This design comes from an exercise in tuning for small area on the open sky130 flow, not from production work. Only simulation tests tie the RTL to the original design; equivalence was not proved. The series may have gaps, and a smaller design here may also do less where the tests do not look. Power and IR drop assume default switching activity.

==> flow/design.v <==
`timescale 1ns / 1ps
module clk_10(clk,rst,clk_1ms,clk_10ms);
input clk;
input rst;
input clk_1ms;
output clk_10ms;
reg [3:0]cnter;
reg c10ms;
reg c10ms_d;
always@(posedge clk) begin
	if(rst) begin
		cnter[3:0]<=0;
		c10ms<=0;
	end
	else if(clk_1ms) begin
	if(cnter[3:0]==4'b1010) begin
		cnter[3:0]<=0;
		c10ms<=1;
	end
	else if(cnter[3:0]<4'b1010) begin
		cnter[3:0]<=cnter[3:0]+4'b0001;
		c10ms<=0;
	end
	end
end
always@(posedge clk) begin
	if(rst) c10ms_d<=0;
	else c10ms_d<=c10ms;
end
assign clk_10ms=c10ms&&!c10ms_d;
endmodule
`timescale 1ns / 1ps
module bossp(clk,rst,enma1,enma2,enma3,enma4,bosshp,bossx,bossy,boss);
input clk;
input rst;
input enma1;
input enma2;
input enma3;
input enma4;
input [9:0]bosshp;
output reg [9:0]bossx;
output [9:0]bossy;
output reg boss;
wire enma;
assign enma=enma1|enma2|enma3|enma4; 
assign bossy=10'd166;
always @(*) begin
	if((bosshp>0)&&(!enma))
		boss=1;
	else
		boss=0;
end
always@(posedge clk)if(rst)begin bossx<=0; end else begin
	if(boss)begin
		if(bossx<344)
			bossx<=bossx+1;
		else
			bossx<=344;
	end
	else
		bossx<=0;
end
endmodule
`timescale 1ns / 1ps
module plane(clk,rst,en,gameover,btnstate,planex,planey);
input clk;
input rst;
input en;
input gameover;
input [3:0]btnstate;
output reg [9:0]planex;
output reg [9:0]planey;
always@(posedge clk)if(rst)begin planex<=10'd344; planey<=10'd413; end else if(en)begin
	if(gameover)begin
		planex<=0;
		planey<=planey+1;
	end
	else begin
		if(btnstate[0]&&(planex>=199)&&(planex<=489)&&(planey>=91)&&(planey<=453))
			planey<=planey-1;
		else if(btnstate[1]&&(planex>=200)&&(planex<=489)&&(planey>=90)&&(planey<=453))
			planex<=planex-1;
		else if(btnstate[3]&&(planex>=199)&&(planex<=489)&&(planey>=90)&&(planey<=452))
			planey<=planey+1;
		else if(btnstate[2]&&(planex>=199)&&(planex<=488)&&(planey>=90)&&(planey<=453))
			planex<=planex+1;
		else if(planex<=0) begin
			planex<=160+184;
			planey<=342+71;
		end
		else
			planex<=planex;
	end
end
endmodule
`timescale 1ns / 1ps
module enm(
		input clk,
		input rst,
		input en,
		input switch,
		input [6:0]enmhp1,
		input [6:0]enmhp2,
		input [6:0]enmhp3,
		input [6:0]enmhp4,
		input [9:0]planex,
		input [9:0]planey,
		output reg [9:0]enmx1,
		output reg [9:0]enmy1,
		output reg [9:0]enmx2,
		output reg [9:0]enmy2,
		output reg [9:0]enmx3,
		output reg [9:0]enmy3,
		output reg [9:0]enmx4,
		output reg [9:0]enmy4,
		output enmrst);
assign enmrst=1'b0;
always@(posedge clk)if(rst)begin enmx1<=0; enmy1<=0; end else if(en)begin
	if(switch)begin
		enmx1<=248;
		enmy1<=40;
	end
	else begin
		if(enmhp1>80)begin
			if(enmy1<200)enmy1<=enmy1+1;
			else enmy1<=200;
		end
		else if(enmhp1>40)begin
			if(enmx1<504)enmx1<=enmx1+1;
			else enmx1<=184;
		end
		else if(enmhp1==0)
			enmx1<=0;
		else begin
			if(enmx1<344)begin
				enmx1<=enmx1+1;
				enmy1<=enmx1+87;
			end
			else if(enmx1<504)begin
				enmx1<=enmx1+1;
				enmy1<=775-enmx1;
			end
			else begin
				enmx1<=184;
				enmy1<=271;
			end
		end
	end
end
always@(posedge clk)if(rst)begin enmx2<=0; enmy2<=0; end else if(en)begin
	if(switch)begin
		enmx2<=312;
		enmy2<=40;
	end
	else begin
		if(enmhp2>80)begin
			if(enmy2<150)enmy2<=enmy2+1;
			else enmy2<=150;
		end
		else if(enmhp2>40)begin
			if(enmx2<504)enmx2<=enmx2+1;
			else enmx2<=184;
		end
		else if(enmhp2==0)
			enmx2<=0;
		else begin
			if(enmx2>344)begin
				enmx2<=enmx2-1;
				enmy2<=enmx2-233;
			end
			else if(enmx2>184)begin
				enmx2<=enmx2-1;
				enmy2<=455-enmx2;
			end
			else begin
				enmx2<=504;
				enmy2<=271;
			end
		end
	end
end
always@(posedge clk)if(rst)begin enmx3<=0; enmy3<=0; end else if(en)begin
	if(switch)begin
		enmx3<=376;
		enmy3<=40;
	end
	else begin
		if(enmhp3>80)begin
			if(enmy3<150)enmy3<=enmy3+1;
			else enmy3<=150;
		end
		else if(enmhp3>40)begin
			if(enmx3<504)enmx3<=enmx3+1;
			else enmx3<=184;
		end
		else if(enmhp3==0)
			enmx3<=0;
		else begin
			if(enmx3>344)begin
				enmx3<=enmx3-1;
				enmy3<=enmx3-233;
			end
			else if(enmx3>184)begin
				enmx3<=enmx3-1;
				enmy3<=455-enmx3;
			end
			else begin
				enmx3<=504;
				enmy3<=271;
			end
		end
	end
end
always@(posedge clk)if(rst)begin enmx4<=0; enmy4<=0; end else if(en)begin
	if(switch)begin
		enmx4<=440;
		enmy4<=40;
	end
	else begin
		if(enmhp4>80)begin
			if(enmy4<200)enmy4<=enmy4+1;
			else enmy4<=200;
		end
		else if(enmhp4>40)begin
			if(enmx4<504)enmx4<=enmx4+1;
			else enmx4<=184;
		end
		else if(enmhp4==0)
			enmx4<=0;
		else begin
			if(enmx4<344)begin
				enmx4<=enmx4+1;
				enmy4<=enmx4+87;
			end
			else if(enmx4<504)begin
				enmx4<=enmx4+1;
				enmy4<=775-enmx4;
			end
			else begin
				enmx4<=184;
				enmy4<=271;
			end
		end
	end
end
endmodule
`timescale 1ns / 1ps
module bullet(
	input clk,
	input rst,
	input en,
	input [9:0]planex,
	input [9:0]planey,
	input [9:0]enmx1,
	input [9:0]enmy1,
	input [9:0]enmx2,
	input [9:0]enmy2,
	input [9:0]enmx3,
	input [9:0]enmy3,
	input [9:0]enmx4,
	input [9:0]enmy4,
	input [6:0]enmhp1,
	input [6:0]enmhp2,
	input [6:0]enmhp3,
	input [6:0]enmhp4,
	input [9:0]bossx,
	input [9:0]bossy,
	input boss,
	input switch,
	output shot,
	output reg [9:0]bigbulletx1,
	output reg [9:0]bigbullety1,
	output reg [9:0]bigbulletx2,
	output reg [9:0]bigbullety2,
	output reg [9:0]bulletx1,
	output reg [9:0]bullety1,
	output reg [9:0]bulletx2,
	output reg [9:0]bullety2,
	output reg [9:0]bulletx3,
	output reg [9:0]bullety3,
	output reg [9:0]bulletx4,
	output reg [9:0]bullety4,
	output reg [9:0]bulletx5,
	output reg [9:0]bullety5,
	output reg [9:0]bulletx6,
	output reg [9:0]bullety6,
	output reg [9:0]bulletx7,
	output reg [9:0]bullety7,
	output reg [9:0]bulletx8,
	output reg [9:0]bullety8,
	output reg [9:0]bulletx9,
	output reg [9:0]bullety9,
	output reg [9:0]bulletx10,
	output reg [9:0]bullety10,
	output reg [9:0]bulletx11,
	output reg [9:0]bullety11,
	output reg [9:0]bulletx12,
	output reg [9:0]bullety12);
reg shot1,shot2,shot3,shot4,shot5,shot6,shot7,shot8,shot9,shot10,shot11,shot12,shot13,shot14;
assign shot=shot1|shot2|shot3|shot4|shot5|shot6|shot7|shot8|shot9|shot10|shot11|shot12|shot13|shot14;
reg [6:0]fst;
reg [4:0]counter30;
always@(posedge clk)if(rst)begin fst<=7'b1111111; counter30<=0; end else if(en)begin
	if(switch)begin
		fst<=7'b1111111;
		counter30<=0;
	end
	else begin
		if(boss)begin
			if(counter30>=30)begin
				counter30<=0;
				fst<=fst<<1;
			end
			else
				counter30<=counter30+1;
		end
		else counter30<=0;
	end
end
always@(posedge clk)if(rst)begin shot13<=0; end else if(en)begin
	if((bigbulletx1>planex-25)&&(bigbulletx1<planex+25)&&(bigbullety1<planey+25)&&(bigbullety1>planey-25))
		shot13<=1;
	else
		shot13<=0;
end
always@(posedge clk)if(rst)begin bigbulletx1<=0; bigbullety1<=0; end else if(en)begin
	if(boss&&(!switch))begin
		if((bigbulletx1<184)||(bigbulletx1>504)||(bigbullety1<61)||(bigbullety1>471))begin
			bigbulletx1<=260;
			bigbullety1<=190;
		end
		else begin
			bigbullety1<=bigbullety1+1;
		end
	end
	else begin
		bigbulletx1<=0;
		bigbullety1<=0;
	end
end
always@(posedge clk)if(rst)begin shot14<=0; end else if(en)begin
	if((bigbulletx2>planex-25)&&(bigbulletx2<planex+25)&&(bigbullety2<planey+25)&&(bigbullety2>planey-25))
		shot14<=1;
	else
		shot14<=0;
end
always@(posedge clk)if(rst)begin bigbulletx2<=0; bigbullety2<=0; end else if(en)begin
	if(boss&&(!switch))begin
		if((bigbulletx2<184)||(bigbulletx2>504)||(bigbullety2<61)||(bigbullety2>471))begin
			bigbulletx2<=428;
			bigbullety2<=190;
		end
		else begin
			bigbullety2<=bigbullety2+1;
		end
	end
	else begin
		bigbulletx2<=0;
		bigbullety2<=0;
	end
end
always@(posedge clk)if(rst)begin shot1<=0; end else if(en)begin
	if((bulletx1>planex-6)&&(bulletx1<planex+6)&&(bullety1<planey+6)&&(bullety1>planey-6))
		shot1<=1;
	else
		shot1<=0;
end
always@(posedge clk)if(rst)begin bulletx1<=0; bullety1<=0; end else if(en)begin
	if(!boss)begin
		if((bulletx1<184)||(bulletx1>504)||(bullety1<61)||(bullety1>471)||switch)begin
			bulletx1<=enmx1;
			bullety1<=enmy1;
		end
		else if((enmhp1>80)||(0<enmhp1<40))
			bullety1<=bullety1+1;
		else
			bullety1<=bullety1;
	end
	else begin
		if(fst[0]) begin
			bulletx1<=294;
			bullety1<=221;
		end
		else begin
			if((bulletx1<184)||(bulletx1>504)||(bullety1<61)||(bullety1>471))begin
				bulletx1<=294;
				bullety1<=221;
			end
			else
				bullety1<=bullety1+1;
		end
	end
end
always@(posedge clk)if(rst)begin shot2<=0; end else if(en)begin
	if((bulletx2>planex-6)&&(bulletx2<planex+6)&&(bullety2<planey+6)&&(bullety2>planey-6))
		shot2<=1;
	else
		shot2<=0;
end
always@(posedge clk)if(rst)begin bulletx2<=0; bullety2<=0; end else if(en)begin
	if(!boss)begin
		if((bulletx2<184)||(bulletx2>504)||(bullety2<61)||(bullety2>471)||switch)begin
			bulletx2<=enmx2;
			bullety2<=enmy2;
		end
		else if((enmhp2>80)||(0<enmhp2<40))
			bullety2<=bullety2+1;
		else
			bullety2<=bullety2;
	end
	else begin
		if(fst[1]) begin
			bulletx2<=344;
			bullety2<=221;
		end
		else begin
			if((bulletx2<184)||(bulletx2>504)||(bullety2<61)||(bullety2>471))begin
				bulletx2<=344;
				bullety2<=221;
			end
			else
				bullety2<=bullety2+1;
		end
	end
end
always@(posedge clk)if(rst)begin shot3<=0; end else if(en)begin
	if((bulletx3>planex-6)&&(bulletx3<planex+6)&&(bullety3<planey+6)&&(bullety3>planey-6))
		shot3<=1;
	else
		shot3<=0;
end
always@(posedge clk)if(rst)begin bulletx3<=0; bullety3<=0; end else if(en)begin
	if(!boss)begin
		if((bulletx3<184)||(bulletx3>504)||(bullety3<61)||(bullety3>471)||switch)begin
			bulletx3<=enmx3;
			bullety3<=enmy3;
		end
		else if((enmhp3>80)||(0<enmhp3<40))
			bullety3<=bullety3+1;
		else
			bullety3<=bullety3;
	end
	else begin
		if(fst[2])begin
			bulletx3<=394;
			bullety3<=221;
		end
		else begin
			if((bulletx3<184)||(bulletx3>504)||(bullety3<61)||(bullety3>471))begin
				bulletx3<=394;
				bullety3<=221;
			end
			else
				bullety3<=bullety3+1;
		end
	end
end
always@(posedge clk)if(rst)begin shot4<=0; end else if(en)begin
	if((bulletx4>planex-6)&&(bulletx4<planex+6)&&(bullety4<planey+6)&&(bullety4>planey-6))
		shot4<=1;
	else
		shot4<=0;
end
always@(posedge clk)if(rst)begin bulletx4<=0; bullety4<=0; end else if(en)begin
	if(!boss)begin
		if((bulletx4<184)||(bulletx4>504)||(bullety4<61)||(bullety4>471)||switch)begin
			bulletx4<=enmx4;
			bullety4<=enmy4;
		end
		else if((enmhp4>80)||(0<enmhp4<40))
			bullety4<=bullety4+1;
		else
			bullety4<=bullety4;
	end
	else begin
		if(fst[3])begin
			bulletx4<=419;
			bullety4<=221;
		end
		else begin
			if((bulletx4<184)||(bulletx4>504)||(bullety4<61)||(bullety4>471))begin
				bulletx4<=419;
				bullety4<=221;
			end
			else
				bullety4<=bullety4+1;
		end
	end
end
always@(posedge clk)if(rst)begin shot5<=0; end else if(en)begin
	if((bulletx5>planex-6)&&(bulletx5<planex+6)&&(bullety5<planey+6)&&(bullety5>planey-6))
		shot5<=1;
	else
		shot5<=0;
end
always@(posedge clk)if(rst)begin bulletx5<=0; bullety5<=0; end else if(en)begin
	if(!boss)begin
		if((bulletx5<184)||(bulletx5>504)||(bullety5<61)||(bullety5>471)||switch)begin
			bulletx5<=enmx1;
			bullety5<=enmy1;
		end
		else if(enmhp1<=80)begin
			bulletx5<=bulletx5+1;
			bullety5<=bullety5+1;
		end
		else begin
			bulletx5<=bulletx5;
			bullety5<=bullety5;
		end
	end
	else begin
		if(fst[4])begin
			bulletx5<=369;
			bullety5<=221;
		end
		else begin
			if((bulletx5<184)||(bulletx5>504)||(bullety5<61)||(bullety5>471))begin
				bulletx5<=369;
				bullety5<=221;
			end
			else
				bullety5<=bullety5+1;
		end
	end
end
always@(posedge clk)if(rst)begin shot6<=0; end else if(en)begin
	if((bulletx6>planex-6)&&(bulletx6<planex+6)&&(bullety6<planey+6)&&(bullety6>planey-6))
		shot6<=1;
	else
		shot6<=0;
end
always@(posedge clk)if(rst)begin bulletx6<=0; bullety6<=0; end else if(en)begin
	if(!boss)begin
		if((bulletx6<184)||(bulletx6>504)||(bullety6<61)||(bullety6>471)||switch)begin
			bulletx6<=enmx2;
			bullety6<=enmy2;
		end
		else if(enmhp2<=80)begin
			bulletx6<=bulletx6+1;
			bullety6<=bullety6+1;
		end
		else begin
			bulletx6<=bulletx6;
			bullety6<=bullety6;
		end
	end
	else begin
		if(fst[5])begin
			bulletx6<=319;
			bullety6<=221;
		end
		else begin
			if((bulletx6<184)||(bulletx6>504)||(bullety6<61)||(bullety6>471))begin
				bulletx6<=319;
				bullety6<=221;
			end
			else
				bullety6<=bullety6+1;
		end
	end
end
always@(posedge clk)if(rst)begin shot7<=0; end else if(en)begin
	if((bulletx7>planex-6)&&(bulletx7<planex+6)&&(bullety7<planey+6)&&(bullety7>planey-6))
		shot7<=1;
	else
		shot7<=0;
end
always@(posedge clk)if(rst)begin bulletx7<=0; bullety7<=0; end else if(en)begin
	if(!boss)begin
		if((bulletx7<184)||(bulletx7>504)||(bullety7<61)||(bullety7>471)||switch)begin
			bulletx7<=enmx3;
			bullety7<=enmy3;
		end
		else if(enmhp3<=80)begin
			bulletx7<=bulletx7+1;
			bullety7<=bullety7+1;
		end
		else begin
			bulletx7<=bulletx7;
			bullety7<=bullety7;
		end
	end
	else begin
		if(fst[6])begin
			bulletx7<=269;
			bullety7<=221;
		end
		else begin
			if((bulletx7<184)||(bulletx7>504)||(bullety7<61)||(bullety7>471))begin
				bulletx7<=269;
				bullety7<=221;
			end
			else
				bullety7<=bullety7+1;
		end
	end
end
always@(posedge clk)if(rst)begin shot8<=0; end else if(en)begin
	if((bulletx8>planex-6)&&(bulletx8<planex+6)&&(bullety8<planey+6)&&(bullety8>planey-6))
		shot8<=1;
	else
		shot8<=0;
end
always@(posedge clk)if(rst)begin bulletx8<=0; bullety8<=0; end else if(en)begin
	if((bulletx8<184)||(bulletx8>504)||(bullety8<61)||(bullety8>471)||switch)begin
		bulletx8<=enmx4;
		bullety8<=enmy4;
	end
	else if(enmhp4<=80)begin
		bulletx8<=bulletx8+1;
		bullety8<=bullety8+1;
	end
	else begin
		bulletx8<=bulletx8;
		bullety8<=bullety8;
	end
end
always@(posedge clk)if(rst)begin shot9<=0; end else if(en)begin
	if((bulletx9>planex-6)&&(bulletx9<planex+6)&&(bullety9<planey+6)&&(bullety9>planey-6))
		shot9<=1;
	else
		shot9<=0;
end
always@(posedge clk)if(rst)begin bulletx9<=0; bullety9<=0; end else if(en)begin
	if(((bulletx9<184)||(bulletx9>504)||(bullety9<61)||(bullety9>471)||switch)&&(enmhp1<=80))begin
		bulletx9<=enmx1;
		bullety9<=enmy1;
	end
	else begin
		bulletx9<=bulletx9-1;
		bullety9<=bullety9+1;
	end
end
always@(posedge clk)if(rst)begin shot10<=0; end else if(en)begin
	if((bulletx10>planex-6)&&(bulletx10<planex+6)&&(bullety10<planey+6)&&(bullety10>planey-6))
		shot10<=1;
	else
		shot10<=0;
end
always@(posedge clk)if(rst)begin bulletx10<=0; bullety10<=0; end else if(en)begin
	if(((bulletx10<184)||(bulletx10>504)||(bullety10<61)||(bullety10>471)||switch)&&(enmhp2<=80))begin
		bulletx10<=enmx2;
		bullety10<=enmy2;
	end
	else begin
		bulletx10<=bulletx10-1;
		bullety10<=bullety10+1;
	end
end
always@(posedge clk)if(rst)begin shot11<=0; end else if(en)begin
	if((bulletx11>planex-6)&&(bulletx11<planex+6)&&(bullety11<planey+6)&&(bullety11>planey-6))
		shot11<=1;
	else
		shot11<=0;
end
always@(posedge clk)if(rst)begin bulletx11<=0; bullety11<=0; end else if(en)begin
	if(((bulletx11<184)||(bulletx11>504)||(bullety11<61)||(bullety11>471)||switch)&&(enmhp3<=80))begin
		bulletx11<=enmx3;
		bullety11<=enmy3;
	end
	else begin
		bulletx11<=bulletx11-1;
		bullety11<=bullety11+1;
	end
end
always@(posedge clk)if(rst)begin shot12<=0; end else if(en)begin
	if((bulletx12>planex-6)&&(bulletx12<planex+6)&&(bullety12<planey+6)&&(bullety12>planey-6))
		shot12<=1;
	else
		shot12<=0;
end
always@(posedge clk)if(rst)begin bulletx12<=0; bullety12<=0; end else if(en)begin
	if(((bulletx12<184)||(bulletx12>504)||(bullety12<61)||(bullety12>471)||switch)&&(enmhp4<=80))begin
		bulletx12<=enmx4;
		bullety12<=enmy4;
	end
	else begin
		bulletx12<=bulletx12-1;
		bullety12<=bullety12+1;
	end
end
endmodule
`timescale 1ns / 1ps
module myb(
	input clk,
	input rst,
	input en,
	input switch,
	output reg [9:0]mybx,
	output reg [9:0]myby,
	input [9:0]planex,
	input [9:0]planey,
	input [9:0]bossx,
	input [9:0]bossy,
	input [9:0]enmx1,
	input [9:0]enmy1,
	input [9:0]enmx2,
	input [9:0]enmy2,
	input [9:0]enmx3,
	input [9:0]enmy3,
	input [9:0]enmx4,
	input [9:0]enmy4,
	input enmrst,
	output reg [6:0]enmhp1,
	output reg [6:0]enmhp2,
	output reg [6:0]enmhp3,
	output reg [6:0]enmhp4,
	output reg [9:0]bosshp
			);
always@(posedge clk)if(rst)begin enmhp1<=7'd120; enmhp2<=7'd120; enmhp3<=7'd120; enmhp4<=7'd120; bosshp<=10'd600; mybx<=planex; myby<=planey; end else if(en)begin
	if(switch)begin
		enmhp1<=120;
		enmhp2<=120;
		enmhp3<=120;
		enmhp4<=120;
		bosshp<=600;
	end
	else begin
		if(((mybx>=bossx-41)&&(mybx<=bossx+41)&&(myby<=bossy+24)))begin 
			mybx<=planex;
			myby<=planey;
			if(bosshp>0) bosshp<=bosshp-2;
			else bosshp<=0;
		end
		else if((mybx>enmx1-15)&&(mybx<enmx1+15)&&(myby<enmy1+18)&&(myby>enmy1-18))begin 
			mybx<=planex;
			myby<=planey;
			if(enmhp1>0) enmhp1<=enmhp1-5'b00010;
			else enmhp1<=0;
		end
		else if((mybx>enmx2-15)&&(mybx<enmx2+15)&&(myby<enmy2+18)&&(myby>enmy2-18))begin 
			mybx<=planex;
			myby<=planey;
			if(enmhp2>0) enmhp2<=enmhp2-5'b00010;
			else enmhp2<=0;
		end
		else if((mybx>enmx3-15)&&(mybx<enmx3+15)&&(myby<enmy3+18)&&(myby>enmy3-18))begin 
			mybx<=planex;
			myby<=planey;
			if(enmhp3>0) enmhp3<=enmhp3-5'b00010;
			else enmhp3<=0;
		end
		else if((mybx>enmx4-15)&&(mybx<enmx4+15)&&(myby<enmy4+18)&&(myby>enmy4-18))begin 
			mybx<=planex;
			myby<=planey;
			if(enmhp4>0) enmhp4<=enmhp4-5'b00010;
			else enmhp4<=0; 
		end
		else if(myby<=71)begin
			mybx<=planex;
			myby<=planey;
		end
		else
			myby<=myby-1;
	end
end
endmodule
`timescale 1ns / 1ps
module stg_game(
	clk,
	rst,
	tick_1ms,
	btnstate,
	switch,
	planex,
	planey,
	mybx,
	myby,
	bossx,
	bossy,
	enmx1,
	enmy1,
	enmx2,
	enmy2,
	enmx3,
	enmy3,
	enmx4,
	enmy4,
	bigbulletx1,
	bigbullety1,
	bigbulletx2,
	bigbullety2,
	bulletx1,
	bullety1,
	bulletx2,
	bullety2,
	bulletx3,
	bullety3,
	bulletx4,
	bullety4,
	bulletx5,
	bullety5,
	bulletx6,
	bullety6,
	bulletx7,
	bullety7,
	bulletx8,
	bullety8,
	bulletx9,
	bullety9,
	bulletx10,
	bullety10,
	bulletx11,
	bullety11,
	bulletx12,
	bullety12,
	life,
	boss,
	enma1,
	enma2,
	enma3,
	enma4,
	gameclear
	);
input clk;
input rst;
input tick_1ms;
input [3:0]btnstate;
input switch;
output [9:0]planex;
output [9:0]planey;
output [9:0]mybx;
output [9:0]myby;
output [9:0]bossx;
output [9:0]bossy;
output [9:0]enmx1;
output [9:0]enmy1;
output [9:0]enmx2;
output [9:0]enmy2;
output [9:0]enmx3;
output [9:0]enmy3;
output [9:0]enmx4;
output [9:0]enmy4;
output [9:0]bigbulletx1;
output [9:0]bigbullety1;
output [9:0]bigbulletx2;
output [9:0]bigbullety2;
output [9:0]bulletx1;
output [9:0]bullety1;
output [9:0]bulletx2;
output [9:0]bullety2;
output [9:0]bulletx3;
output [9:0]bullety3;
output [9:0]bulletx4;
output [9:0]bullety4;
output [9:0]bulletx5;
output [9:0]bullety5;
output [9:0]bulletx6;
output [9:0]bullety6;
output [9:0]bulletx7;
output [9:0]bullety7;
output [9:0]bulletx8;
output [9:0]bullety8;
output [9:0]bulletx9;
output [9:0]bullety9;
output [9:0]bulletx10;
output [9:0]bullety10;
output [9:0]bulletx11;
output [9:0]bullety11;
output [9:0]bulletx12;
output [9:0]bullety12;
output reg [2:0]life;
output boss;
output enma1,enma2,enma3,enma4;
output reg gameclear;
wire clk_1ms;
wire clk_10ms;
reg gameover;
wire shot;
reg shot_d;
wire [6:0]enmhp1;
wire [6:0]enmhp2;
wire [6:0]enmhp3;
wire [6:0]enmhp4;
wire [9:0]bosshp;
wire enmrst;
assign clk_1ms=tick_1ms;
always@(posedge clk)begin
	if(rst)begin
		life<=3'b111;
		shot_d<=0;
	end
	else begin
		shot_d<=shot;
		if(switch) life<=3'b111;
		else if(shot&&!shot_d) life<=life<<1;
	end
end
always @(*) begin
	if(switch)
		gameover=0;
	else begin
		if(life==3'b000)
			gameover=1;
		else
			gameover=0;
	end
end
always @(*) begin
	if(switch)
		gameclear=0;
	else begin
		if(bosshp==0)
			gameclear=1;
		else
			gameclear=0;
	end
end
assign enma1=enmhp1[0]|enmhp1[1]|enmhp1[2]|enmhp1[3]|enmhp1[4]|enmhp1[5]|enmhp1[6];
assign enma2=enmhp2[0]|enmhp2[1]|enmhp2[2]|enmhp2[3]|enmhp2[4]|enmhp1[5]|enmhp1[6];
assign enma3=enmhp3[0]|enmhp3[1]|enmhp3[2]|enmhp3[3]|enmhp3[4]|enmhp1[5]|enmhp1[6];
assign enma4=enmhp4[0]|enmhp4[1]|enmhp4[2]|enmhp4[3]|enmhp4[4]|enmhp1[5]|enmhp1[6];
clk_10 c0(clk,rst,clk_1ms,clk_10ms);
bossp m2(clk,rst,enma1,enma2,enma3,enma4,bosshp,bossx,bossy,boss);
plane m4(clk,rst,clk_10ms,gameover,btnstate,planex,planey);
enm m5(clk,rst,clk_10ms,switch,
		enmhp1,enmhp2,enmhp3,enmhp4,
		planex,planey,
		enmx1,enmy1,
		enmx2,enmy2,
		enmx3,enmy3,
		enmx4,enmy4,
		enmrst);
bullet m6(clk,rst,clk_10ms,planex,planey,
			enmx1,enmy1,
			enmx2,enmy2,
			enmx3,enmy3,
			enmx4,enmy4,
			enmhp1,enmhp2,enmhp3,enmhp4,
			bossx,bossy,boss,switch,
			shot,
			bigbulletx1,bigbullety1,
			bigbulletx2,bigbullety2,
			bulletx1,bullety1,
			bulletx2,bullety2,
			bulletx3,bullety3,
			bulletx4,bullety4,
			bulletx5,bullety5,
			bulletx6,bullety6,
			bulletx7,bullety7,
			bulletx8,bullety8,
			bulletx9,bullety9,
			bulletx10,bullety10,
			bulletx11,bullety11,
			bulletx12,bullety12);
myb m3(clk,rst,clk_1ms,switch,mybx,myby,
			planex,planey,
			bossx,bossy,
			enmx1,enmy1,
			enmx2,enmy2,
			enmx3,enmy3,
			enmx4,enmy4,
			enmrst,
			enmhp1,enmhp2,enmhp3,enmhp4,bosshp
			);
endmodule
==> flow/run.sh <==
#!/bin/bash
# synth_recipe.tcl (not shown) runs the flow's synth.tcl, then flattens the netlist and writes it again
# the make line also repeats each setting of config.mk as NAME=value (left out here)
make -C /OpenROAD-flow-scripts/flow DESIGN_CONFIG=/design/flow/config.mk WORK_HOME=/design/flow/orfs CLKGATE_MAP_FILE= SYNTH_SCRIPT=/design/flow/synth_recipe.tcl finish
==> flow/config.mk <==
export PLATFORM = sky130hd
export DESIGN_NAME = stg_game
export DESIGN_NICKNAME = stg_game
export VERILOG_FILES = /design/flow/design.v
export SDC_FILE = /design/flow/constraint.sdc
export NUM_CORES = 4
export LEC_CHECK = 0
export CAP_MARGIN = 20
export CORE_MARGIN = 2
export CORE_UTILIZATION = 40
export PLACE_DENSITY = 0.6
export SLEW_MARGIN = 20
==> flow/constraint.sdc <==
create_clock -name core_clock -period 10.0 [get_ports {clk}]
set_input_delay 2.0000 -clock core_clock [delete_from_list [all_inputs] [get_ports {clk}]]
set_output_delay 2.0000 -clock core_clock [all_outputs]
set_load 0.01 [all_outputs]
==> results.py, run 1 <==
metrics = {
    "run_status": {
        "status": "complete, no violations",
    },
    "placed_design": {
        "pre_cts_ws_ps": 4300,
        "gp_congestion": 0.980,
        "port_buffers": 413,
        "placed_area_um2": 51100,
        "dpl.cell_count": 7645,
    },
    "route": {
        "met3_length_mm": 22.6,
        "dr.first_iter.drc_count": 5356,
        "drt_first_pass_iters": 7,
        "met1_length_mm": 79.5,
        "highest_layer": "met5",
        "wl_met2_mm": 92.0,
        "post_drt_via_cell_ratio": 6.28,
        "drc_errors": 0,
        "wl_per_cell_um": 26.9,
        "ant_nets": 0,
    },
    "logic_synthesis": {
        "synthTopCellsByCount": "ha_1 (763), a21oi_1 (606), nand2_1 (533), nor2_1 (499), dfxtp_1 (441)",
        "yosysMostFrequentCell": "ha_1",
        "synth_xor_area_share_pct": 5.60,
        "ys_ff_latch": 461,
        "synth_top_family_by_area": "compound AO/OA/AOI/OAI gates",
        "syn_avg_cell_area_um2": 7.62,
        "synth_edf_count": 20,
        "synthMuxAreaShare_pct": 0.969,
        "syn-cell-area_um2": 45200,
        "async_flop_share_pct": 0,
        "synthAdderAreaFrac_pct": 21.1,
        "synth_top_cell_by_area": "ha_1",
        "syn_inst": 5931,
        "ys_top_cells_by_area": "ha_1 (21%), dfxtp_1 (20%), a21oi_1 (6.7%)",
        "yosys_warnings": 7,
        "ys.flop_type": "dfxtp_1",
        "yosys.area_share.simple_pct": 21.5,
    },
    "flow_run": {
        "max-cap-violations": 0,
    },
    "worst_setup_path": {
        "path_cells": "buf_2 -> buf_4 -> inv_1 -> buf_4 -> and2_1 -> clkdlybuf4s50_1",
        "critPathRequiredTime_ps": 8000,
        "worstSetupPathDepth": 6,
        "r2r-end": "m3.mybx[2]",
        "crit_fanout": 33,
        "reg2reg_depth": 14,
        "cp-end-kind": "output pin",
        "arrival_ps": 3730,
        "path_class": "primary input to output pin",
        "startpoint_type": "primary input",
        "crit_family": "buffers and inverters",
        "worstSetupStartpoint": "switch",
        "crit_end": "gameclear",
        "timing.rr.start": "m5.enmx2[3]",
        "max_stage_delay_ps": 540,
    },
    "min_path": {
        "hold_end": "m6.shot6",
        "min_from": "m6.shot6",
        "whs_path_depth": 2,
        "hp-class": "register to register",
    },
    "finish": {
        "layout_commonest_cell": "ha_1",
        "buf_share_pct": 9.39,
        "nMultiInputCombCells": 4949,
        "inverters_excl_clock": 211,
        "postLayoutCoreUtil_pct": 47.7,
        "area_growth_pct": 18.4,
        "signal_buffers": 525,
        "clock_buffers": 76,
        "n_antenna_cell": 5,
        "clkCellAreaFrac_pct": 4.33,
        "seq_share_pct": 17.6,
        "largest_class": "multi-input combinational cells",
        "multiInputGateArea_um2": 34000,
        "final_area_um2": 53500,
        "fillers": 11050,
        "final_cell_count_no_fill": 7764,
        "final_cell_mix": "ha_1 (763), a21oi_1 (605), nand2_1 (533)",
        "nets": 6980,
    },
    "floorplanning": {
        "die-area_um2": 116000,
        "die_w_um": 340,
        "initial_core_util_pct": 40.3,
        "core_area_um2": 112000,
        "rows": 123,
        "pin_count": 437,
        "die_y_um": 340,
        "nWellTaps": 1500,
    },
    "global_route": {
        "grt_busiest_layer": "met2",
        "grt_pass1_wl_mm": 304,
        "grt_pass1_vias": 45434,
        "antenna_found_initial": 9,
        "use_met3_pct": 9.49,
        "grt_overflow": 0,
        "grt_use_total_pct": 34.7,
        "grt_max_degree": 184,
    },
    "clock_tree": {
        "post_cts_resized": 0,
        "cts_setup_buffers": 0,
        "cts_buffers": 61,
        "clock-sinks": 461,
        "clk_latency_ps": 730,
        "cts_hold_buf": 0,
        "cts_tree": "done",
        "ctsLongestPathBuffers": 3,
        "clk_pin_slew_ps": 70,
    },
    "power": {
        "sequentialPower_mw": 1.88,
        "leakagePower_nw": 21.6,
        "power_frac_comb_pct": 4.0,
        "p_int_mw": 3.50,
        "p_clk_share_pct": 55.8,
        "p_sw_share_pct": 25.2,
        "clockNetworkPower_mw": 2.61,
        "power_per_cell_area_nw_per_um2": 87.4,
        "p_seq_share_pct": 40.2,
        "power_mw": 4.68,
        "ir_worst_vdd_mv": 0.149,
        "switchingPower_mw": 1.18,
        "comb_power_uw": 188,
    },
    "sta": {
        "final_hold_viol_count": 0,
        "skew_ps": 41.8,
        "rsz0062_at_grt": "false",
        "whs_ps": 467,
        "max_slew_margin_pct": 5.85,
        "setup_ws_ps": 4270,
        "slew_violations": 0,
        "min_period_ps": 5730,
        "worstMarginPinSlew_ps": 1380,
        "finalCritPeriodShare_pct": 57.3,
    },
}
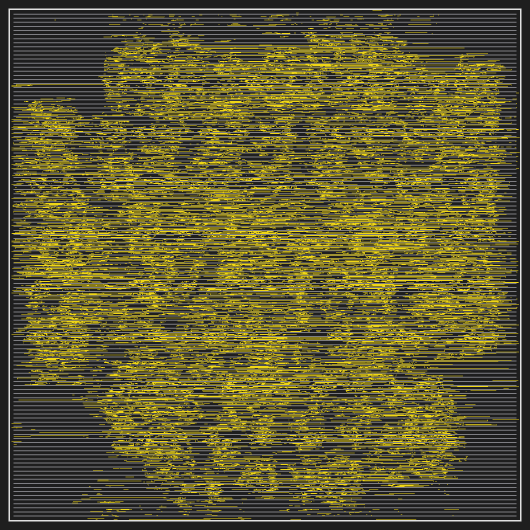
Run 1: metal 1
Drawn at 1.5 px/um. Supply wires on this layer in gray.
6441 nets have wire on it. The layer carries 79.5 mm of wire. The longest straight run is 125 um. The layer holds 38% of the routed length. The wires run mostly horizontal.
Vias: 48755
met1 usage: 41.5%

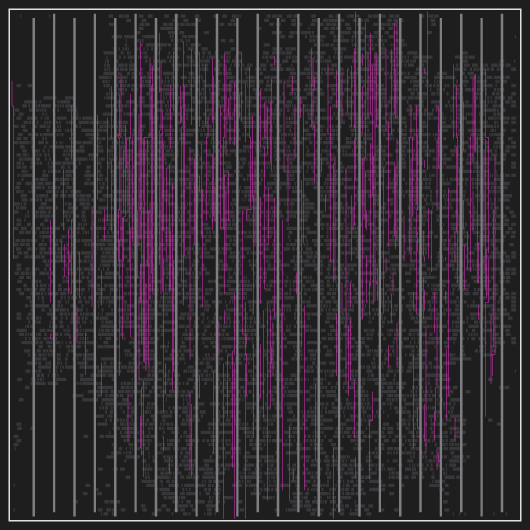
Run 1: metal 4
Drawn at 1.5 px/um. Supply wires on this layer in gray. Cells faint in the background.
The layer holds 7.2% of the routed length. The longest straight run is 180 um. 149 nets have wire on it.
Total Routed Length: 209 mm

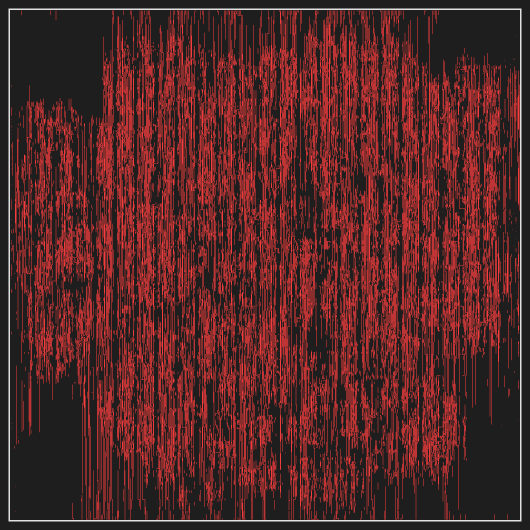
Run 1: metal 2
Drawn at 1.5 px/um.
The layer holds 44% of the routed length. The longest straight run is 119 um.
M2 GR Usage: 55.0%

--- run 2 (changed files replaced; the others as in run 1) ---
==> flow/design.v <==
`timescale 1ns / 1ps
module stg_game(
	clk,
	rst,
	tick_1ms,
	btnstate,
	switch,
	planex,
	planey,
	mybx,
	myby,
	bossx,
	bossy,
	enmx1,
	enmy1,
	enmx2,
	enmy2,
	enmx3,
	enmy3,
	enmx4,
	enmy4,
	bigbulletx1,
	bigbullety1,
	bigbulletx2,
	bigbullety2,
	bulletx1,
	bullety1,
	bulletx2,
	bullety2,
	bulletx3,
	bullety3,
	bulletx4,
	bullety4,
	bulletx5,
	bullety5,
	bulletx6,
	bullety6,
	bulletx7,
	bullety7,
	bulletx8,
	bullety8,
	bulletx9,
	bullety9,
	bulletx10,
	bullety10,
	bulletx11,
	bullety11,
	bulletx12,
	bullety12,
	life,
	boss,
	enma1,
	enma2,
	enma3,
	enma4,
	gameclear
	);
input clk;
input rst;
input tick_1ms;
input [3:0]btnstate;
input switch;
output [9:0]planex;
output [9:0]planey;
output [9:0]mybx;
output [9:0]myby;
output [9:0]bossx;
output [9:0]bossy;
output [9:0]enmx1;
output [9:0]enmy1;
output [9:0]enmx2;
output [9:0]enmy2;
output [9:0]enmx3;
output [9:0]enmy3;
output [9:0]enmx4;
output [9:0]enmy4;
output [9:0]bigbulletx1;
output [9:0]bigbullety1;
output [9:0]bigbulletx2;
output [9:0]bigbullety2;
output [9:0]bulletx1;
output [9:0]bullety1;
output [9:0]bulletx2;
output [9:0]bullety2;
output [9:0]bulletx3;
output [9:0]bullety3;
output [9:0]bulletx4;
output [9:0]bullety4;
output [9:0]bulletx5;
output [9:0]bullety5;
output [9:0]bulletx6;
output [9:0]bullety6;
output [9:0]bulletx7;
output [9:0]bullety7;
output [9:0]bulletx8;
output [9:0]bullety8;
output [9:0]bulletx9;
output [9:0]bullety9;
output [9:0]bulletx10;
output [9:0]bullety10;
output [9:0]bulletx11;
output [9:0]bullety11;
output [9:0]bulletx12;
output [9:0]bullety12;
output reg [2:0]life;
output boss;
output enma1,enma2,enma3,enma4;
output gameclear;
function [9:0] inc10;
	input [9:0] a; input c;
	integer i; reg k;
	begin
		k=c;
		for(i=0;i<10;i=i+1) begin inc10[i]=a[i]^k; k=a[i]&k; end
	end
endfunction
function [9:0] dec10;
	input [9:0] a; input c;
	integer i; reg k;
	begin
		k=c;
		for(i=0;i<10;i=i+1) begin dec10[i]=a[i]^k; k=~a[i]&k; end
	end
endfunction
function [9:0] updn10;
	input [9:0] a; input up;
	integer i; reg k;
	begin
		k=1'b1;
		for(i=0;i<10;i=i+1) begin updn10[i]=a[i]^k; k=k&~(a[i]^up); end
	end
endfunction
function [9:0] sub10;
	input [9:0] a; input [9:0] b;
	integer i; reg k;
	begin
		k=1'b1;
		for(i=0;i<10;i=i+1) begin
			sub10[i]=a[i]^~b[i]^k;
			k=(a[i]&~b[i])|(a[i]&k)|(~b[i]&k);
		end
	end
endfunction
function [9:0] add10;
	input [9:0] a; input [9:0] b;
	integer i; reg k;
	begin
		k=1'b0;
		for(i=0;i<10;i=i+1) begin
			add10[i]=a[i]^b[i]^k;
			k=(a[i]&b[i])|(a[i]&k)|(b[i]&k);
		end
	end
endfunction
function [8:0] inc9; input [8:0] a; input c; reg [9:0] t; begin t=inc10({1'b0,a},c); inc9=t[8:0]; end endfunction
function [8:0] dec9; input [8:0] a; input c; reg [9:0] t; begin t=dec10({1'b0,a},c); dec9=t[8:0]; end endfunction
function [8:0] add9; input [8:0] a; input [8:0] b; reg [9:0] t; begin t=add10({1'b0,a},{1'b0,b}); add9=t[8:0]; end endfunction
function [8:0] sub9; input [8:0] a; input [8:0] b; reg [9:0] t; begin t=sub10({1'b0,a},{1'b0,b}); sub9=t[8:0]; end endfunction
function lt10;
	input [9:0] a; input [9:0] b;
	integer i; reg k;
	begin
		k=1'b0;
		for(i=0;i<10;i=i+1) k=(~a[i]&b[i])|(~(a[i]^b[i])&k);
		lt10=k;
	end
endfunction
reg [3:0] cnter;         
reg step;                
reg shot, shot_d;        
reg pend;                
reg [2:0] sc;            
reg [8:0] px;            
reg [9:0] py;
reg [8:0] mx;            
reg [9:0] my;
reg [8:0] bx;            
reg [5:0] hp1,hp2,hp3,hp4;    
reg [8:0] hpb;           
reg [8:0] ex1,ey1,ex2,ey2,ex3,ey3,ex4,ey4;
reg [2:0] fn;            
reg [4:0] c30;           
reg [8:0] bby;           
reg [8:0] b1x,b1y,b2x,b2y,b3x,b3y,b4x,b4y,b5x,b5y,b6x,b6y,b7x,b7y,b8x,b8y;
reg [9:0] b9x,b9y,b10x,b10y,b11x,b11y,b12x,b12y;
assign planex={1'b0,px};
assign planey=py;
assign mybx={1'b0,mx};
assign myby=my;
assign bossx={1'b0,bx};
assign bossy=10'd166;
assign enmx1={1'b0,ex1}; assign enmy1={1'b0,ey1};
assign enmx2={1'b0,ex2}; assign enmy2={1'b0,ey2};
assign enmx3={1'b0,ex3}; assign enmy3={1'b0,ey3};
assign enmx4={1'b0,ex4}; assign enmy4={1'b0,ey4};
wire bact = bby[8]|bby[7];            
assign bigbulletx1 = bact ? 10'd260 : 10'd0;
assign bigbulletx2 = bact ? 10'd428 : 10'd0;
assign bigbullety1 = {1'b0,bby};
assign bigbullety2 = {1'b0,bby};
assign bulletx1={1'b0,b1x}; assign bullety1={1'b0,b1y};
assign bulletx2={1'b0,b2x}; assign bullety2={1'b0,b2y};
assign bulletx3={1'b0,b3x}; assign bullety3={1'b0,b3y};
assign bulletx4={1'b0,b4x}; assign bullety4={1'b0,b4y};
assign bulletx5={1'b0,b5x}; assign bullety5={1'b0,b5y};
assign bulletx6={1'b0,b6x}; assign bullety6={1'b0,b6y};
assign bulletx7={1'b0,b7x}; assign bullety7={1'b0,b7y};
assign bulletx8={1'b0,b8x}; assign bullety8={1'b0,b8y};
assign bulletx9=b9x;   assign bullety9=b9y;
assign bulletx10=b10x; assign bullety10=b10y;
assign bulletx11=b11x; assign bullety11=b11y;
assign bulletx12=b12x; assign bullety12=b12y;
wire hp1nz = |hp1;
assign enma1 = hp1nz;
assign enma2 = (|hp2[3:0])|hp1[4]|hp1[5];
assign enma3 = (|hp3[3:0])|hp1[4]|hp1[5];
assign enma4 = (|hp4[3:0])|hp1[4]|hp1[5];
wire enma = hp1nz|(|hp2[3:0])|(|hp3[3:0])|(|hp4[3:0]);
wire hpbnz = |hpb;
assign boss = hpbnz & ~enma;
assign gameclear = ~switch & ~hpbnz;
wire gameover = ~switch & ~life[2];
wire c10 = cnter[3]&cnter[1];
wire [9:0] cntn = inc10({6'd0,cnter},1'b1);
always @(posedge clk) begin
	if(rst) begin
		cnter<=0;
		step<=0;
	end
	else begin
		step<=tick_1ms&c10;
		if(tick_1ms) cnter<= c10 ? 4'd0 : cntn[3:0];
	end
end
always @(posedge clk) begin
	if(rst) begin
		life<=3'b111;
		shot_d<=0;
	end
	else begin
		shot_d<=shot;
		if(switch) life<=3'b111;
		else if(shot&&!shot_d) life<={life[1:0],1'b0};
	end
end
always @(posedge clk) begin
	if(rst) bx<=0;
	else if(boss) bx<=inc9(bx,bx!=9'd344);
	else bx<=0;
end
wire pxnz = |px;     
wire pyge90 = ~lt10(py,10'd90);
wire pyle453 = lt10(py,10'd454);
wire mvup = btnstate[0] & pxnz & ~lt10(py,10'd91) & pyle453;
wire mvlf = btnstate[1] & ~lt10({1'b0,px},10'd200) & pyge90 & pyle453;
wire mvdn = btnstate[3] & pxnz & pyge90 & lt10(py,10'd453);
wire mvrt = btnstate[2] & pxnz & lt10({1'b0,px},10'd489) & pyge90 & pyle453;
wire [9:0] pyud = updn10(py, gameover | ~mvup);
wire [9:0] pxud = updn10({1'b0,px}, ~mvlf);
always @(posedge clk) begin
	if(rst) begin px<=9'd344; py<=10'd413; end
	else if(step) begin
		if(gameover) begin px<=0; py<=pyud; end
		else if(mvup) py<=pyud;
		else if(mvlf) px<=pxud[8:0];
		else if(mvdn) py<=pyud;
		else if(mvrt) px<=pxud[8:0];
		else if(!pxnz) begin px<=9'd344; py<=10'd413; end
	end
end
wire [9:0] dbx = sub10({1'b0,mx},{1'b0,bx});
wire hitb = ~lt10({1'b0,bx},10'd41) & (lt10(dbx,10'd42) | ~lt10(dbx,10'd983)) & lt10(my,10'd191);
function ehit;
	input [8:0] mxx; input [9:0] myy; input [8:0] ex; input [8:0] ey;
	reg [9:0] dx, dy;
	begin
		dx = sub10({1'b0,mxx},{1'b0,ex});
		dy = sub10(myy,{1'b0,ey});
		ehit = ~lt10({1'b0,ex},10'd15) & (lt10(dx,10'd15) | ~lt10(dx,10'd1010))
		     & ~lt10({1'b0,ey},10'd18) & (lt10(dy,10'd18) | ~lt10(dy,10'd1007));
	end
endfunction
wire hit1 = ehit(mx,my,ex1,ey1);
wire hit2 = ehit(mx,my,ex2,ey2);
wire hit3 = ehit(mx,my,ex3,ey3);
wire hit4 = ehit(mx,my,ex4,ey4);
wire [9:0] hp1t=dec10({4'd0,hp1},hp1nz), hp2t=dec10({4'd0,hp2},|hp2), hp3t=dec10({4'd0,hp3},|hp3), hp4t=dec10({4'd0,hp4},|hp4);
wire [5:0] hp1d=hp1t[5:0], hp2d=hp2t[5:0], hp3d=hp3t[5:0], hp4d=hp4t[5:0];
wire mtop = lt10(my,10'd72);
always @(posedge clk) begin
	if(rst) begin
		hp1<=6'd60; hp2<=6'd60; hp3<=6'd60; hp4<=6'd60; hpb<=9'd300;
		mx<=px; my<=py;
	end
	else if(tick_1ms) begin
		if(switch) begin
			hp1<=6'd60; hp2<=6'd60; hp3<=6'd60; hp4<=6'd60; hpb<=9'd300;
		end
		else begin
			if(hitb|hit1|hit2|hit3|hit4|mtop) begin mx<=px; my<=py; end
			else my<=dec10(my,1'b1);
			if(hitb) hpb<=dec9(hpb,hpbnz);
			else if(hit1) hp1<=hp1d;
			else if(hit2) hp2<=hp2d;
			else if(hit3) hp3<=hp3d;
			else if(hit4) hp4<=hp4d;
		end
	end
end
function [17:0] enmA;    
	input [8:0] x; input [8:0] y; input [5:0] hp; input [8:0] cap;
	begin
		if(lt10(10'd40,{4'd0,hp})) enmA = {x, lt10({1'b0,y},{1'b0,cap}) ? inc9(y,1'b1) : cap};
		else if(lt10(10'd20,{4'd0,hp})) enmA = {lt10({1'b0,x},10'd504) ? inc9(x,1'b1) : 9'd184, y};
		else if(hp==6'd0) enmA = {9'd0, y};
		else if(lt10({1'b0,x},10'd344)) enmA = {inc9(x,1'b1), add9(x,9'd87)};
		else if(lt10({1'b0,x},10'd504)) enmA = {inc9(x,1'b1), sub9(9'd263,x)};
		else enmA = {9'd184, 9'd271};
	end
endfunction
function [17:0] enmB;
	input [8:0] x; input [8:0] y; input [5:0] hp; input [8:0] cap;
	begin
		if(lt10(10'd40,{4'd0,hp})) enmB = {x, lt10({1'b0,y},{1'b0,cap}) ? inc9(y,1'b1) : cap};
		else if(lt10(10'd20,{4'd0,hp})) enmB = {lt10({1'b0,x},10'd504) ? inc9(x,1'b1) : 9'd184, y};
		else if(hp==6'd0) enmB = {9'd0, y};
		else if(lt10(10'd344,{1'b0,x})) enmB = {dec9(x,1'b1), sub9(x,9'd233)};
		else if(lt10(10'd184,{1'b0,x})) enmB = {dec9(x,1'b1), sub9(9'd455,x)};
		else enmB = {9'd504, 9'd271};
	end
endfunction
wire [17:0] e1n = enmA(ex1,ey1,hp1,9'd200);
wire [17:0] e2n = enmB(ex2,ey2,hp2,9'd150);
wire [17:0] e3n = enmB(ex3,ey3,hp3,9'd150);
wire [17:0] e4n = enmA(ex4,ey4,hp4,9'd200);
always @(posedge clk) begin
	if(rst) begin
		ex1<=0; ey1<=0; ex2<=0; ey2<=0; ex3<=0; ey3<=0; ex4<=0; ey4<=0;
	end
	else if(step) begin
		if(switch) begin
			ex1<=9'd248; ey1<=9'd40;
			ex2<=9'd312; ey2<=9'd40;
			ex3<=9'd376; ey3<=9'd40;
			ex4<=9'd440; ey4<=9'd40;
		end
		else begin
			{ex1,ey1}<=e1n;
			{ex2,ey2}<=e2n;
			{ex3,ey3}<=e3n;
			{ex4,ey4}<=e4n;
		end
	end
end
function oob;    
	input [9:0] x; input [9:0] y;
	oob = lt10(x,10'd184) | lt10(10'd504,x) | lt10(y,10'd61) | lt10(10'd471,y);
endfunction
wire [9:0] fnt = inc10({7'd0,fn},~&fn);
wire [2:0] fnn = fnt[2:0];
wire [9:0] c30t = inc10({5'd0,c30},1'b1);
wire [4:0] c30n = c30t[4:0];
wire c30top = c30[4]&c30[3]&c30[2]&c30[1];    
always @(posedge clk) begin
	if(rst) begin fn<=0; c30<=0; end
	else if(step) begin
		if(switch) begin fn<=0; c30<=0; end
		else if(boss) begin
			if(c30top) begin
				c30<=0;
				fn<=fnn;
			end
			else c30<=c30n;
		end
		else c30<=0;
	end
end
wire [6:0] fst;
assign fst[0] = ~fn[2]&~fn[1]&~fn[0];
assign fst[1] = ~fn[2]&~fn[1];
assign fst[2] = ~fn[2]&~(fn[1]&fn[0]);
assign fst[3] = ~fn[2];
assign fst[4] = ~fn[2]|(~fn[1]&~fn[0]);
assign fst[5] = ~fn[2]|~fn[1];
assign fst[6] = ~(fn[2]&fn[1]&fn[0]);
always @(posedge clk) begin
	if(rst) bby<=0;
	else if(step) begin
		if(boss&&!switch) begin
			if(!bact || lt10(10'd471,{1'b0,bby})) bby<=9'd190;
			else bby<=inc9(bby,1'b1);
		end
		else bby<=0;
	end
end
function [17:0] bstr;
	input [8:0] x; input [8:0] y; input [8:0] ex; input [8:0] ey; input f; input [8:0] cx;
	reg o;
	begin
		o = oob({1'b0,x},{1'b0,y});
		if(!boss) bstr = (o|switch) ? {ex,ey} : {x, inc9(y,1'b1)};
		else bstr = (f|o) ? {cx,9'd221} : {x, inc9(y,1'b1)};
	end
endfunction
function [17:0] bdia;
	input [8:0] x; input [8:0] y; input [8:0] ex; input [8:0] ey; input mv; input bs; input f; input [8:0] cx;
	reg o;
	begin
		o = oob({1'b0,x},{1'b0,y});
		if(!bs) bdia = (o|switch) ? {ex,ey} : mv ? {inc9(x,1'b1), inc9(y,1'b1)} : {x,y};
		else bdia = (f|o) ? {cx,9'd221} : {x, inc9(y,1'b1)};
	end
endfunction
function [19:0] bback;
	input [9:0] x; input [9:0] y; input [8:0] ex; input [8:0] ey; input ld;
	begin
		bback = ((oob(x,y)|switch)&ld) ? {1'b0,ex,1'b0,ey} : {dec10(x,1'b1), inc10(y,1'b1)};
	end
endfunction
wire hp1le40 = lt10({4'd0,hp1},10'd41);
wire hp2le40 = lt10({4'd0,hp2},10'd41);
wire hp3le40 = lt10({4'd0,hp3},10'd41);
wire hp4le40 = lt10({4'd0,hp4},10'd41);
wire [17:0] n1 = bstr(b1x,b1y,ex1,ey1,fst[0],9'd294);
wire [17:0] n2 = bstr(b2x,b2y,ex2,ey2,fst[1],9'd344);
wire [17:0] n3 = bstr(b3x,b3y,ex3,ey3,fst[2],9'd394);
wire [17:0] n4 = bstr(b4x,b4y,ex4,ey4,fst[3],9'd419);
wire [17:0] n5 = bdia(b5x,b5y,ex1,ey1,hp1le40,boss,fst[4],9'd369);
wire [17:0] n6 = bdia(b6x,b6y,ex2,ey2,hp2le40,boss,fst[5],9'd319);
wire [17:0] n7 = bdia(b7x,b7y,ex3,ey3,hp3le40,boss,fst[6],9'd269);
wire [17:0] n8 = bdia(b8x,b8y,ex4,ey4,hp4le40,1'b0,1'b0,9'd0);
wire [19:0] n9 = bback(b9x,b9y,ex1,ey1,hp1le40);
wire [19:0] n10 = bback(b10x,b10y,ex2,ey2,hp2le40);
wire [19:0] n11 = bback(b11x,b11y,ex3,ey3,hp3le40);
wire [19:0] n12 = bback(b12x,b12y,ex4,ey4,hp4le40);
always @(posedge clk) begin
	if(rst) begin
		b1x<=0; b1y<=0; b2x<=0; b2y<=0; b3x<=0; b3y<=0; b4x<=0; b4y<=0;
		b5x<=0; b5y<=0; b6x<=0; b6y<=0; b7x<=0; b7y<=0; b8x<=0; b8y<=0;
		b9x<=0; b9y<=0; b10x<=0; b10y<=0; b11x<=0; b11y<=0; b12x<=0; b12y<=0;
	end
	else if(step) begin
		{b1x,b1y}<=n1; {b2x,b2y}<=n2; {b3x,b3y}<=n3; {b4x,b4y}<=n4;
		{b5x,b5y}<=n5; {b6x,b6y}<=n6; {b7x,b7y}<=n7; {b8x,b8y}<=n8;
		{b9x,b9y}<=n9; {b10x,b10y}<=n10; {b11x,b11y}<=n11; {b12x,b12y}<=n12;
	end
end
wire pyok = ~lt10(py,10'd6) & lt10(py,10'd1018);
function shit;
	input [9:0] x; input [9:0] y; input [8:0] pxx; input [9:0] pyy;
	reg [9:0] dx, dy;
	begin
		dx = sub10(x,{1'b0,pxx});
		dy = sub10(y,pyy);
		shit = (lt10(dx,10'd6) | ~lt10(dx,10'd1019)) & (lt10(dy,10'd6) | ~lt10(dy,10'd1019));
	end
endfunction
wire [9:0] sct = inc10({7'd0,sc},1'b1);
wire [2:0] scn = sct[2:0];
reg [9:0] sa_x, sa_y, sb_x, sb_y;
always @(*) begin
	case(sc)
	3'd0: begin sa_x={1'b0,b1x}; sa_y={1'b0,b1y}; sb_x={1'b0,b7x}; sb_y={1'b0,b7y}; end
	3'd1: begin sa_x={1'b0,b2x}; sa_y={1'b0,b2y}; sb_x={1'b0,b8x}; sb_y={1'b0,b8y}; end
	3'd2: begin sa_x={1'b0,b3x}; sa_y={1'b0,b3y}; sb_x=b9x; sb_y=b9y; end
	3'd3: begin sa_x={1'b0,b4x}; sa_y={1'b0,b4y}; sb_x=b10x; sb_y=b10y; end
	3'd4: begin sa_x={1'b0,b5x}; sa_y={1'b0,b5y}; sb_x=b11x; sb_y=b11y; end
	default: begin sa_x={1'b0,b6x}; sa_y={1'b0,b6y}; sb_x=b12x; sb_y=b12y; end
	endcase
end
wire hsa = shit(sa_x,sa_y,px,py);
wire hsb = shit(sb_x,sb_y,px,py);
wire [9:0] dby = sub10({1'b0,bby},py);
wire hbig = bact & ((~lt10({1'b0,px},10'd236) & lt10({1'b0,px},10'd285)) | (~lt10({1'b0,px},10'd404) & lt10({1'b0,px},10'd453)))
          & (lt10(dby,10'd25) | ~lt10(dby,10'd1000));
wire hnow = hbig | (pxnz & pyok & (hsa|hsb));
always @(posedge clk) begin
	if(rst) begin
		sc<=0; pend<=0; shot<=0;
	end
	else begin
		sc<=scn;
		if(step) begin
			shot<=pend|hnow;
			pend<=0;
		end
		else pend<=pend|hnow;
	end
end
endmodule
==> results.py, run 2 <==
metrics = {
    "run_status": {
        "status": "complete, no violations",
    },
    "finish": {
        "fillers": 7329,
        "largest_class": "multi-input combinational cells",
        "postLayoutCoreUtil_pct": 48.5,
        "seq_share_pct": 22.8,
        "n_antenna_cell": 0,
        "buf_share_pct": 11.9,
        "clkCellAreaFrac_pct": 4.62,
        "area_growth_pct": 20.7,
        "final_cell_count_no_fill": 4854,
        "final_cell_mix": "dfxtp_1 (387), clkdlybuf4s50_1 (382), ha_1 (366)",
        "layout_commonest_cell": "dfxtp_1",
        "final_area_um2": 36600,
        "inverters_excl_clock": 275,
        "multi_input_area_share_pct": 54.5,
        "nets": 4321,
        "multiInputGateArea_um2": 20000,
        "signal_buffers": 454,
    },
    "clock_tree": {
        "post_cts_resized": 0,
        "cts_hold_buf": 0,
        "cts_setup_buffers": 0,
        "clock-sinks": 407,
        "cts_tree": "done",
        "ctsLongestPathBuffers": 3,
        "cts_buffers": 51,
        "clk_latency_ps": 630,
    },
    "power": {
        "comb_power_uw": 261,
        "clockNetworkPower_mw": 1.92,
        "power_per_cell_area_nw_per_um2": 105,
        "p_seq_share_pct": 43.2,
        "sequentialPower_mw": 1.66,
        "ir_worst_vdd_mv": 0.126,
        "p_sw_share_pct": 25.9,
        "leakagePower_nw": 14.0,
        "p_clk_share_pct": 50.0,
        "switchingPower_uw": 993,
        "power_mw": 3.83,
    },
    "logic_synthesis": {
        "ys_top_cells_by_area": "dfxtp_1 (26%), ha_1 (15%), fa_1 (7.4%)",
        "synthTopCellsByCount": "dfxtp_1 (388), ha_1 (366), nor2_1 (304), inv_1 (273), a21oi_1 (240)",
        "async_flop_share_pct": 0,
        "synth_xor_area_share_pct": 1.07,
        "synthMuxAreaShare_pct": 1.94,
        "synth_top_family_by_area": "compound AO/OA/AOI/OAI gates",
        "synth_top_cell_by_area": "dfxtp_1",
        "syn_avg_cell_area_um2": 8.55,
        "syn-cell-area_um2": 30400,
        "synth_edf_count": 19,
        "yosys.area_share.simple_pct": 15.6,
        "ys_ff_latch": 407,
        "yosysMostFrequentCell": "dfxtp_1",
        "syn_inst": 3550,
        "ys.flop_type": "dfxtp_1",
        "synthAdderAreaFrac_pct": 22.5,
    },
    "global_route": {
        "grt_busiest_layer": "met2",
        "antenna_found_initial": 3,
        "grt_use_total_pct": 33.5,
        "gr-usage-met1_pct": 44.9,
        "grt_overflow": 0,
        "grt_max_degree": 84,
        "grt_pass1_vias": 27658,
        "gr-usage-met2_pct": 50.4,
    },
    "worst_setup_path": {
        "path_cells": "inv_1 -> ha_1 -> inv_1 -> fa_1 -> fa_1 -> fa_1 -> fa_1 -> fa_1 -> fa_1 -> fa_1 -> inv_1 -> fa_1 -> and4b_1 -> o21ai_0 -> nor2_1 -> nor4_2 -> and3_1 -> nor2b_1",
        "path_class": "register to register",
        "reg2reg_depth": 18,
        "worstSetupPathDepth": 18,
        "arrival_ps": 7310,
        "worstSetupStartpoint": "mx[0]",
        "max_stage_delay_ps": 670,
        "rrSetupSlack_ps": 2970,
        "startpoint_type": "register",
        "timing.rr.start": "mx[0]",
        "critPathRequiredTime_ps": 10290,
        "crit_end": "mx[3]",
        "path_common_cell": "fa_1",
        "crit_family": "adder cells",
        "crit_fanout": 11,
        "cp-end-kind": "register",
        "r2r-end": "mx[3]",
    },
    "min_path": {
        "whs_path_depth": 1,
        "min_from": "sc[0]",
        "hp-class": "register to register",
        "hold_end": "sc[0]",
    },
    "placed_design": {
        "port_buffers": 384,
        "placed_area_um2": 34900,
        "dpl.cell_count": 4760,
        "pre_cts_ws_ps": 3020,
    },
    "flow_run": {
        "max-cap-violations": 0,
    },
    "route": {
        "ant_nets": 0,
        "met3_length_mm": 15.6,
        "drt_first_pass_iters": 11,
        "dr.first_iter.drc_count": 4068,
        "met1_length_mm": 54.1,
        "wl_per_cell_um": 28.0,
        "drc_errors": 0,
        "highest_layer": "met5",
    },
    "floorplanning": {
        "core_area_um2": 75600,
        "rows": 101,
        "nWellTaps": 978,
        "pin_count": 437,
        "die_w_um": 279,
    },
    "sta": {
        "setup_ws_ps": 2970,
        "skew_ps": 32.5,
        "rsz0062_at_grt": "false",
        "final_hold_viol_count": 0,
        "slew_violations": 0,
        "whs_ps": 460,
        "finalCritPeriodShare_pct": 70.3,
        "min_period_ps": 7030,
        "max_slew_margin_pct": 29.2,
    },
}
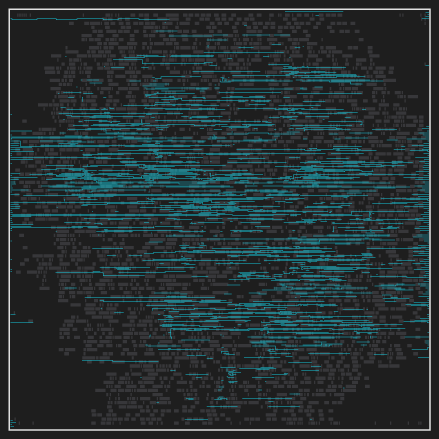
Run 2: the metal 3 layer
Drawn at 1.5 px/um. Cells faint in the background.
The layer holds 11% of the routed length. The layer carries 15600 um of wire. The wires run mostly horizontal. 644 nets have wire on it. The longest straight run is 152 um.
Vias: 30396
met3 GRT Util: 8.18%
Total Routed Length: 136 mm

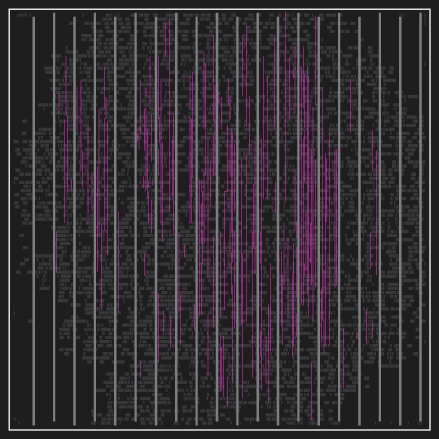
Run 2: metal 4
Drawn at 1.5 px/um. Supply wires on this layer in gray. Cells faint in the background.

==> run 3: a larger rewrite; changed files in full <==
removed: flow/run.sh
==> flow/design.v <==
`timescale 1ns / 1ps
module stg_game(
	clk,
	rst,
	tick_1ms,
	btnstate,
	switch,
	planex,
	planey,
	mybx,
	myby,
	bossx,
	bossy,
	enmx1,
	enmy1,
	enmx2,
	enmy2,
	enmx3,
	enmy3,
	enmx4,
	enmy4,
	bigbulletx1,
	bigbullety1,
	bigbulletx2,
	bigbullety2,
	bulletx1,
	bullety1,
	bulletx2,
	bullety2,
	bulletx3,
	bullety3,
	bulletx4,
	bullety4,
	bulletx5,
	bullety5,
	bulletx6,
	bullety6,
	bulletx7,
	bullety7,
	bulletx8,
	bullety8,
	bulletx9,
	bullety9,
	bulletx10,
	bullety10,
	bulletx11,
	bullety11,
	bulletx12,
	bullety12,
	life,
	boss,
	enma1,
	enma2,
	enma3,
	enma4,
	gameclear
	);
input clk;
input rst;
input tick_1ms;
input [3:0]btnstate;
input switch;
output [9:0]planex;
output [9:0]planey;
output [9:0]mybx;
output [9:0]myby;
output [9:0]bossx;
output [9:0]bossy;
output [9:0]enmx1;
output [9:0]enmy1;
output [9:0]enmx2;
output [9:0]enmy2;
output [9:0]enmx3;
output [9:0]enmy3;
output [9:0]enmx4;
output [9:0]enmy4;
output [9:0]bigbulletx1;
output [9:0]bigbullety1;
output [9:0]bigbulletx2;
output [9:0]bigbullety2;
output [9:0]bulletx1;
output [9:0]bullety1;
output [9:0]bulletx2;
output [9:0]bullety2;
output [9:0]bulletx3;
output [9:0]bullety3;
output [9:0]bulletx4;
output [9:0]bullety4;
output [9:0]bulletx5;
output [9:0]bullety5;
output [9:0]bulletx6;
output [9:0]bullety6;
output [9:0]bulletx7;
output [9:0]bullety7;
output [9:0]bulletx8;
output [9:0]bullety8;
output [9:0]bulletx9;
output [9:0]bullety9;
output [9:0]bulletx10;
output [9:0]bullety10;
output [9:0]bulletx11;
output [9:0]bullety11;
output [9:0]bulletx12;
output [9:0]bullety12;
output reg [2:0]life;
output boss;
output enma1,enma2,enma3,enma4;
output gameclear;
function [9:0] inc10;
	input [9:0] a; input c;
	integer i; reg k;
	begin
		k=c;
		for(i=0;i<10;i=i+1) begin inc10[i]=a[i]^k; k=a[i]&k; end
	end
endfunction
function [9:0] dec10;
	input [9:0] a; input c;
	integer i; reg k;
	begin
		k=c;
		for(i=0;i<10;i=i+1) begin dec10[i]=a[i]^k; k=~a[i]&k; end
	end
endfunction
function [9:0] updn10;
	input [9:0] a; input up;
	integer i; reg k;
	begin
		k=1'b1;
		for(i=0;i<10;i=i+1) begin updn10[i]=a[i]^k; k=k&~(a[i]^up); end
	end
endfunction
function [9:0] updne10;
	input [9:0] a; input up; input en;
	integer i; reg k;
	begin
		k=en;
		for(i=0;i<10;i=i+1) begin updne10[i]=a[i]^k; k=k&~(a[i]^up); end
	end
endfunction
function [9:0] sub10;
	input [9:0] a; input [9:0] b;
	integer i; reg k;
	begin
		k=1'b1;
		for(i=0;i<10;i=i+1) begin
			sub10[i]=a[i]^~b[i]^k;
			k=(a[i]&~b[i])|(a[i]&k)|(~b[i]&k);
		end
	end
endfunction
function [9:0] add10;
	input [9:0] a; input [9:0] b;
	integer i; reg k;
	begin
		k=1'b0;
		for(i=0;i<10;i=i+1) begin
			add10[i]=a[i]^b[i]^k;
			k=(a[i]&b[i])|(a[i]&k)|(b[i]&k);
		end
	end
endfunction
function [8:0] updne9; input [8:0] a; input up; input en; reg [9:0] t; begin t=updne10({1'b0,a},up,en); updne9=t[8:0]; end endfunction
function [8:0] inc9; input [8:0] a; input c; reg [9:0] t; begin t=inc10({1'b0,a},c); inc9=t[8:0]; end endfunction
function [8:0] dec9; input [8:0] a; input c; reg [9:0] t; begin t=dec10({1'b0,a},c); dec9=t[8:0]; end endfunction
function [8:0] add9; input [8:0] a; input [8:0] b; reg [9:0] t; begin t=add10({1'b0,a},{1'b0,b}); add9=t[8:0]; end endfunction
function [8:0] sub9; input [8:0] a; input [8:0] b; reg [9:0] t; begin t=sub10({1'b0,a},{1'b0,b}); sub9=t[8:0]; end endfunction
function lt10;
	input [9:0] a; input [9:0] b;
	integer i; reg k;
	begin
		k=1'b0;
		for(i=0;i<10;i=i+1) k=(~a[i]&b[i])|(~(a[i]^b[i])&k);
		lt10=k;
	end
endfunction
reg [3:0] cnter;         
reg step;                
reg shot, shot_d;        
reg pend;                
reg [2:0] sc;            
reg [12:1] of;           
reg [8:0] px;            
reg [9:0] py;
reg [8:0] mx;            
reg [9:0] my;
reg [8:0] bx;            
reg [5:0] hpc1,hpc2,hpc3,hpc4;    
wire [5:0] hp1=~hpc1, hp2=~hpc2, hp3=~hpc3, hp4=~hpc4;
reg [8:0] hpbc;          
wire [8:0] hpb=~hpbc;
reg [8:0] ex1,ey1,ex2,ey2,ex3,ey3,ex4,ey4;
reg [2:0] fn;            
reg [4:0] c30;           
reg [8:0] bby;           
reg [8:0] b1x,b1y,b2x,b2y,b3x,b3y,b4x,b4y,b5x,b5y,b6x,b6y,b7x,b7y,b8x,b8y;
reg [9:0] b9x,b9y,b10x,b10y,b11x,b11y,b12x,b12y;
assign planex={1'b0,px};
assign planey=py;
assign mybx={1'b0,mx};
assign myby=my;
assign bossx={1'b0,bx};
assign bossy=10'd166;
assign enmx1={1'b0,ex1}; assign enmy1={1'b0,ey1};
assign enmx2={1'b0,ex2}; assign enmy2={1'b0,ey2};
assign enmx3={1'b0,ex3}; assign enmy3={1'b0,ey3};
assign enmx4={1'b0,ex4}; assign enmy4={1'b0,ey4};
wire bact = bby[8]|bby[7];            
assign bigbulletx1 = bact ? 10'd260 : 10'd0;
assign bigbulletx2 = bact ? 10'd428 : 10'd0;
assign bigbullety1 = {1'b0,bby};
assign bigbullety2 = {1'b0,bby};
assign bulletx1={1'b0,b1x}; assign bullety1={1'b0,b1y};
assign bulletx2={1'b0,b2x}; assign bullety2={1'b0,b2y};
assign bulletx3={1'b0,b3x}; assign bullety3={1'b0,b3y};
assign bulletx4={1'b0,b4x}; assign bullety4={1'b0,b4y};
assign bulletx5={1'b0,b5x}; assign bullety5={1'b0,b5y};
assign bulletx6={1'b0,b6x}; assign bullety6={1'b0,b6y};
assign bulletx7={1'b0,b7x}; assign bullety7={1'b0,b7y};
assign bulletx8={1'b0,b8x}; assign bullety8={1'b0,b8y};
assign bulletx9=b9x;   assign bullety9=b9y;
assign bulletx10=b10x; assign bullety10=b10y;
assign bulletx11=b11x; assign bullety11=b11y;
assign bulletx12=b12x; assign bullety12=b12y;
wire hp1nz = |hp1;
assign enma1 = hp1nz;
assign enma2 = (|hp2[3:0])|hp1[4]|hp1[5];
assign enma3 = (|hp3[3:0])|hp1[4]|hp1[5];
assign enma4 = (|hp4[3:0])|hp1[4]|hp1[5];
wire enma = hp1nz|(|hp2[3:0])|(|hp3[3:0])|(|hp4[3:0]);
wire hpbnz = |hpb;
assign boss = hpbnz & ~enma;
assign gameclear = ~switch & ~hpbnz;
wire gameover = ~switch & ~life[2];
wire c10 = cnter[3]&cnter[1];
wire [9:0] cntn = inc10({6'd0,cnter},1'b1);
always @(posedge clk) begin
	if(rst) begin
		cnter<=0;
		step<=0;
	end
	else begin
		step<=tick_1ms&c10;
		if(tick_1ms) cnter<= c10 ? 4'd0 : cntn[3:0];
	end
end
always @(posedge clk) begin
	if(rst) begin
		life<=3'b111;
		shot_d<=0;
	end
	else begin
		shot_d<=shot;
		if(switch) life<=3'b111;
		else if(shot&&!shot_d) life<={life[1:0],1'b0};
	end
end
always @(posedge clk) begin
	if(rst|~boss) bx<=0;
	else bx<=inc9(bx,bx!=9'd344);
end
wire pxnz = |px;     
wire pyge90 = ~lt10(py,10'd90);
wire pyle453 = lt10(py,10'd454);
wire mvup = btnstate[0] & pxnz & ~lt10(py,10'd91) & pyle453;
wire mvlf = btnstate[1] & ~lt10({1'b0,px},10'd200) & pyge90 & pyle453;
wire mvdn = btnstate[3] & pxnz & pyge90 & lt10(py,10'd453);
wire mvrt = btnstate[2] & pxnz & lt10({1'b0,px},10'd489) & pyge90 & pyle453;
wire pmv = step & ~gameover;
wire pxL = pmv & ~mvup & mvlf;
wire pxR = pmv & ~mvup & ~mvlf & ~mvdn & mvrt;
wire pyU = pmv & mvup;
wire pyD = step & (gameover | (~mvup & ~mvlf & mvdn));
wire prst = pmv & ~pxnz;      
always @(posedge clk) begin
	if(rst|prst) begin px<=9'd344; py<=10'd413; end
	else begin
		px <= (step&gameover) ? 9'd0 : updne9(px, ~mvlf, pxL|pxR);
		py <= updne10(py, ~pyU, pyU|pyD);
	end
end
wire [9:0] dbx = sub10({1'b0,bx},{1'b0,mx});
wire hitb = ~lt10({1'b0,bx},10'd41) & (lt10(dbx,10'd42) | ~lt10(dbx,10'd983)) & lt10(my,10'd191);
function ehit;
	input [8:0] mxx; input [9:0] myy; input [8:0] ex; input [8:0] ey;
	reg [9:0] dx, dy;
	begin
		dx = sub10({1'b0,ex},{1'b0,mxx});
		dy = sub10({1'b0,ey},myy);
		ehit = ~lt10({1'b0,ex},10'd15) & (lt10(dx,10'd15) | ~lt10(dx,10'd1010))
		     & ~lt10({1'b0,ey},10'd18) & (lt10(dy,10'd18) | ~lt10(dy,10'd1007));
	end
endfunction
wire hit1 = ehit(mx,my,ex1,ey1);
wire hit2 = ehit(mx,my,ex2,ey2);
wire hit3 = ehit(mx,my,ex3,ey3);
wire hit4 = ehit(mx,my,ex4,ey4);
wire mtop = lt10(my,10'd72);
wire tk = tick_1ms & ~switch;
wire hrst = rst | (tick_1ms & switch);
wire reload = tk & (hitb|hit1|hit2|hit3|hit4|mtop);
wire [9:0] myd = dec10(my, tk);
always @(posedge clk) begin
	if(rst|reload) begin mx<=px; my<=py; end
	else my<=myd;
end
wire [9:0] hp1t=inc10({4'd0,hpc1},tk&~hitb&hit1&hp1nz);
wire [9:0] hp2t=inc10({4'd0,hpc2},tk&~hitb&~hit1&hit2&(|hp2));
wire [9:0] hp3t=inc10({4'd0,hpc3},tk&~hitb&~hit1&~hit2&hit3&(|hp3));
wire [9:0] hp4t=inc10({4'd0,hpc4},tk&~hitb&~hit1&~hit2&~hit3&hit4&(|hp4));
always @(posedge clk) begin
	if(hrst) begin
		hpc1<=~6'd60; hpc2<=~6'd60; hpc3<=~6'd60; hpc4<=~6'd60; hpbc<=~9'd300;
	end
	else begin
		hpbc<=inc9(hpbc,tk&hitb&hpbnz);
		hpc1<=hp1t[5:0]; hpc2<=hp2t[5:0]; hpc3<=hp3t[5:0]; hpc4<=hp4t[5:0];
	end
end
function [17:0] enmA;
	input [8:0] x; input [8:0] y; input [5:0] hp; input [8:0] cap; input st; input sw; input [8:0] x0;
	reg ph1, ph2, hz, ph3, xl504, xl344;
	begin
		ph1 = lt10(10'd40,{4'd0,hp});
		ph2 = ~ph1 & lt10(10'd20,{4'd0,hp});
		hz = hp==6'd0;
		ph3 = ~ph1 & ~ph2 & ~hz;
		xl504 = lt10({1'b0,x},10'd504);
		xl344 = lt10({1'b0,x},10'd344);
		if(st&sw) enmA = {x0, 9'd40};
		else begin
			enmA[17:9] = (st&~ph1&hz) ? 9'd0 : (st&~ph1&~xl504) ? 9'd184 : inc9(x, st&~ph1);
			enmA[8:0] = (st&ph1&~lt10({1'b0,y},{1'b0,cap})) ? cap :
			            (st&ph3) ? (xl504 ? add9(x^{9{~xl344}}, {~xl344,1'b0,xl344,1'b0,xl344,~xl344,xl344,xl344,xl344}) : 9'd271) :
			            inc9(y, st&ph1);
		end
	end
endfunction
function [17:0] enmB;
	input [8:0] x; input [8:0] y; input [5:0] hp; input [8:0] cap; input st; input sw; input [8:0] x0;
	reg ph1, ph2, hz, ph3, xl504, xg344, xg184;
	begin
		ph1 = lt10(10'd40,{4'd0,hp});
		ph2 = ~ph1 & lt10(10'd20,{4'd0,hp});
		hz = hp==6'd0;
		ph3 = ~ph1 & ~ph2 & ~hz;
		xl504 = lt10({1'b0,x},10'd504);
		xg344 = lt10(10'd344,{1'b0,x});
		xg184 = lt10(10'd184,{1'b0,x});
		if(st&sw) enmB = {x0, 9'd40};
		else begin
			enmB[17:9] = (st&~ph1&hz) ? 9'd0 : (st&ph2&~xl504) ? 9'd184 : (st&ph3&~xg184) ? 9'd504 :
			             updne9(x, ph2, st&(ph2|ph3));
			enmB[8:0] = (st&ph1&~lt10({1'b0,y},{1'b0,cap})) ? cap :
			            (st&ph3) ? (xg184 ? add9(x^{9{~xg344}}, {1'b1,~xg344,~xg344,1'b0,xg344,~xg344,xg344,xg344,xg344}) : 9'd271) :
			            inc9(y, st&ph1);
		end
	end
endfunction
wire [17:0] e1n = enmA(ex1,ey1,hp1,9'd200,step,switch,9'd248);
wire [17:0] e2n = enmB(ex2,ey2,hp2,9'd150,step,switch,9'd312);
wire [17:0] e3n = enmB(ex3,ey3,hp3,9'd150,step,switch,9'd376);
wire [17:0] e4n = enmA(ex4,ey4,hp4,9'd200,step,switch,9'd440);
always @(posedge clk) begin
	if(rst) begin
		ex1<=0; ey1<=0; ex2<=0; ey2<=0; ex3<=0; ey3<=0; ex4<=0; ey4<=0;
	end
	else begin
		{ex1,ey1}<=e1n;
		{ex2,ey2}<=e2n;
		{ex3,ey3}<=e3n;
		{ex4,ey4}<=e4n;
	end
end
function oob;    
	input [9:0] x; input [9:0] y;
	oob = lt10(x,10'd184) | lt10(10'd504,x) | lt10(y,10'd61) | lt10(10'd471,y);
endfunction
wire [9:0] fnt = inc10({7'd0,fn},~&fn);
wire [2:0] fnn = fnt[2:0];
wire [9:0] c30t = inc10({5'd0,c30},1'b1);
wire [4:0] c30n = c30t[4:0];
wire c30top = c30[4]&c30[3]&c30[2]&c30[1];    
always @(posedge clk) begin
	if(rst) begin fn<=0; c30<=0; end
	else if(step) begin
		if(switch) begin fn<=0; c30<=0; end
		else if(boss) begin
			if(c30top) begin
				c30<=0;
				fn<=fnn;
			end
			else c30<=c30n;
		end
		else c30<=0;
	end
end
wire [6:0] fst;
assign fst[0] = ~fn[2]&~fn[1]&~fn[0];
assign fst[1] = ~fn[2]&~fn[1];
assign fst[2] = ~fn[2]&~(fn[1]&fn[0]);
assign fst[3] = ~fn[2];
assign fst[4] = ~fn[2]|(~fn[1]&~fn[0]);
assign fst[5] = ~fn[2]|~fn[1];
assign fst[6] = ~(fn[2]&fn[1]&fn[0]);
always @(posedge clk) begin
	if(rst | (step&~(boss&~switch))) bby<=0;
	else if(step & (~bact | lt10(10'd471,{1'b0,bby}))) bby<=9'd190;
	else bby<=inc9(bby,step);
end
function [17:0] bstr;
	input [8:0] x; input [8:0] y; input [8:0] ex; input [8:0] ey; input f; input [8:0] cx;
	input st; input bs; input sw; input o;
	begin
		bstr = (st&~bs&(o|sw)) ? {ex,ey} : (st&bs&(f|o)) ? {cx,9'd221} : {x, inc9(y,st)};
	end
endfunction
function [17:0] bdia;
	input [8:0] x; input [8:0] y; input [8:0] ex; input [8:0] ey; input mv; input bs; input f; input [8:0] cx;
	input st; input sw; input o;
	begin
		bdia = (st&~bs&(o|sw)) ? {ex,ey} : (st&bs&(f|o)) ? {cx,9'd221} :
		       {inc9(x, st&~bs&mv), inc9(y, st&(bs|mv))};
	end
endfunction
function [19:0] bback;
	input [9:0] x; input [9:0] y; input [8:0] ex; input [8:0] ey; input ld; input st; input sw; input o;
	begin
		bback = (st&(o|sw)&ld) ? {1'b0,ex,1'b0,ey} : {dec10(x,st), inc10(y,st)};
	end
endfunction
wire hp1le40 = lt10({4'd0,hp1},10'd41);
wire hp2le40 = lt10({4'd0,hp2},10'd41);
wire hp3le40 = lt10({4'd0,hp3},10'd41);
wire hp4le40 = lt10({4'd0,hp4},10'd41);
wire [17:0] n1 = bstr(b1x,b1y,ex1,ey1,fst[0],9'd294,step,boss,switch,of[1]);
wire [17:0] n2 = bstr(b2x,b2y,ex2,ey2,fst[1],9'd344,step,boss,switch,of[2]);
wire [17:0] n3 = bstr(b3x,b3y,ex3,ey3,fst[2],9'd394,step,boss,switch,of[3]);
wire [17:0] n4 = bstr(b4x,b4y,ex4,ey4,fst[3],9'd419,step,boss,switch,of[4]);
wire [17:0] n5 = bdia(b5x,b5y,ex1,ey1,hp1le40,boss,fst[4],9'd369,step,switch,of[5]);
wire [17:0] n6 = bdia(b6x,b6y,ex2,ey2,hp2le40,boss,fst[5],9'd319,step,switch,of[6]);
wire [17:0] n7 = bdia(b7x,b7y,ex3,ey3,hp3le40,boss,fst[6],9'd269,step,switch,of[7]);
wire [17:0] n8 = bdia(b8x,b8y,ex4,ey4,hp4le40,1'b0,1'b0,9'd0,step,switch,of[8]);
wire [19:0] n9 = bback(b9x,b9y,ex1,ey1,hp1le40,step,switch,of[9]);
wire [19:0] n10 = bback(b10x,b10y,ex2,ey2,hp2le40,step,switch,of[10]);
wire [19:0] n11 = bback(b11x,b11y,ex3,ey3,hp3le40,step,switch,of[11]);
wire [19:0] n12 = bback(b12x,b12y,ex4,ey4,hp4le40,step,switch,of[12]);
always @(posedge clk) begin
	if(rst) begin
		b1x<=0; b1y<=0; b2x<=0; b2y<=0; b3x<=0; b3y<=0; b4x<=0; b4y<=0;
		b5x<=0; b5y<=0; b6x<=0; b6y<=0; b7x<=0; b7y<=0; b8x<=0; b8y<=0;
		b9x<=0; b9y<=0; b10x<=0; b10y<=0; b11x<=0; b11y<=0; b12x<=0; b12y<=0;
	end
	else begin
		{b1x,b1y}<=n1; {b2x,b2y}<=n2; {b3x,b3y}<=n3; {b4x,b4y}<=n4;
		{b5x,b5y}<=n5; {b6x,b6y}<=n6; {b7x,b7y}<=n7; {b8x,b8y}<=n8;
		{b9x,b9y}<=n9; {b10x,b10y}<=n10; {b11x,b11y}<=n11; {b12x,b12y}<=n12;
	end
end
wire pyok = ~lt10(py,10'd6) & lt10(py,10'd1018);
function shit;
	input [9:0] x; input [9:0] y; input [8:0] pxx; input [9:0] pyy;
	reg [9:0] dx, dy;
	begin
		dx = sub10(x,{1'b0,pxx});
		dy = sub10(y,pyy);
		shit = (lt10(dx,10'd6) | ~lt10(dx,10'd1019)) & (lt10(dy,10'd6) | ~lt10(dy,10'd1019));
	end
endfunction
wire [9:0] sct = inc10({7'd0,sc},1'b1);
wire [2:0] scn = sct[2:0];
reg [9:0] sa_x, sa_y, sb_x, sb_y;
always @(*) begin
	case(sc)
	3'd0: begin sa_x={1'b0,b1x}; sa_y={1'b0,b1y}; sb_x={1'b0,b7x}; sb_y={1'b0,b7y}; end
	3'd1: begin sa_x={1'b0,b2x}; sa_y={1'b0,b2y}; sb_x={1'b0,b8x}; sb_y={1'b0,b8y}; end
	3'd2: begin sa_x={1'b0,b3x}; sa_y={1'b0,b3y}; sb_x=b9x; sb_y=b9y; end
	3'd3: begin sa_x={1'b0,b4x}; sa_y={1'b0,b4y}; sb_x=b10x; sb_y=b10y; end
	3'd4: begin sa_x={1'b0,b5x}; sa_y={1'b0,b5y}; sb_x=b11x; sb_y=b11y; end
	default: begin sa_x={1'b0,b6x}; sa_y={1'b0,b6y}; sb_x=b12x; sb_y=b12y; end
	endcase
end
wire hsa = shit(sa_x,sa_y,px,py);
wire oa = oob(sa_x,sa_y);
wire ob = oob(sb_x,sb_y);
always @(posedge clk) begin
	case(sc)
	3'd0: begin of[1]<=oa; of[7]<=ob; end
	3'd1: begin of[2]<=oa; of[8]<=ob; end
	3'd2: begin of[3]<=oa; of[9]<=ob; end
	3'd3: begin of[4]<=oa; of[10]<=ob; end
	3'd4: begin of[5]<=oa; of[11]<=ob; end
	3'd5: begin of[6]<=oa; of[12]<=ob; end
	default: ;
	endcase
end
wire hsb = shit(sb_x,sb_y,px,py);
wire [9:0] dby = sub10({1'b0,bby},py);
wire hbig = bact & ((~lt10({1'b0,px},10'd236) & lt10({1'b0,px},10'd285)) | (~lt10({1'b0,px},10'd404) & lt10({1'b0,px},10'd453)))
          & (lt10(dby,10'd25) | ~lt10(dby,10'd1000));
wire hnow = hbig | (pxnz & pyok & (hsa|hsb));
always @(posedge clk) sc<= rst ? 3'd0 : scn;    
always @(posedge clk) begin
	if(rst) begin
		pend<=0; shot<=0;
	end
	else begin
		if(step) begin
			shot<=pend|hnow;
			pend<=0;
		end
		else pend<=pend|hnow;
	end
end
endmodule
==> flow/flow/run.sh <==
#!/bin/bash
# The standard layout (standard.sh) with three changes:
#  - synthesis is synth_recipe.tcl unchanged except that the final abc call
#    maps with an area-oriented script (flow/area.abc);
#  - port buffers are sky130_fd_sc_hd__buf_1;
#  - the clock tree uses larger sink clusters and no dummy loads.
set -euo pipefail
W=$(pwd)
{
  echo "proc abc {args} { set i [lsearch \$args -script]; if {\$i >= 0} { lset args [expr {\$i+1}] $W/flow/area.abc }; yosys abc {*}\$args }"
  cat synth_recipe.tcl
} > area_synth.tcl
sed -e "s#SYNTH_SCRIPT=[^ ]*#SYNTH_SCRIPT=$W/area_synth.tcl#" standard.sh > area_standard.sh
export BUFFER_PORTS_ARGS="-buffer_cell sky130_fd_sc_hd__buf_1"
export CTS_ARGS="-sink_clustering_enable -repair_clock_nets -dont_use_dummy_load -sink_clustering_size 24 -sink_clustering_max_diameter 100 -buf_list sky130_fd_sc_hd__clkbuf_16"
bash area_standard.sh > area_standard.log 2>&1
==> flow/flow/area.abc <==
strash
ifraig
scorr
dc2
dc2
strash
dch -f
amap -F 3 -A 10
topo
==> flow/standard.sh <==
#!/bin/bash
# synth_recipe.tcl (not shown) runs the flow's synth.tcl, then flattens the netlist and writes it again
# the make line also repeats each setting of config.mk as NAME=value (left out here)
make -C /OpenROAD-flow-scripts/flow DESIGN_CONFIG=/design/flow/config.mk WORK_HOME=/design/flow/orfs CLKGATE_MAP_FILE= SYNTH_SCRIPT=/design/flow/synth_recipe.tcl "${@:-finish}"
==> flow/config.mk <==
export PLATFORM = sky130hd
export DESIGN_NAME = stg_game
export DESIGN_NICKNAME = stg_game
export VERILOG_FILES = /design/flow/design.v
export SDC_FILE = /design/flow/constraint.sdc
export NUM_CORES = 4
export LEC_CHECK = 0
export CAP_MARGIN = 20
export CORE_MARGIN = 2
export CORE_UTILIZATION = 50
export GPL_TIMING_DRIVEN = 0
export PLACE_DENSITY = 0.65
export SLEW_MARGIN = 20
==> results.py, run 3 <==
metrics = {
    "finish": {
        "signal_buffers": 486,
        "seq_share_pct": 30.4,
        "n_antenna_cell": 0,
        "buf_share_pct": 8.65,
        "fillers": 4584,
        "final_cell_mix": "nor2_1 (429), dfxtp_1 (397), buf_1 (384)",
        "final_cell_count_no_fill": 3806,
        "layout_commonest_cell": "nor2_1",
        "clkCellAreaFrac_pct": 1.86,
        "multiInputGateArea_um2": 14900,
        "postLayoutCoreUtil_pct": 57.9,
        "largest-register": "of",
        "nMultiInputCombCells": 1943,
        "inverters_excl_clock": 273,
        "final_area_um2": 28300,
        "nets": 3565,
        "multi_input_area_share_pct": 52.5,
        "drive_above_1_share_pct": 4.71,
        "regArea_um2": 8600,
        "area_growth_pct": 14.5,
        "largest_class": "multi-input combinational cells",
    },
    "worst_setup_path": {
        "crit_end": "shot",
        "startpoint_type": "register",
        "crit_fanout": 35,
        "rrSetupSlack_ps": 1530,
        "crit_path_top_delay_cell": "clkinv_2",
        "path_cells": "clkinv_1 -> ha_1 -> nand2_1 -> clkinv_2 -> nor4_2 -> buf_4 -> buf_4 -> clkinv_1 -> o211ai_1 -> clkinv_1 -> fa_1 -> fa_1 -> fa_1 -> fa_1 -> fa_1 -> fa_1 -> fa_1 -> clkinv_1 -> fa_1 -> a31o_1 -> a31oi_1 -> nor3_1 -> a311oi_1 -> a221oi_1",
        "worstSetupPathDepth": 24,
        "path_common_cell": "fa_1",
        "cp-end-kind": "register",
        "max_stage_delay_ps": 650,
        "r2r-end": "shot",
        "reg2reg_depth": 24,
        "critPathRequiredTime_ps": 10450,
        "timing.rr.start": "sc[0]",
        "path_buf_inv": 7,
        "path_class": "register to register",
        "crit_family": "adder cells",
        "worstSetupStartpoint": "sc[0]",
        "arrival_ps": 8910,
    },
    "logic_synthesis": {
        "syn_avg_cell_area_um2": 9.31,
        "synthTopCellsByCount": "nor2_1 (435), dfxtp_1 (398), ha_1 (301), clkinv_1 (273), a21oi_1 (155)",
        "synth_top_family_by_area": "adder cells",
        "async_flop_share_pct": 0,
        "ys.flop_type": "dfxtp_1",
        "synth_top_cell_by_area": "dfxtp_1",
        "synthMuxAreaShare_pct": 0,
        "synth_xor_area_share_pct": 0.0709,
        "syn_inst": 2655,
        "ys_top_cells_by_area": "dfxtp_1 (32%), ha_1 (15%), fa_1 (9.1%)",
        "synth_top_cell_area_share_pct": 32.2,
        "synthAdderAreaFrac_pct": 24.3,
        "yosysMostFrequentCell": "nor2_1",
        "yosys.area_share.simple_pct": 12.9,
        "synth_edf_count": 21,
        "syn-cell-area_um2": 24700,
        "ys_ff_latch": 419,
    },
    "clock_tree": {
        "cts_setup_buffers": 0,
        "htree_levels": 1,
        "cts_tree": "done",
        "cts_hold_buf": 0,
        "post_cts_resized": 0,
        "clock-sinks": 419,
        "clk_latency_ps": 580,
        "clockRootBuffer": "clkbuf_16",
        "cts_buffers": 21,
        "clk_pin_slew_ps": 100,
        "ctsLongestPathBuffers": 3,
    },
    "power": {
        "power_frac_comb_pct": 7.6,
        "p_clk_share_pct": 33.1,
        "p_sw_share_pct": 25.5,
        "sequentialPower_mw": 1.70,
        "leakagePower_nw": 11.6,
        "power_mw": 2.86,
        "p_seq_share_pct": 59.3,
        "power_per_cell_area_nw_per_um2": 101,
        "ir_worst_vdd_mv": 0.129,
        "switchingPower_uw": 729,
        "p_int_mw": 2.13,
        "clockNetworkPower_uw": 948,
        "comb_power_uw": 218,
    },
    "route": {
        "drc_errors": 0,
        "drt_first_pass_iters": 9,
        "highest_layer": "met5",
        "wl_per_cell_um": 27.1,
        "dr.first_iter.drc_count": 2922,
        "met1_length_mm": 39.4,
        "ant_nets": 0,
        "met3_length_mm": 10.8,
        "post_drt_via_cell_ratio": 6.35,
        "wl_met2_mm": 45.8,
    },
    "placed_design": {
        "pre_cts_ws_ps": 1770,
        "port_buffers": 384,
        "dpl.cell_count": 3785,
        "placed_area_um2": 27800,
    },
    "min_path": {
        "whs_path_depth": 2,
        "hold_end": "shot_d",
        "min_from": "shot",
        "hp-class": "register to register",
    },
    "floorplanning": {
        "rows": 81,
        "initial_core_util_pct": 50.6,
        "pin_count": 437,
        "nWellTaps": 664,
        "die-area_um2": 51200,
        "die_y_um": 226,
        "core_area_um2": 48800,
        "die_w_um": 226,
    },
    "global_route": {
        "grt_pass1_wl_mm": 148,
        "grt_busiest_layer": "met2",
        "grt_max_degree": 40,
        "grt_pass1_vias": 22459,
        "antenna_found_initial": 8,
        "gr-usage-met2_pct": 61.3,
        "grt_use_total_pct": 39.3,
        "grt_overflow": 0,
        "gr-usage-met1_pct": 49.8,
    },
    "sta": {
        "slew_violations": 0,
        "max_freq_mhz": 118,
        "setup_ws_ps": 1530,
        "rsz0062_at_grt": "false",
        "finalCritPeriodShare_pct": 84.7,
        "max_slew_margin_pct": 22.2,
        "whs_ps": 452,
        "min_period_ps": 8470,
        "final_hold_viol_count": 0,
        "worstMarginPinSlew_ps": 1150,
        "skew_ps": 47.9,
    },
    "run_status": {
        "status": "complete, no violations",
    },
    "flow_run": {
        "max-cap-violations": 0,
    },
}
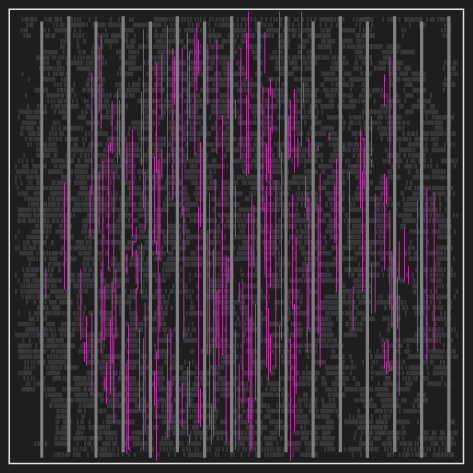
Run 3: metal 4
Drawn at 2 px/um. Supply wires on this layer in gray. Cells faint in the background.
The layer carries 6980 um of wire. The longest straight run is 127 um. The wires run mostly vertical.
Total Routed Length: 103 mm
Vias: 24172

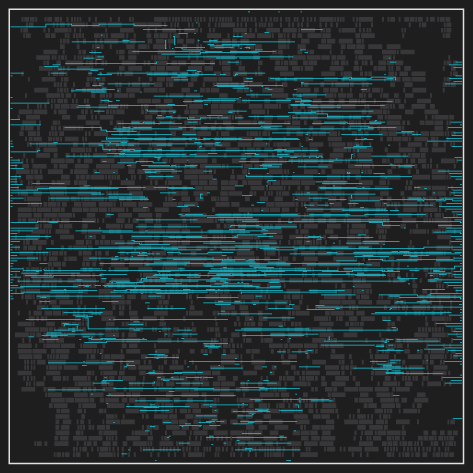
Run 3: the metal 3 layer
Drawn at 2 px/um. Cells faint in the background.
met3 GRT Util: 9.56%

==> run 4, diff against run 3 <==
--- a/flow/config.mk
+++ b/flow/config.mk
@@ -7,7 +7,6 @@
 export LEC_CHECK = 0
 export CAP_MARGIN = 20
 export CORE_MARGIN = 2
-export CORE_UTILIZATION = 50
-export GPL_TIMING_DRIVEN = 0
-export PLACE_DENSITY = 0.65
+export CORE_UTILIZATION = 40
+export PLACE_DENSITY = 0.6
 export SLEW_MARGIN = 20
==> results.py, run 4 <==
metrics = {
    "run_status": {
        "status": "complete, no violations",
    },
    "finish": {
        "nets": 3534,
        "buf_share_pct": 6.99,
        "area_growth_pct": 13.2,
        "nMultiInputCombCells": 1943,
        "seq_share_pct": 30.7,
        "fillers": 6063,
        "n_antenna_cell": 0,
        "largest_class": "multi-input combinational cells",
        "inverters_excl_clock": 273,
        "clkCellAreaFrac_pct": 2.15,
    },
    "route": {
        "highest_layer": "met4",
        "met3_length_mm": 11.3,
        "post_drt_via_cell_ratio": 6.18,
        "met1_length_mm": 43.3,
        "wl_per_cell_um": 28.6,
        "drt_first_pass_iters": 9,
        "wl_met2_mm": 50.0,
        "ant_nets": 0,
    },
    "worst_setup_path": {
        "cp-end-kind": "register",
        "crit_end": "shot",
        "reg2reg_depth": 24,
        "path_buf_inv": 6,
        "crit_fanout": 31,
        "max_stage_delay_ps": 420,
        "r2r-end": "shot",
        "crit_family": "adder cells",
        "path_class": "register to register",
        "startpoint_type": "register",
        "critPathRequiredTime_ps": 10500,
        "arrival_ps": 7610,
    },
    "power": {
        "power_frac_comb_pct": 6.3,
        "sequentialPower_mw": 1.70,
        "clockNetworkPower_mw": 1.03,
        "comb_power_uw": 185,
        "ir_worst_vdd_mv": 0.118,
        "leakagePower_nw": 11.3,
        "p_sw_share_pct": 25.9,
        "p_seq_share_pct": 58.2,
    },
    "sta": {
        "finalCritPeriodShare_pct": 71.1,
        "skew_ps": 57.7,
        "final_hold_viol_count": 0,
        "whs_ps": 472,
        "worstMarginPinSlew_ps": 1170,
        "max_freq_mhz": 141,
        "rsz0062_at_grt": "false",
        "slew_violations": 0,
    },
    "logic_synthesis": {
        "ys.flop_type": "dfxtp_1",
        "synth_top_family_by_area": "adder cells",
        "syn_inst": 2655,
        "synth_edf_count": 21,
        "yosys.area_share.simple_pct": 12.9,
        "syn-cell-area_um2": 24700,
        "yosysMostFrequentCell": "nor2_1",
        "synth_xor_area_share_pct": 0.0709,
        "ys_ff_latch": 419,
        "async_flop_share_pct": 0,
        "synthAdderAreaFrac_pct": 24.3,
        "syn_avg_cell_area_um2": 9.31,
        "synthTopCellsByCount": "nor2_1 (435), dfxtp_1 (398), ha_1 (301), clkinv_1 (273), a21oi_1 (155)",
        "synthMuxAreaShare_pct": 0,
        "ys_top_cells_by_area": "dfxtp_1 (32%), ha_1 (15%), fa_1 (9.1%)",
        "synth_top_cell_area_share_pct": 32.2,
    },
    "clock_tree": {
        "cts_buffers": 24,
        "ctsLongestPathBuffers": 3,
        "clk_latency_ps": 600,
        "post_cts_resized": 0,
        "clockRootBuffer": "clkbuf_16",
        "htree_levels": 1,
        "cts_hold_buf": 0,
    },
    "global_route": {
        "antenna_found_initial": 3,
        "grt_pass1_vias": 22777,
        "grt_max_degree": 53,
        "grt_overflow": 0,
    },
    "placed_design": {
        "dpl.cell_count": 3877,
        "placed_area_um2": 27400,
        "port_buffers": 384,
        "pre_cts_ws_ps": 3010,
    },
    "floorplanning": {
        "die-area_um2": 63800,
        "pin_count": 437,
        "rows": 91,
        "initial_core_util_pct": 40.3,
        "nWellTaps": 790,
        "die_w_um": 253,
    },
    "min_path": {
        "whs_path_depth": 2,
        "hold_end": "shot_d",
        "hp-class": "register to register",
    },
}
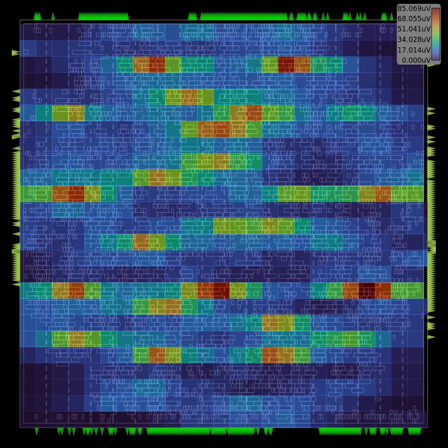
Run 4: supply voltage drop heat map
Psw: 755 uW
total chip power: 2.91 mW
Int Power: 2.16 mW
Pwr per Cell Area: 104 nW/um^2

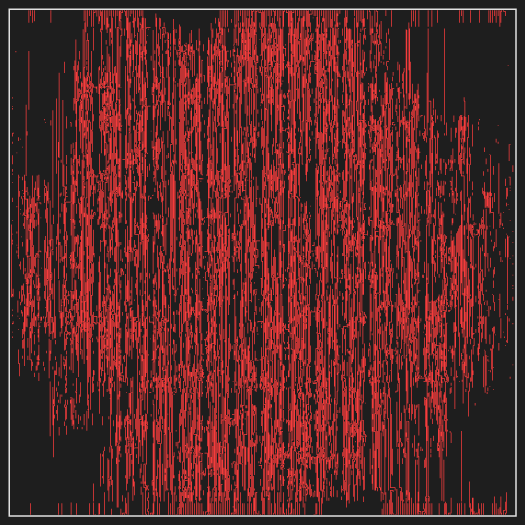
Run 4: metal 2
Drawn at 2 px/um.
The layer carries 50.0 mm of wire. The longest straight run is 117 um. The wires run mostly vertical. 3001 nets have wire on it. The layer holds 45% of the routed length.
Total Routed Length: 112 mm
Vias: 24104
M2 GR Usage: 53.5%

==> run 5, diff against run 4 <==
--- a/flow/flow/run.sh
+++ b/flow/flow/run.sh
@@ -12,5 +12,6 @@
 } > area_synth.tcl
 sed -e "s#SYNTH_SCRIPT=[^ ]*#SYNTH_SCRIPT=$W/area_synth.tcl#" standard.sh > area_standard.sh
 export BUFFER_PORTS_ARGS="-buffer_cell sky130_fd_sc_hd__buf_1"
-export CTS_ARGS="-sink_clustering_enable -repair_clock_nets -dont_use_dummy_load -sink_clustering_size 24 -sink_clustering_max_diameter 100 -buf_list sky130_fd_sc_hd__clkbuf_16"
+export SYNTH_INSBUF=0
+export CTS_ARGS="-sink_clustering_enable -repair_clock_nets -dont_use_dummy_load -sink_clustering_size 16 -sink_clustering_max_diameter 80 -buf_list sky130_fd_sc_hd__clkbuf_8"
 bash area_standard.sh > area_standard.log 2>&1
==> results.py, run 5 <==
metrics = {
    "route": {
        "wl_met2_mm": 47.9,
        "post_drt_via_cell_ratio": 6.20,
        "met3_length_mm": 11.8,
        "dr.first_iter.drc_count": 2700,
        "drc_errors": 0,
        "wl_per_cell_um": 28.5,
        "drt_first_pass_iters": 6,
        "met1_length_mm": 44.3,
        "ant_nets": 0,
        "highest_layer": "met5",
    },
    "logic_synthesis": {
        "synthTopCellsByCount": "nor2_1 (435), dfxtp_1 (398), ha_1 (301), clkinv_1 (273), a21oi_1 (155)",
        "synth_top_family_by_area": "adder cells",
        "syn-cell-area_um2": 24200,
        "syn_avg_cell_area_um2": 9.36,
        "ys.flop_type": "dfxtp_1",
        "synth_compound_area_share_pct": 22.1,
        "synthAdderAreaFrac_pct": 24.8,
        "synth_xor_area_share_pct": 0.0723,
        "yosys.area_share.simple_pct": 13.2,
        "syn_inst": 2587,
        "synth_edf_count": 21,
        "ys_top_cells_by_area": "dfxtp_1 (33%), ha_1 (16%), fa_1 (9.3%)",
        "synth_top_cell_by_area": "dfxtp_1",
        "synthMuxAreaShare_pct": 0,
        "synth_top_cell_area_share_pct": 32.9,
        "yosys_warnings": 1,
        "synth_seq_area_share_pct": 35.5,
        "ys_ff_latch": 419,
        "yosysMostFrequentCell": "nor2_1",
        "netlist-cell-type-count": 59,
        "async_flop_share_pct": 0,
    },
    "worst_setup_path": {
        "reg2reg_depth": 24,
        "crit_path_top_delay_cell": "fa_1",
        "arrival_ps": 7930,
        "cp-end-kind": "register",
        "path_cells": "clkinv_1 -> fa_1 -> fa_1 -> fa_1 -> fa_1 -> fa_1 -> fa_1 -> fa_1 -> clkinv_1 -> fa_1 -> clkinv_1 -> or4_1 -> nor4_1 -> a21oi_1 -> nor4_1 -> clkinv_1 -> nand4_1 -> nor2_1 -> ha_1 -> ha_1 -> ha_1 -> ha_1 -> ha_1 -> a211oi_1",
        "timing.rr.start": "mx[1]",
        "rrSetupSlack_ps": 2610,
        "max_stage_delay_ps": 670,
        "path_buf_inv": 4,
        "r2r-end": "hpc3[5]",
        "path_class": "register to register",
        "crit_fanout": 5,
        "startpoint_type": "register",
        "critPathRequiredTime_ps": 10540,
        "worstSetupPathDepth": 24,
        "crit_family": "adder cells",
        "path_common_cell": "fa_1",
        "worstSetupStartpoint": "mx[1]",
        "crit_end": "hpc3[5]",
    },
    "placed_design": {
        "port_buffers": 384,
        "gp_congestion": 0.992,
        "dp_hpwl_mm": 85.1,
        "dpl.cell_count": 3851,
        "pre_cts_ws_ps": 2750,
        "placed_area_um2": 27200,
    },
    "clock_tree": {
        "cts_setup_buffers": 0,
        "clk_pin_slew_ps": 110,
        "clk_latency_ps": 660,
        "cts_hold_buf": 0,
        "ctsLongestPathBuffers": 3,
        "post_cts_resized": 0,
        "cts_tree": "done",
        "clock-sinks": 419,
        "htree_levels": 2,
        "cts_buffers": 35,
        "clockRootBuffer": "clkbuf_8",
    },
    "finish": {
        "final_cell_count_no_fill": 3891,
        "final_cell_mix": "nor2_1 (430), dfxtp_1 (398), buf_1 (383)",
        "regArea_um2": 8600,
        "inverters_excl_clock": 273,
        "postLayoutCoreUtil_pct": 46.2,
        "drive_above_1_share_pct": 3.12,
        "clkCellAreaFrac_pct": 1.74,
        "multiInputGateArea_um2": 14800,
        "multi_input_area_share_pct": 53.4,
        "largest_class": "multi-input combinational cells",
        "seq_cells": 419,
        "signal_buffers": 436,
        "clock_buffers": 35,
        "buf_share_pct": 6.68,
        "fillers": 5928,
        "area_growth_pct": 14.7,
        "final_area_um2": 27800,
        "largest-register": "of",
        "layout_commonest_cell": "nor2_1",
        "nMultiInputCombCells": 1943,
        "seq_share_pct": 31.0,
        "nets": 3529,
        "largest_register_ffs": 12,
        "n_antenna_cell": 3,
    },
    "power": {
        "ir_worst_vdd_mv": 0.0813,
        "comb_power_uw": 187,
        "power_per_cell_area_nw_per_um2": 101,
        "power_mw": 2.81,
        "p_sw_share_pct": 27.1,
        "power_frac_comb_pct": 6.7,
        "clockNetworkPower_uw": 924,
        "maxPowerGroup": "registers",
        "leakagePower_nw": 11.2,
        "p_clk_share_pct": 32.9,
        "p_seq_share_pct": 60.4,
        "sequentialPower_mw": 1.70,
        "switchingPower_uw": 762,
        "p_int_mw": 2.05,
    },
    "min_path": {
        "whs_path_depth": 1,
        "min_from": "c30[0]",
        "hold_end": "c30[0]",
        "hp-class": "register to register",
    },
    "global_route": {
        "grt_pass1_wl_mm": 157,
        "antenna_found_initial": 2,
        "grt_overflow": 0,
        "grt_pass1_vias": 22422,
        "grt_busiest_layer": "met2",
        "grt_max_degree": 70,
        "grt_use_total_pct": 34.5,
        "gr-usage-met1_pct": 45.9,
    },
    "floorplanning": {
        "die-area_um2": 62500,
        "initial_core_util_pct": 40.3,
        "die_w_um": 250,
        "rows": 90,
        "core_area_um2": 60100,
        "die_y_um": 250,
        "nWellTaps": 782,
        "pin_count": 437,
    },
    "sta": {
        "fin_setup_tns_ps": 0,
        "min_period_ps": 7390,
        "setup-violations-final": 0,
        "max_slew_margin_pct": 20.5,
        "whs_ps": 474,
        "max_freq_mhz": 135,
        "skew_ps": 86.3,
        "final_hold_viol_count": 0,
        "finalCritPeriodShare_pct": 73.9,
        "setup_ws_ps": 2610,
        "rsz0062_at_grt": "false",
        "worstMarginPinSlew_ps": 1180,
        "slew_violations": 0,
    },
    "run_status": {
        "status": "complete, no violations",
    },
    "flow_run": {
        "max-cap-violations": 0,
    },
}
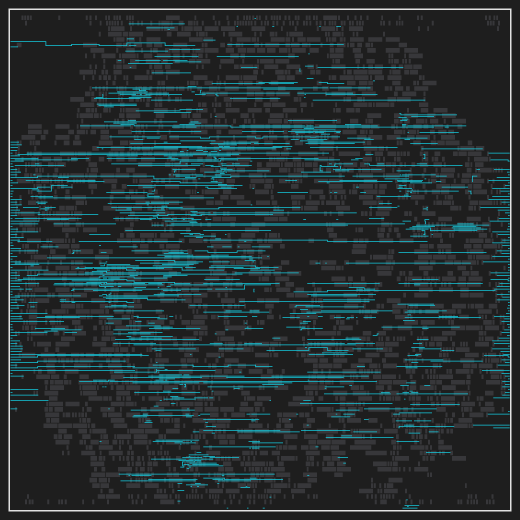
Run 5: the metal 3 layer
Drawn at 2 px/um. Cells faint in the background.
The layer holds 11% of the routed length. The wires run mostly horizontal. The layer carries 11800 um of wire. The longest straight run is 151 um.
Total Routed Length: 111 mm
met3 GRT Util: 8.18%
Vias: 24116

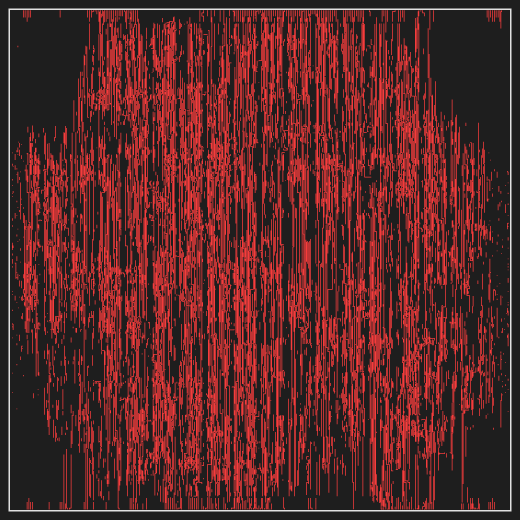
Run 5: metal 2
Drawn at 2 px/um.
The layer holds 43% of the routed length. 3001 nets have wire on it.
M2 GR Usage: 52.1%

==> run 6, diff against run 5 <==
--- a/flow/config.mk
+++ b/flow/config.mk
@@ -8,5 +8,6 @@
 export CAP_MARGIN = 20
 export CORE_MARGIN = 2
 export CORE_UTILIZATION = 40
+export GPL_TIMING_DRIVEN = 0
 export PLACE_DENSITY = 0.6
 export SLEW_MARGIN = 20
==> results.py, run 6 <==
metrics = {
    "logic_synthesis": {
        "synth_top_cell_by_area": "dfxtp_1",
        "async_flop_share_pct": 0,
        "synth_compound_area_share_pct": 22.1,
        "synth_seq_area_share_pct": 35.5,
        "synthMuxAreaShare_pct": 0,
        "yosys.area_share.simple_pct": 13.2,
        "syn_avg_cell_area_um2": 9.36,
        "ys_ff_latch": 419,
        "syn_inst": 2587,
        "ys.flop_type": "dfxtp_1",
    },
    "sta": {
        "finalCritPeriodShare_pct": 83.9,
        "worstMarginPinSlew_ps": 1310,
        "final_hold_viol_count": 0,
        "setup-violations-final": 0,
        "skew_ps": 69.4,
    },
    "min_path": {
        "whs_path_depth": 2,
        "hold_end": "shot_d",
        "hp-class": "register to register",
    },
    "power": {
        "p_clk_share_pct": 32.8,
        "p_sw_share_pct": 27.2,
        "clockNetworkPower_uw": 926,
        "leakagePower_nw": 11.2,
        "p_seq_share_pct": 60.1,
    },
    "finish": {
        "signal_buffers": 415,
        "seq_share_pct": 30.8,
        "clock_buffers": 35,
        "regArea_um2": 8600,
        "final_cell_count_no_fill": 3869,
        "largest-register": "of",
        "largest_register_ffs": 12,
        "largest_class": "multi-input combinational cells",
        "postLayoutCoreUtil_pct": 46.4,
    },
    "global_route": {
        "gr-usage-met2_pct": 51.0,
        "grt_use_total_pct": 33.4,
        "grt_pass1_wl_mm": 153,
        "grt_overflow": 0,
        "grt_busiest_layer": "met2",
    },
    "placed_design": {
        "pre_cts_ws_ps": 1870,
        "gp_congestion": 0.968,
        "dpl.cell_count": 3832,
        "dp_hpwl_mm": 83.6,
        "placed_area_um2": 27400,
    },
    "floorplanning": {
        "die_y_um": 250,
        "core_area_um2": 60100,
        "nWellTaps": 782,
    },
    "worst_setup_path": {
        "startpoint_type": "register",
        "path_cells": "clkinv_1 -> nand2_1 -> clkinv_2 -> nor4_2 -> clkinv_1 -> o211ai_1 -> clkinv_1 -> fa_1 -> fa_1 -> fa_1 -> fa_1 -> fa_1 -> fa_1 -> fa_1 -> clkinv_1 -> fa_1 -> a31o_1 -> a31oi_1 -> nor3_1 -> a311oi_1 -> a221oi_1",
        "worstSetupPathDepth": 21,
        "crit_family": "adder cells",
        "crit_path_top_delay_cell": "nor4_2",
        "worstSetupStartpoint": "sc[2]",
    },
    "route": {
        "drt_first_pass_iters": 19,
        "wl_per_cell_um": 27.8,
    },
    "run_status": {
        "status": "complete, no violations",
    },
    "clock_tree": {
        "htree_levels": 2,
        "clk_latency_ps": 660,
        "cts_tree": "done",
        "clockRootBuffer": "clkbuf_8",
        "ctsLongestPathBuffers": 3,
        "cts_hold_buf": 0,
    },
}
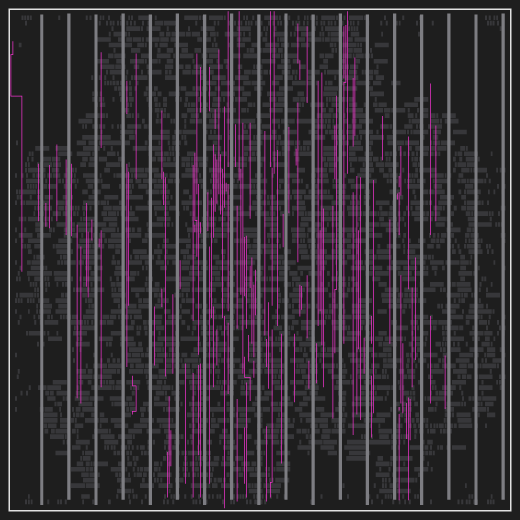
Run 6: metal 4
Drawn at 2 px/um. Supply wires on this layer in gray. Cells faint in the background.
The layer holds 6.3% of the routed length. 111 nets have wire on it. The wires run mostly vertical.
Total Routed Length: 108 mm
Vias: 23837

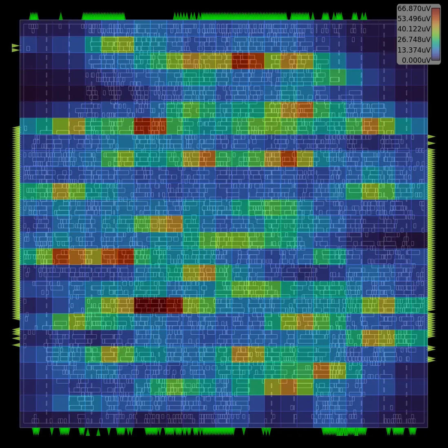
Run 6: supply voltage drop heat map
total chip power: 2.82 mW
Pwr per Cell Area: 101 nW/um^2
Psw: 767 uW

==> run 7, diff against run 6 <==
--- a/flow/config.mk
+++ b/flow/config.mk
@@ -7,7 +7,6 @@
 export LEC_CHECK = 0
 export CAP_MARGIN = 20
 export CORE_MARGIN = 2
-export CORE_UTILIZATION = 40
-export GPL_TIMING_DRIVEN = 0
-export PLACE_DENSITY = 0.6
+export CORE_UTILIZATION = 55
+export PLACE_DENSITY = 0.7
 export SLEW_MARGIN = 20
==> results.py, run 7 <==
metrics = {
    "run_status": {
        "status": "complete, no violations",
    },
    "route": {
        "ant_nets": 0,
        "post_drt_via_cell_ratio": 6.63,
        "highest_layer": "met5",
        "dr.first_iter.drc_count": 3354,
        "drc_errors": 0,
        "drt_first_pass_iters": 10,
        "wl_per_cell_um": 27.9,
        "met3_length_mm": 12.7,
    },
    "logic_synthesis": {
        "synthAdderAreaFrac_pct": 24.8,
        "synth_top_cell_by_area": "dfxtp_1",
        "synthTopCellsByCount": "nor2_1 (435), dfxtp_1 (398), ha_1 (301), clkinv_1 (273), a21oi_1 (155)",
        "async_flop_share_pct": 0,
        "syn_avg_cell_area_um2": 9.36,
        "synth_seq_area_share_pct": 35.5,
        "synth_edf_count": 21,
        "syn-cell-area_um2": 24200,
        "synth_compound_area_share_pct": 22.1,
        "ys_ff_latch": 419,
        "synthMuxAreaShare_pct": 0,
        "synth_top_cell_area_share_pct": 32.9,
        "yosys.area_share.simple_pct": 13.2,
        "synth_top_family_by_area": "adder cells",
        "ys.flop_type": "dfxtp_1",
        "syn_inst": 2587,
        "netlist-cell-type-count": 59,
        "yosys_warnings": 1,
    },
    "placed_design": {
        "port_buffers": 384,
        "placed_area_um2": 27000,
        "gp_congestion": 1.04,
        "pre_cts_ws_ps": 2800,
        "dpl.cell_count": 3652,
        "dp_hpwl_mm": 78.4,
    },
    "sta": {
        "max_freq_mhz": 135,
        "whs_ps": 476,
        "rsz0062_at_grt": "false",
        "finalCritPeriodShare_pct": 74.3,
        "max_slew_margin_pct": 16.8,
        "setup_ws_ps": 2570,
        "skew_ps": 68.8,
        "final_hold_viol_count": 0,
        "setup-violations-final": 0,
        "worstMarginPinSlew_ps": 1240,
        "slew_violations": 0,
        "fin_setup_tns_ps": 0,
    },
    "power": {
        "clockNetworkPower_uw": 898,
        "p_clk_share_pct": 32.4,
        "sequentialPower_mw": 1.70,
        "power_mw": 2.78,
        "p_seq_share_pct": 61.0,
        "maxPowerGroup": "registers",
        "ir_worst_vdd_mv": 0.105,
        "switchingPower_uw": 741,
        "p_int_mw": 2.04,
        "p_sw_share_pct": 26.7,
        "leakagePower_nw": 11.2,
        "comb_power_uw": 183,
        "power_per_cell_area_nw_per_um2": 101,
    },
    "finish": {
        "final_area_um2": 27500,
        "nMultiInputCombCells": 1943,
        "largest-register": "of",
        "largest_register_ffs": 12,
        "area_growth_pct": 13.4,
        "multi_input_area_share_pct": 54.0,
        "largest_class": "multi-input combinational cells",
        "buf_share_pct": 6.59,
        "seq_share_pct": 31.3,
        "final_cell_mix": "nor2_1 (431), dfxtp_1 (398), buf_1 (383)",
        "clock_buffers": 34,
        "signal_buffers": 433,
        "multiInputGateArea_um2": 14800,
        "postLayoutCoreUtil_pct": 63.5,
        "fillers": 3793,
        "n_antenna_cell": 3,
        "nets": 3525,
        "inverters_excl_clock": 273,
        "regArea_um2": 8600,
        "final_cell_count_no_fill": 3690,
        "drive_above_1_share_pct": 3.00,
        "clkCellAreaFrac_pct": 1.70,
        "layout_commonest_cell": "nor2_1",
    },
    "clock_tree": {
        "clk_pin_slew_ps": 100,
        "ctsLongestPathBuffers": 3,
        "clockRootBuffer": "clkbuf_8",
        "cts_hold_buf": 0,
        "cts_buffers": 34,
        "post_cts_resized": 0,
        "htree_levels": 2,
        "cts_setup_buffers": 0,
        "clock-sinks": 419,
        "cts_tree": "done",
        "clk_latency_ps": 660,
    },
    "worst_setup_path": {
        "max_stage_delay_ps": 540,
        "crit_family": "adder cells",
        "arrival_ps": 7930,
        "path_class": "register to register",
        "rrSetupSlack_ps": 2570,
        "cp-end-kind": "register",
        "timing.rr.start": "sc[2]",
        "path_buf_inv": 4,
        "critPathRequiredTime_ps": 10500,
        "worstSetupStartpoint": "sc[2]",
        "reg2reg_depth": 23,
        "path_cells": "clkinv_1 -> nand2_1 -> clkinv_1 -> nor4_2 -> buf_4 -> a21oi_1 -> ha_1 -> fa_1 -> fa_1 -> fa_1 -> fa_1 -> fa_1 -> fa_1 -> fa_1 -> fa_1 -> clkinv_1 -> nand4_1 -> or4_1 -> o22ai_1 -> a31oi_1 -> nor3_1 -> a311oi_1 -> a221oi_1",
        "crit_fanout": 30,
        "crit_path_top_delay_cell": "clkinv_1",
        "startpoint_type": "register",
        "path_common_cell": "fa_1",
        "worstSetupPathDepth": 23,
    },
    "flow_run": {
        "max-cap-violations": 0,
    },
    "min_path": {
        "hp-class": "register to register",
        "whs_path_depth": 1,
        "min_from": "sc[0]",
        "hold_end": "sc[0]",
    },
    "global_route": {
        "grt_pass1_wl_mm": 146,
        "gr-usage-met2_pct": 65.0,
        "grt_overflow": 0,
        "grt_use_total_pct": 44.0,
        "grt_pass1_vias": 22417,
        "grt_busiest_layer": "met2",
        "grt_max_degree": 67,
    },
    "floorplanning": {
        "initial_core_util_pct": 56.0,
        "rows": 76,
        "die_y_um": 214,
        "die_w_um": 214,
        "nWellTaps": 585,
        "die-area_um2": 45700,
        "core_area_um2": 43300,
        "pin_count": 437,
    },
}
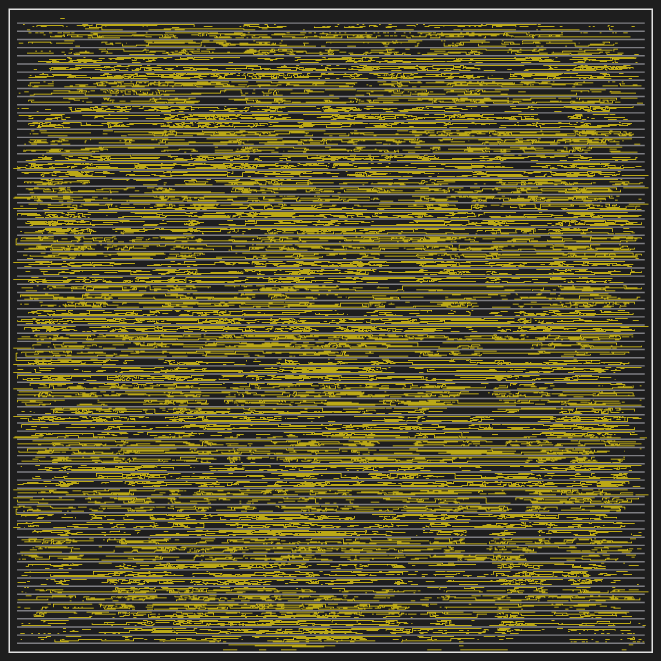
Run 7: metal 1
Drawn at 3 px/um. Supply wires on this layer in gray.
The longest straight run is 102 um. The layer carries 39.0 mm of wire. The wires run mostly horizontal.
Total Routed Length: 103 mm
met1 usage: 56.8%

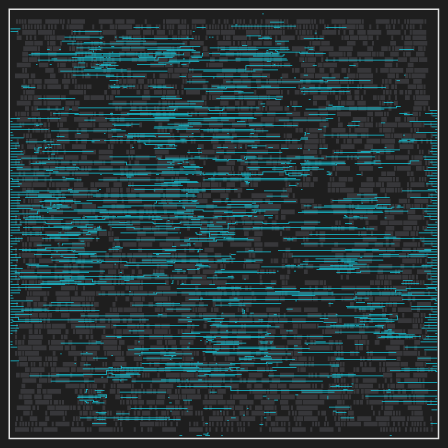
Run 7: the metal 3 layer
Drawn at 2 px/um. Cells faint in the background.
Vias: 24452
met3 GRT Util: 11.5%

==> run 8, diff against run 7 <==
--- a/flow/flow/run.sh
+++ b/flow/flow/run.sh
@@ -13,5 +13,5 @@
 sed -e "s#SYNTH_SCRIPT=[^ ]*#SYNTH_SCRIPT=$W/area_synth.tcl#" standard.sh > area_standard.sh
 export BUFFER_PORTS_ARGS="-buffer_cell sky130_fd_sc_hd__buf_1"
 export SYNTH_INSBUF=0
-export CTS_ARGS="-sink_clustering_enable -repair_clock_nets -dont_use_dummy_load -sink_clustering_size 16 -sink_clustering_max_diameter 80 -buf_list sky130_fd_sc_hd__clkbuf_8"
+export CTS_ARGS="-sink_clustering_enable -repair_clock_nets -dont_use_dummy_load -sink_clustering_size 22 -sink_clustering_max_diameter 70 -buf_list sky130_fd_sc_hd__clkbuf_8"
 bash area_standard.sh > area_standard.log 2>&1
--- a/flow/config.mk
+++ b/flow/config.mk
@@ -7,6 +7,6 @@
 export LEC_CHECK = 0
 export CAP_MARGIN = 20
 export CORE_MARGIN = 2
-export CORE_UTILIZATION = 55
-export PLACE_DENSITY = 0.7
+export CORE_UTILIZATION = 40
+export PLACE_DENSITY = 0.6
 export SLEW_MARGIN = 20
==> results.py, run 8 <==
metrics = {
    "clock_tree": {
        "ctsLongestPathBuffers": 3,
        "htree_levels": 2,
        "clk_pin_slew_ps": 100,
        "clock-sinks": 419,
        "clk_latency_ps": 660,
        "cts_hold_buf": 0,
        "clockRootBuffer": "clkbuf_8",
        "cts_buffers": 35,
    },
    "worst_setup_path": {
        "startpoint_type": "register",
        "crit_path_top_delay_cell": "fa_1",
        "arrival_ps": 7920,
        "path_cells": "clkinv_1 -> fa_1 -> fa_1 -> fa_1 -> fa_1 -> fa_1 -> fa_1 -> fa_1 -> clkinv_1 -> fa_1 -> clkinv_1 -> or4_1 -> nor4_1 -> a21oi_1 -> nor4_1 -> clkinv_1 -> nand4_1 -> nor2_1 -> ha_1 -> ha_1 -> ha_1 -> ha_1 -> ha_1 -> a211oi_1",
        "worstSetupPathDepth": 24,
        "rrSetupSlack_ps": 2620,
        "cp-end-kind": "register",
        "worstSetupStartpoint": "mx[1]",
        "path_class": "register to register",
    },
    "finish": {
        "layout_commonest_cell": "nor2_1",
        "largest_register_ffs": 12,
        "postLayoutCoreUtil_pct": 46.1,
        "multiInputGateArea_um2": 14800,
        "largest_class": "multi-input combinational cells",
        "inverters_excl_clock": 273,
        "final_area_um2": 27700,
        "seq_share_pct": 31.0,
        "drive_above_1_share_pct": 3.12,
        "nMultiInputCombCells": 1943,
        "final_cell_count_no_fill": 3888,
        "regArea_um2": 8600,
        "area_growth_pct": 14.6,
        "buf_share_pct": 6.66,
        "signal_buffers": 436,
        "nets": 3529,
        "clock_buffers": 35,
    },
    "logic_synthesis": {
        "synthTopCellsByCount": "nor2_1 (435), dfxtp_1 (398), ha_1 (301), clkinv_1 (273), a21oi_1 (155)",
        "synth_top_cell_by_area": "dfxtp_1",
        "ys_ff_latch": 419,
        "syn-cell-area_um2": 24200,
        "synth_edf_count": 21,
        "synth_top_family_by_area": "adder cells",
        "async_flop_share_pct": 0,
        "synth_compound_area_share_pct": 22.1,
        "netlist-cell-type-count": 59,
        "synth_seq_area_share_pct": 35.5,
        "syn_avg_cell_area_um2": 9.36,
        "syn_inst": 2587,
    },
    "power": {
        "power_mw": 2.80,
        "sequentialPower_mw": 1.70,
        "p_seq_share_pct": 60.6,
        "clockNetworkPower_uw": 914,
        "power_per_cell_area_nw_per_um2": 101,
        "p_int_mw": 2.04,
        "maxPowerGroup": "registers",
        "ir_worst_vdd_mv": 0.0731,
        "comb_power_uw": 188,
    },
    "global_route": {
        "grt_busiest_layer": "met2",
        "use_met3_pct": 8.12,
        "grt_pass1_wl_mm": 157,
        "grt_use_total_pct": 34.4,
        "grt_pass1_vias": 22361,
    },
    "route": {
        "ant_nets": 0,
        "drt_first_pass_iters": 9,
        "post_drt_via_cell_ratio": 6.19,
        "highest_layer": "met5",
        "met3_length_mm": 11.4,
    },
    "floorplanning": {
        "core_area_um2": 60100,
        "pin_count": 437,
        "die-area_um2": 62500,
        "die_w_um": 250,
    },
    "placed_design": {
        "pre_cts_ws_ps": 2750,
        "gp_congestion": 0.992,
        "dpl.cell_count": 3851,
        "port_buffers": 384,
    },
    "min_path": {
        "hold_end": "sc[0]",
        "min_from": "sc[0]",
    },
    "sta": {
        "slew_violations": 0,
        "finalCritPeriodShare_pct": 73.8,
        "fin_setup_tns_ps": 0,
        "setup_ws_ps": 2620,
        "whs_ps": 462,
    },
    "run_status": {
        "status": "complete, no violations",
    },
}
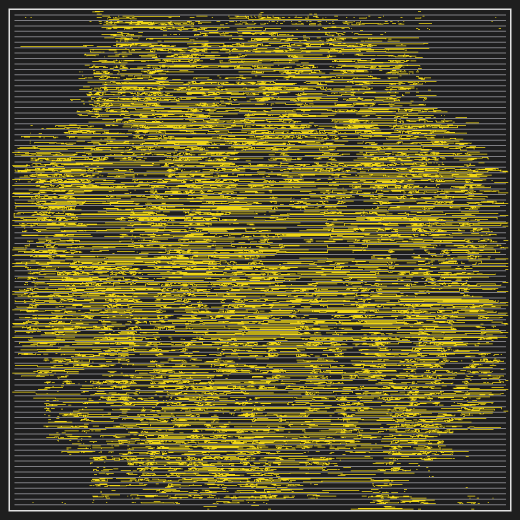
Run 8: metal 1
Drawn at 2 px/um. Supply wires on this layer in gray.
met1 usage: 45.7%
Total Routed Length: 111 mm

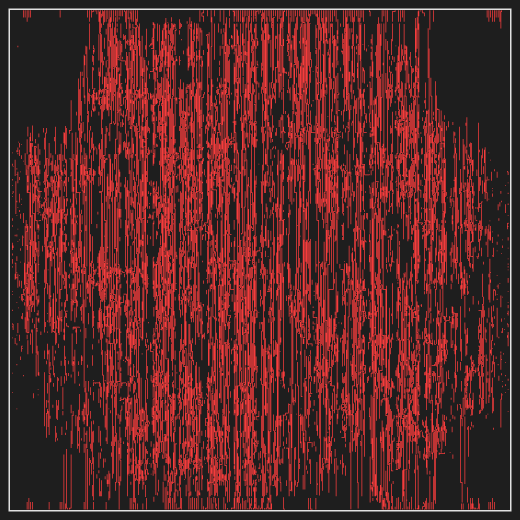
Run 8: metal 2
Drawn at 2 px/um.
The wires run mostly vertical. The layer holds 43% of the routed length. 2993 nets have wire on it. The layer carries 47.7 mm of wire.
M2 GR Usage: 52.0%
Vias: 24073


## Gallery

The metal 3 layer.
picture 1
Drawn at 2 px/um. Cells faint in the background.
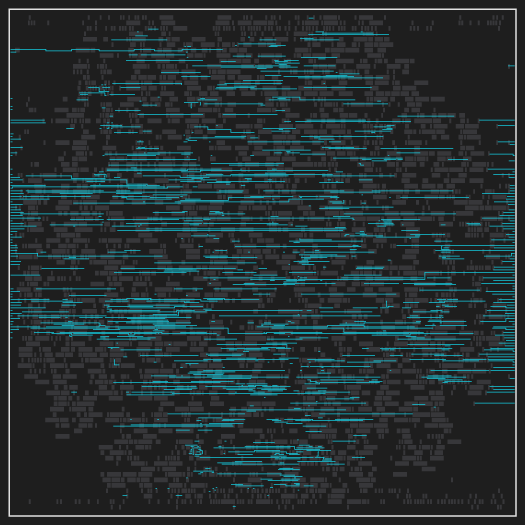
picture 2
Drawn at 1.5 px/um. Cells faint in the background.
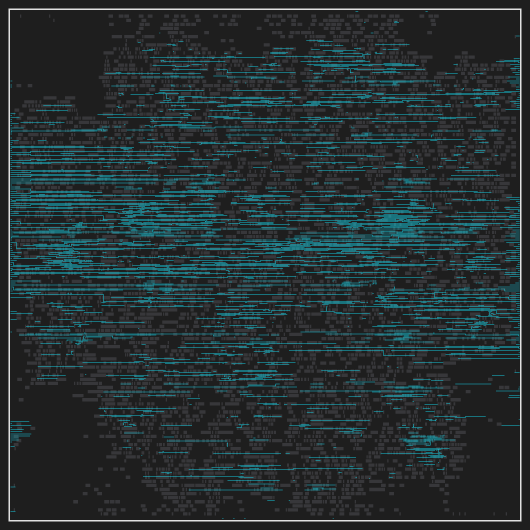
picture 3
Drawn at 2 px/um. Cells faint in the background.
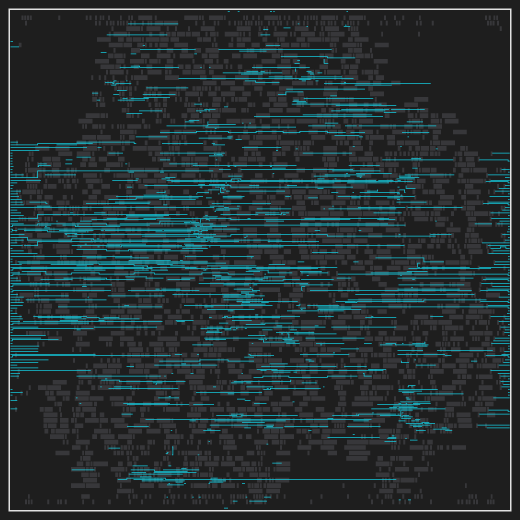
picture 4
Drawn at 2 px/um. Cells faint in the background.
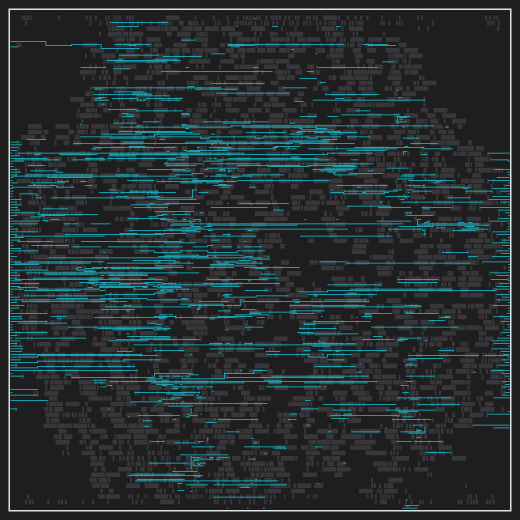
picture 2: run 1
picture 1: run 4
picture 3: run 6
picture 4: run 8

Key to picture 3:
The longest straight run is 121 um. The layer carries 11400 um of wire.


==> screenshots <==
Metal 4.
Drawn at 2 px/um. Supply wires on this layer in gray. Cells faint in the background.
(a)
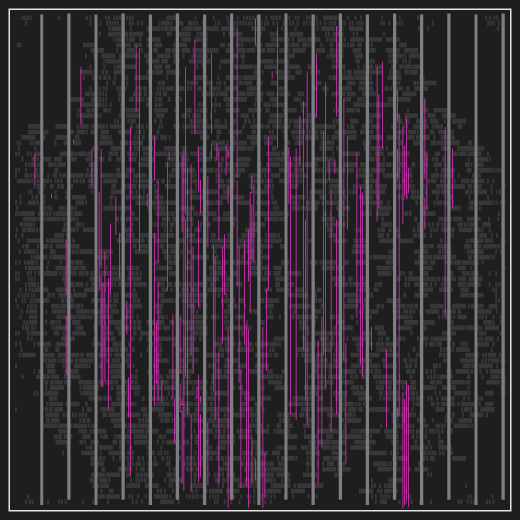
(b)
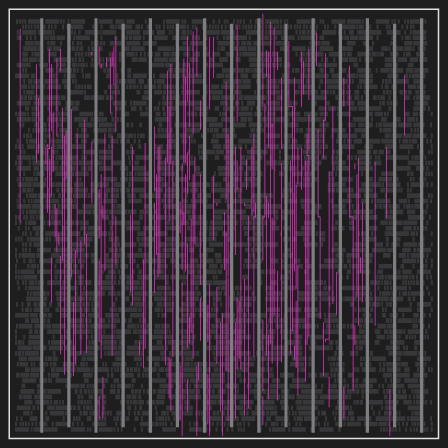
(c)
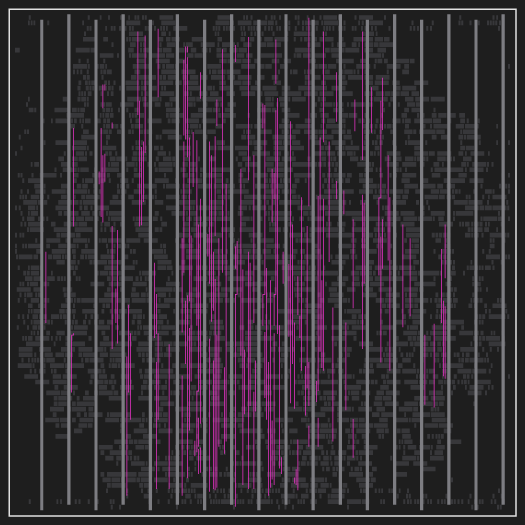
(c): run 4
(a): run 8
(b): run 7
Of these, smallest die: (b)

port drivers added, routing unchanged:
How much do the figures lean on ideal ports? The routed layouts below were timed once more, with nothing changed but the port constraints.
Step 1 assumes that a clkbuf_16 drives the clock port and a buf_2 every other input.
Step 2 moves the port delays by t, midway between the first and last clock arrival at a register: inputs arrive t later, outputs are due t later. That takes back most of the time a late clock gives input paths.
Three values: ideal, step 1, step 2; two values: the first two.
run	shift t [ns]	setup slack, ns	clock arrival spread, ns	slew at the worst register clock pin (ns)	pins driven straight from the clock port
run 1	0.786	4.266 / 4.246 / 4.246	0.041 / 0.042	0.07 / 0.07	1
run 2	0.684	2.972 / 2.972 / 2.972	0.034 / 0.034	0.06 / 0.06	1
run 3	0.627	1.535 / 1.535 / 1.535	0.054 / 0.054	0.11 / 0.11	1
run 4	0.638	2.891 / 2.891 / 2.891	0.058 / 0.058	0.11 / 0.11	1
run 5	0.675	2.609 / 2.609 / 2.609	0.086 / 0.086	0.11 / 0.11	1
run 6	0.684	1.608 / 1.608 / 1.608	0.070 / 0.069	0.12 / 0.12	1
run 7	0.682	2.571 / 2.571 / 2.571	0.069 / 0.070	0.11 / 0.11	1
run 8	0.685	2.619 / 2.619 / 2.619	0.085 / 0.085	0.12 / 0.12	1
After both steps every run listed still meets setup and hold. The setup slack of run 1, which loses most, moves by -0.020 ns with the drivers and by -0.020 ns with both steps.
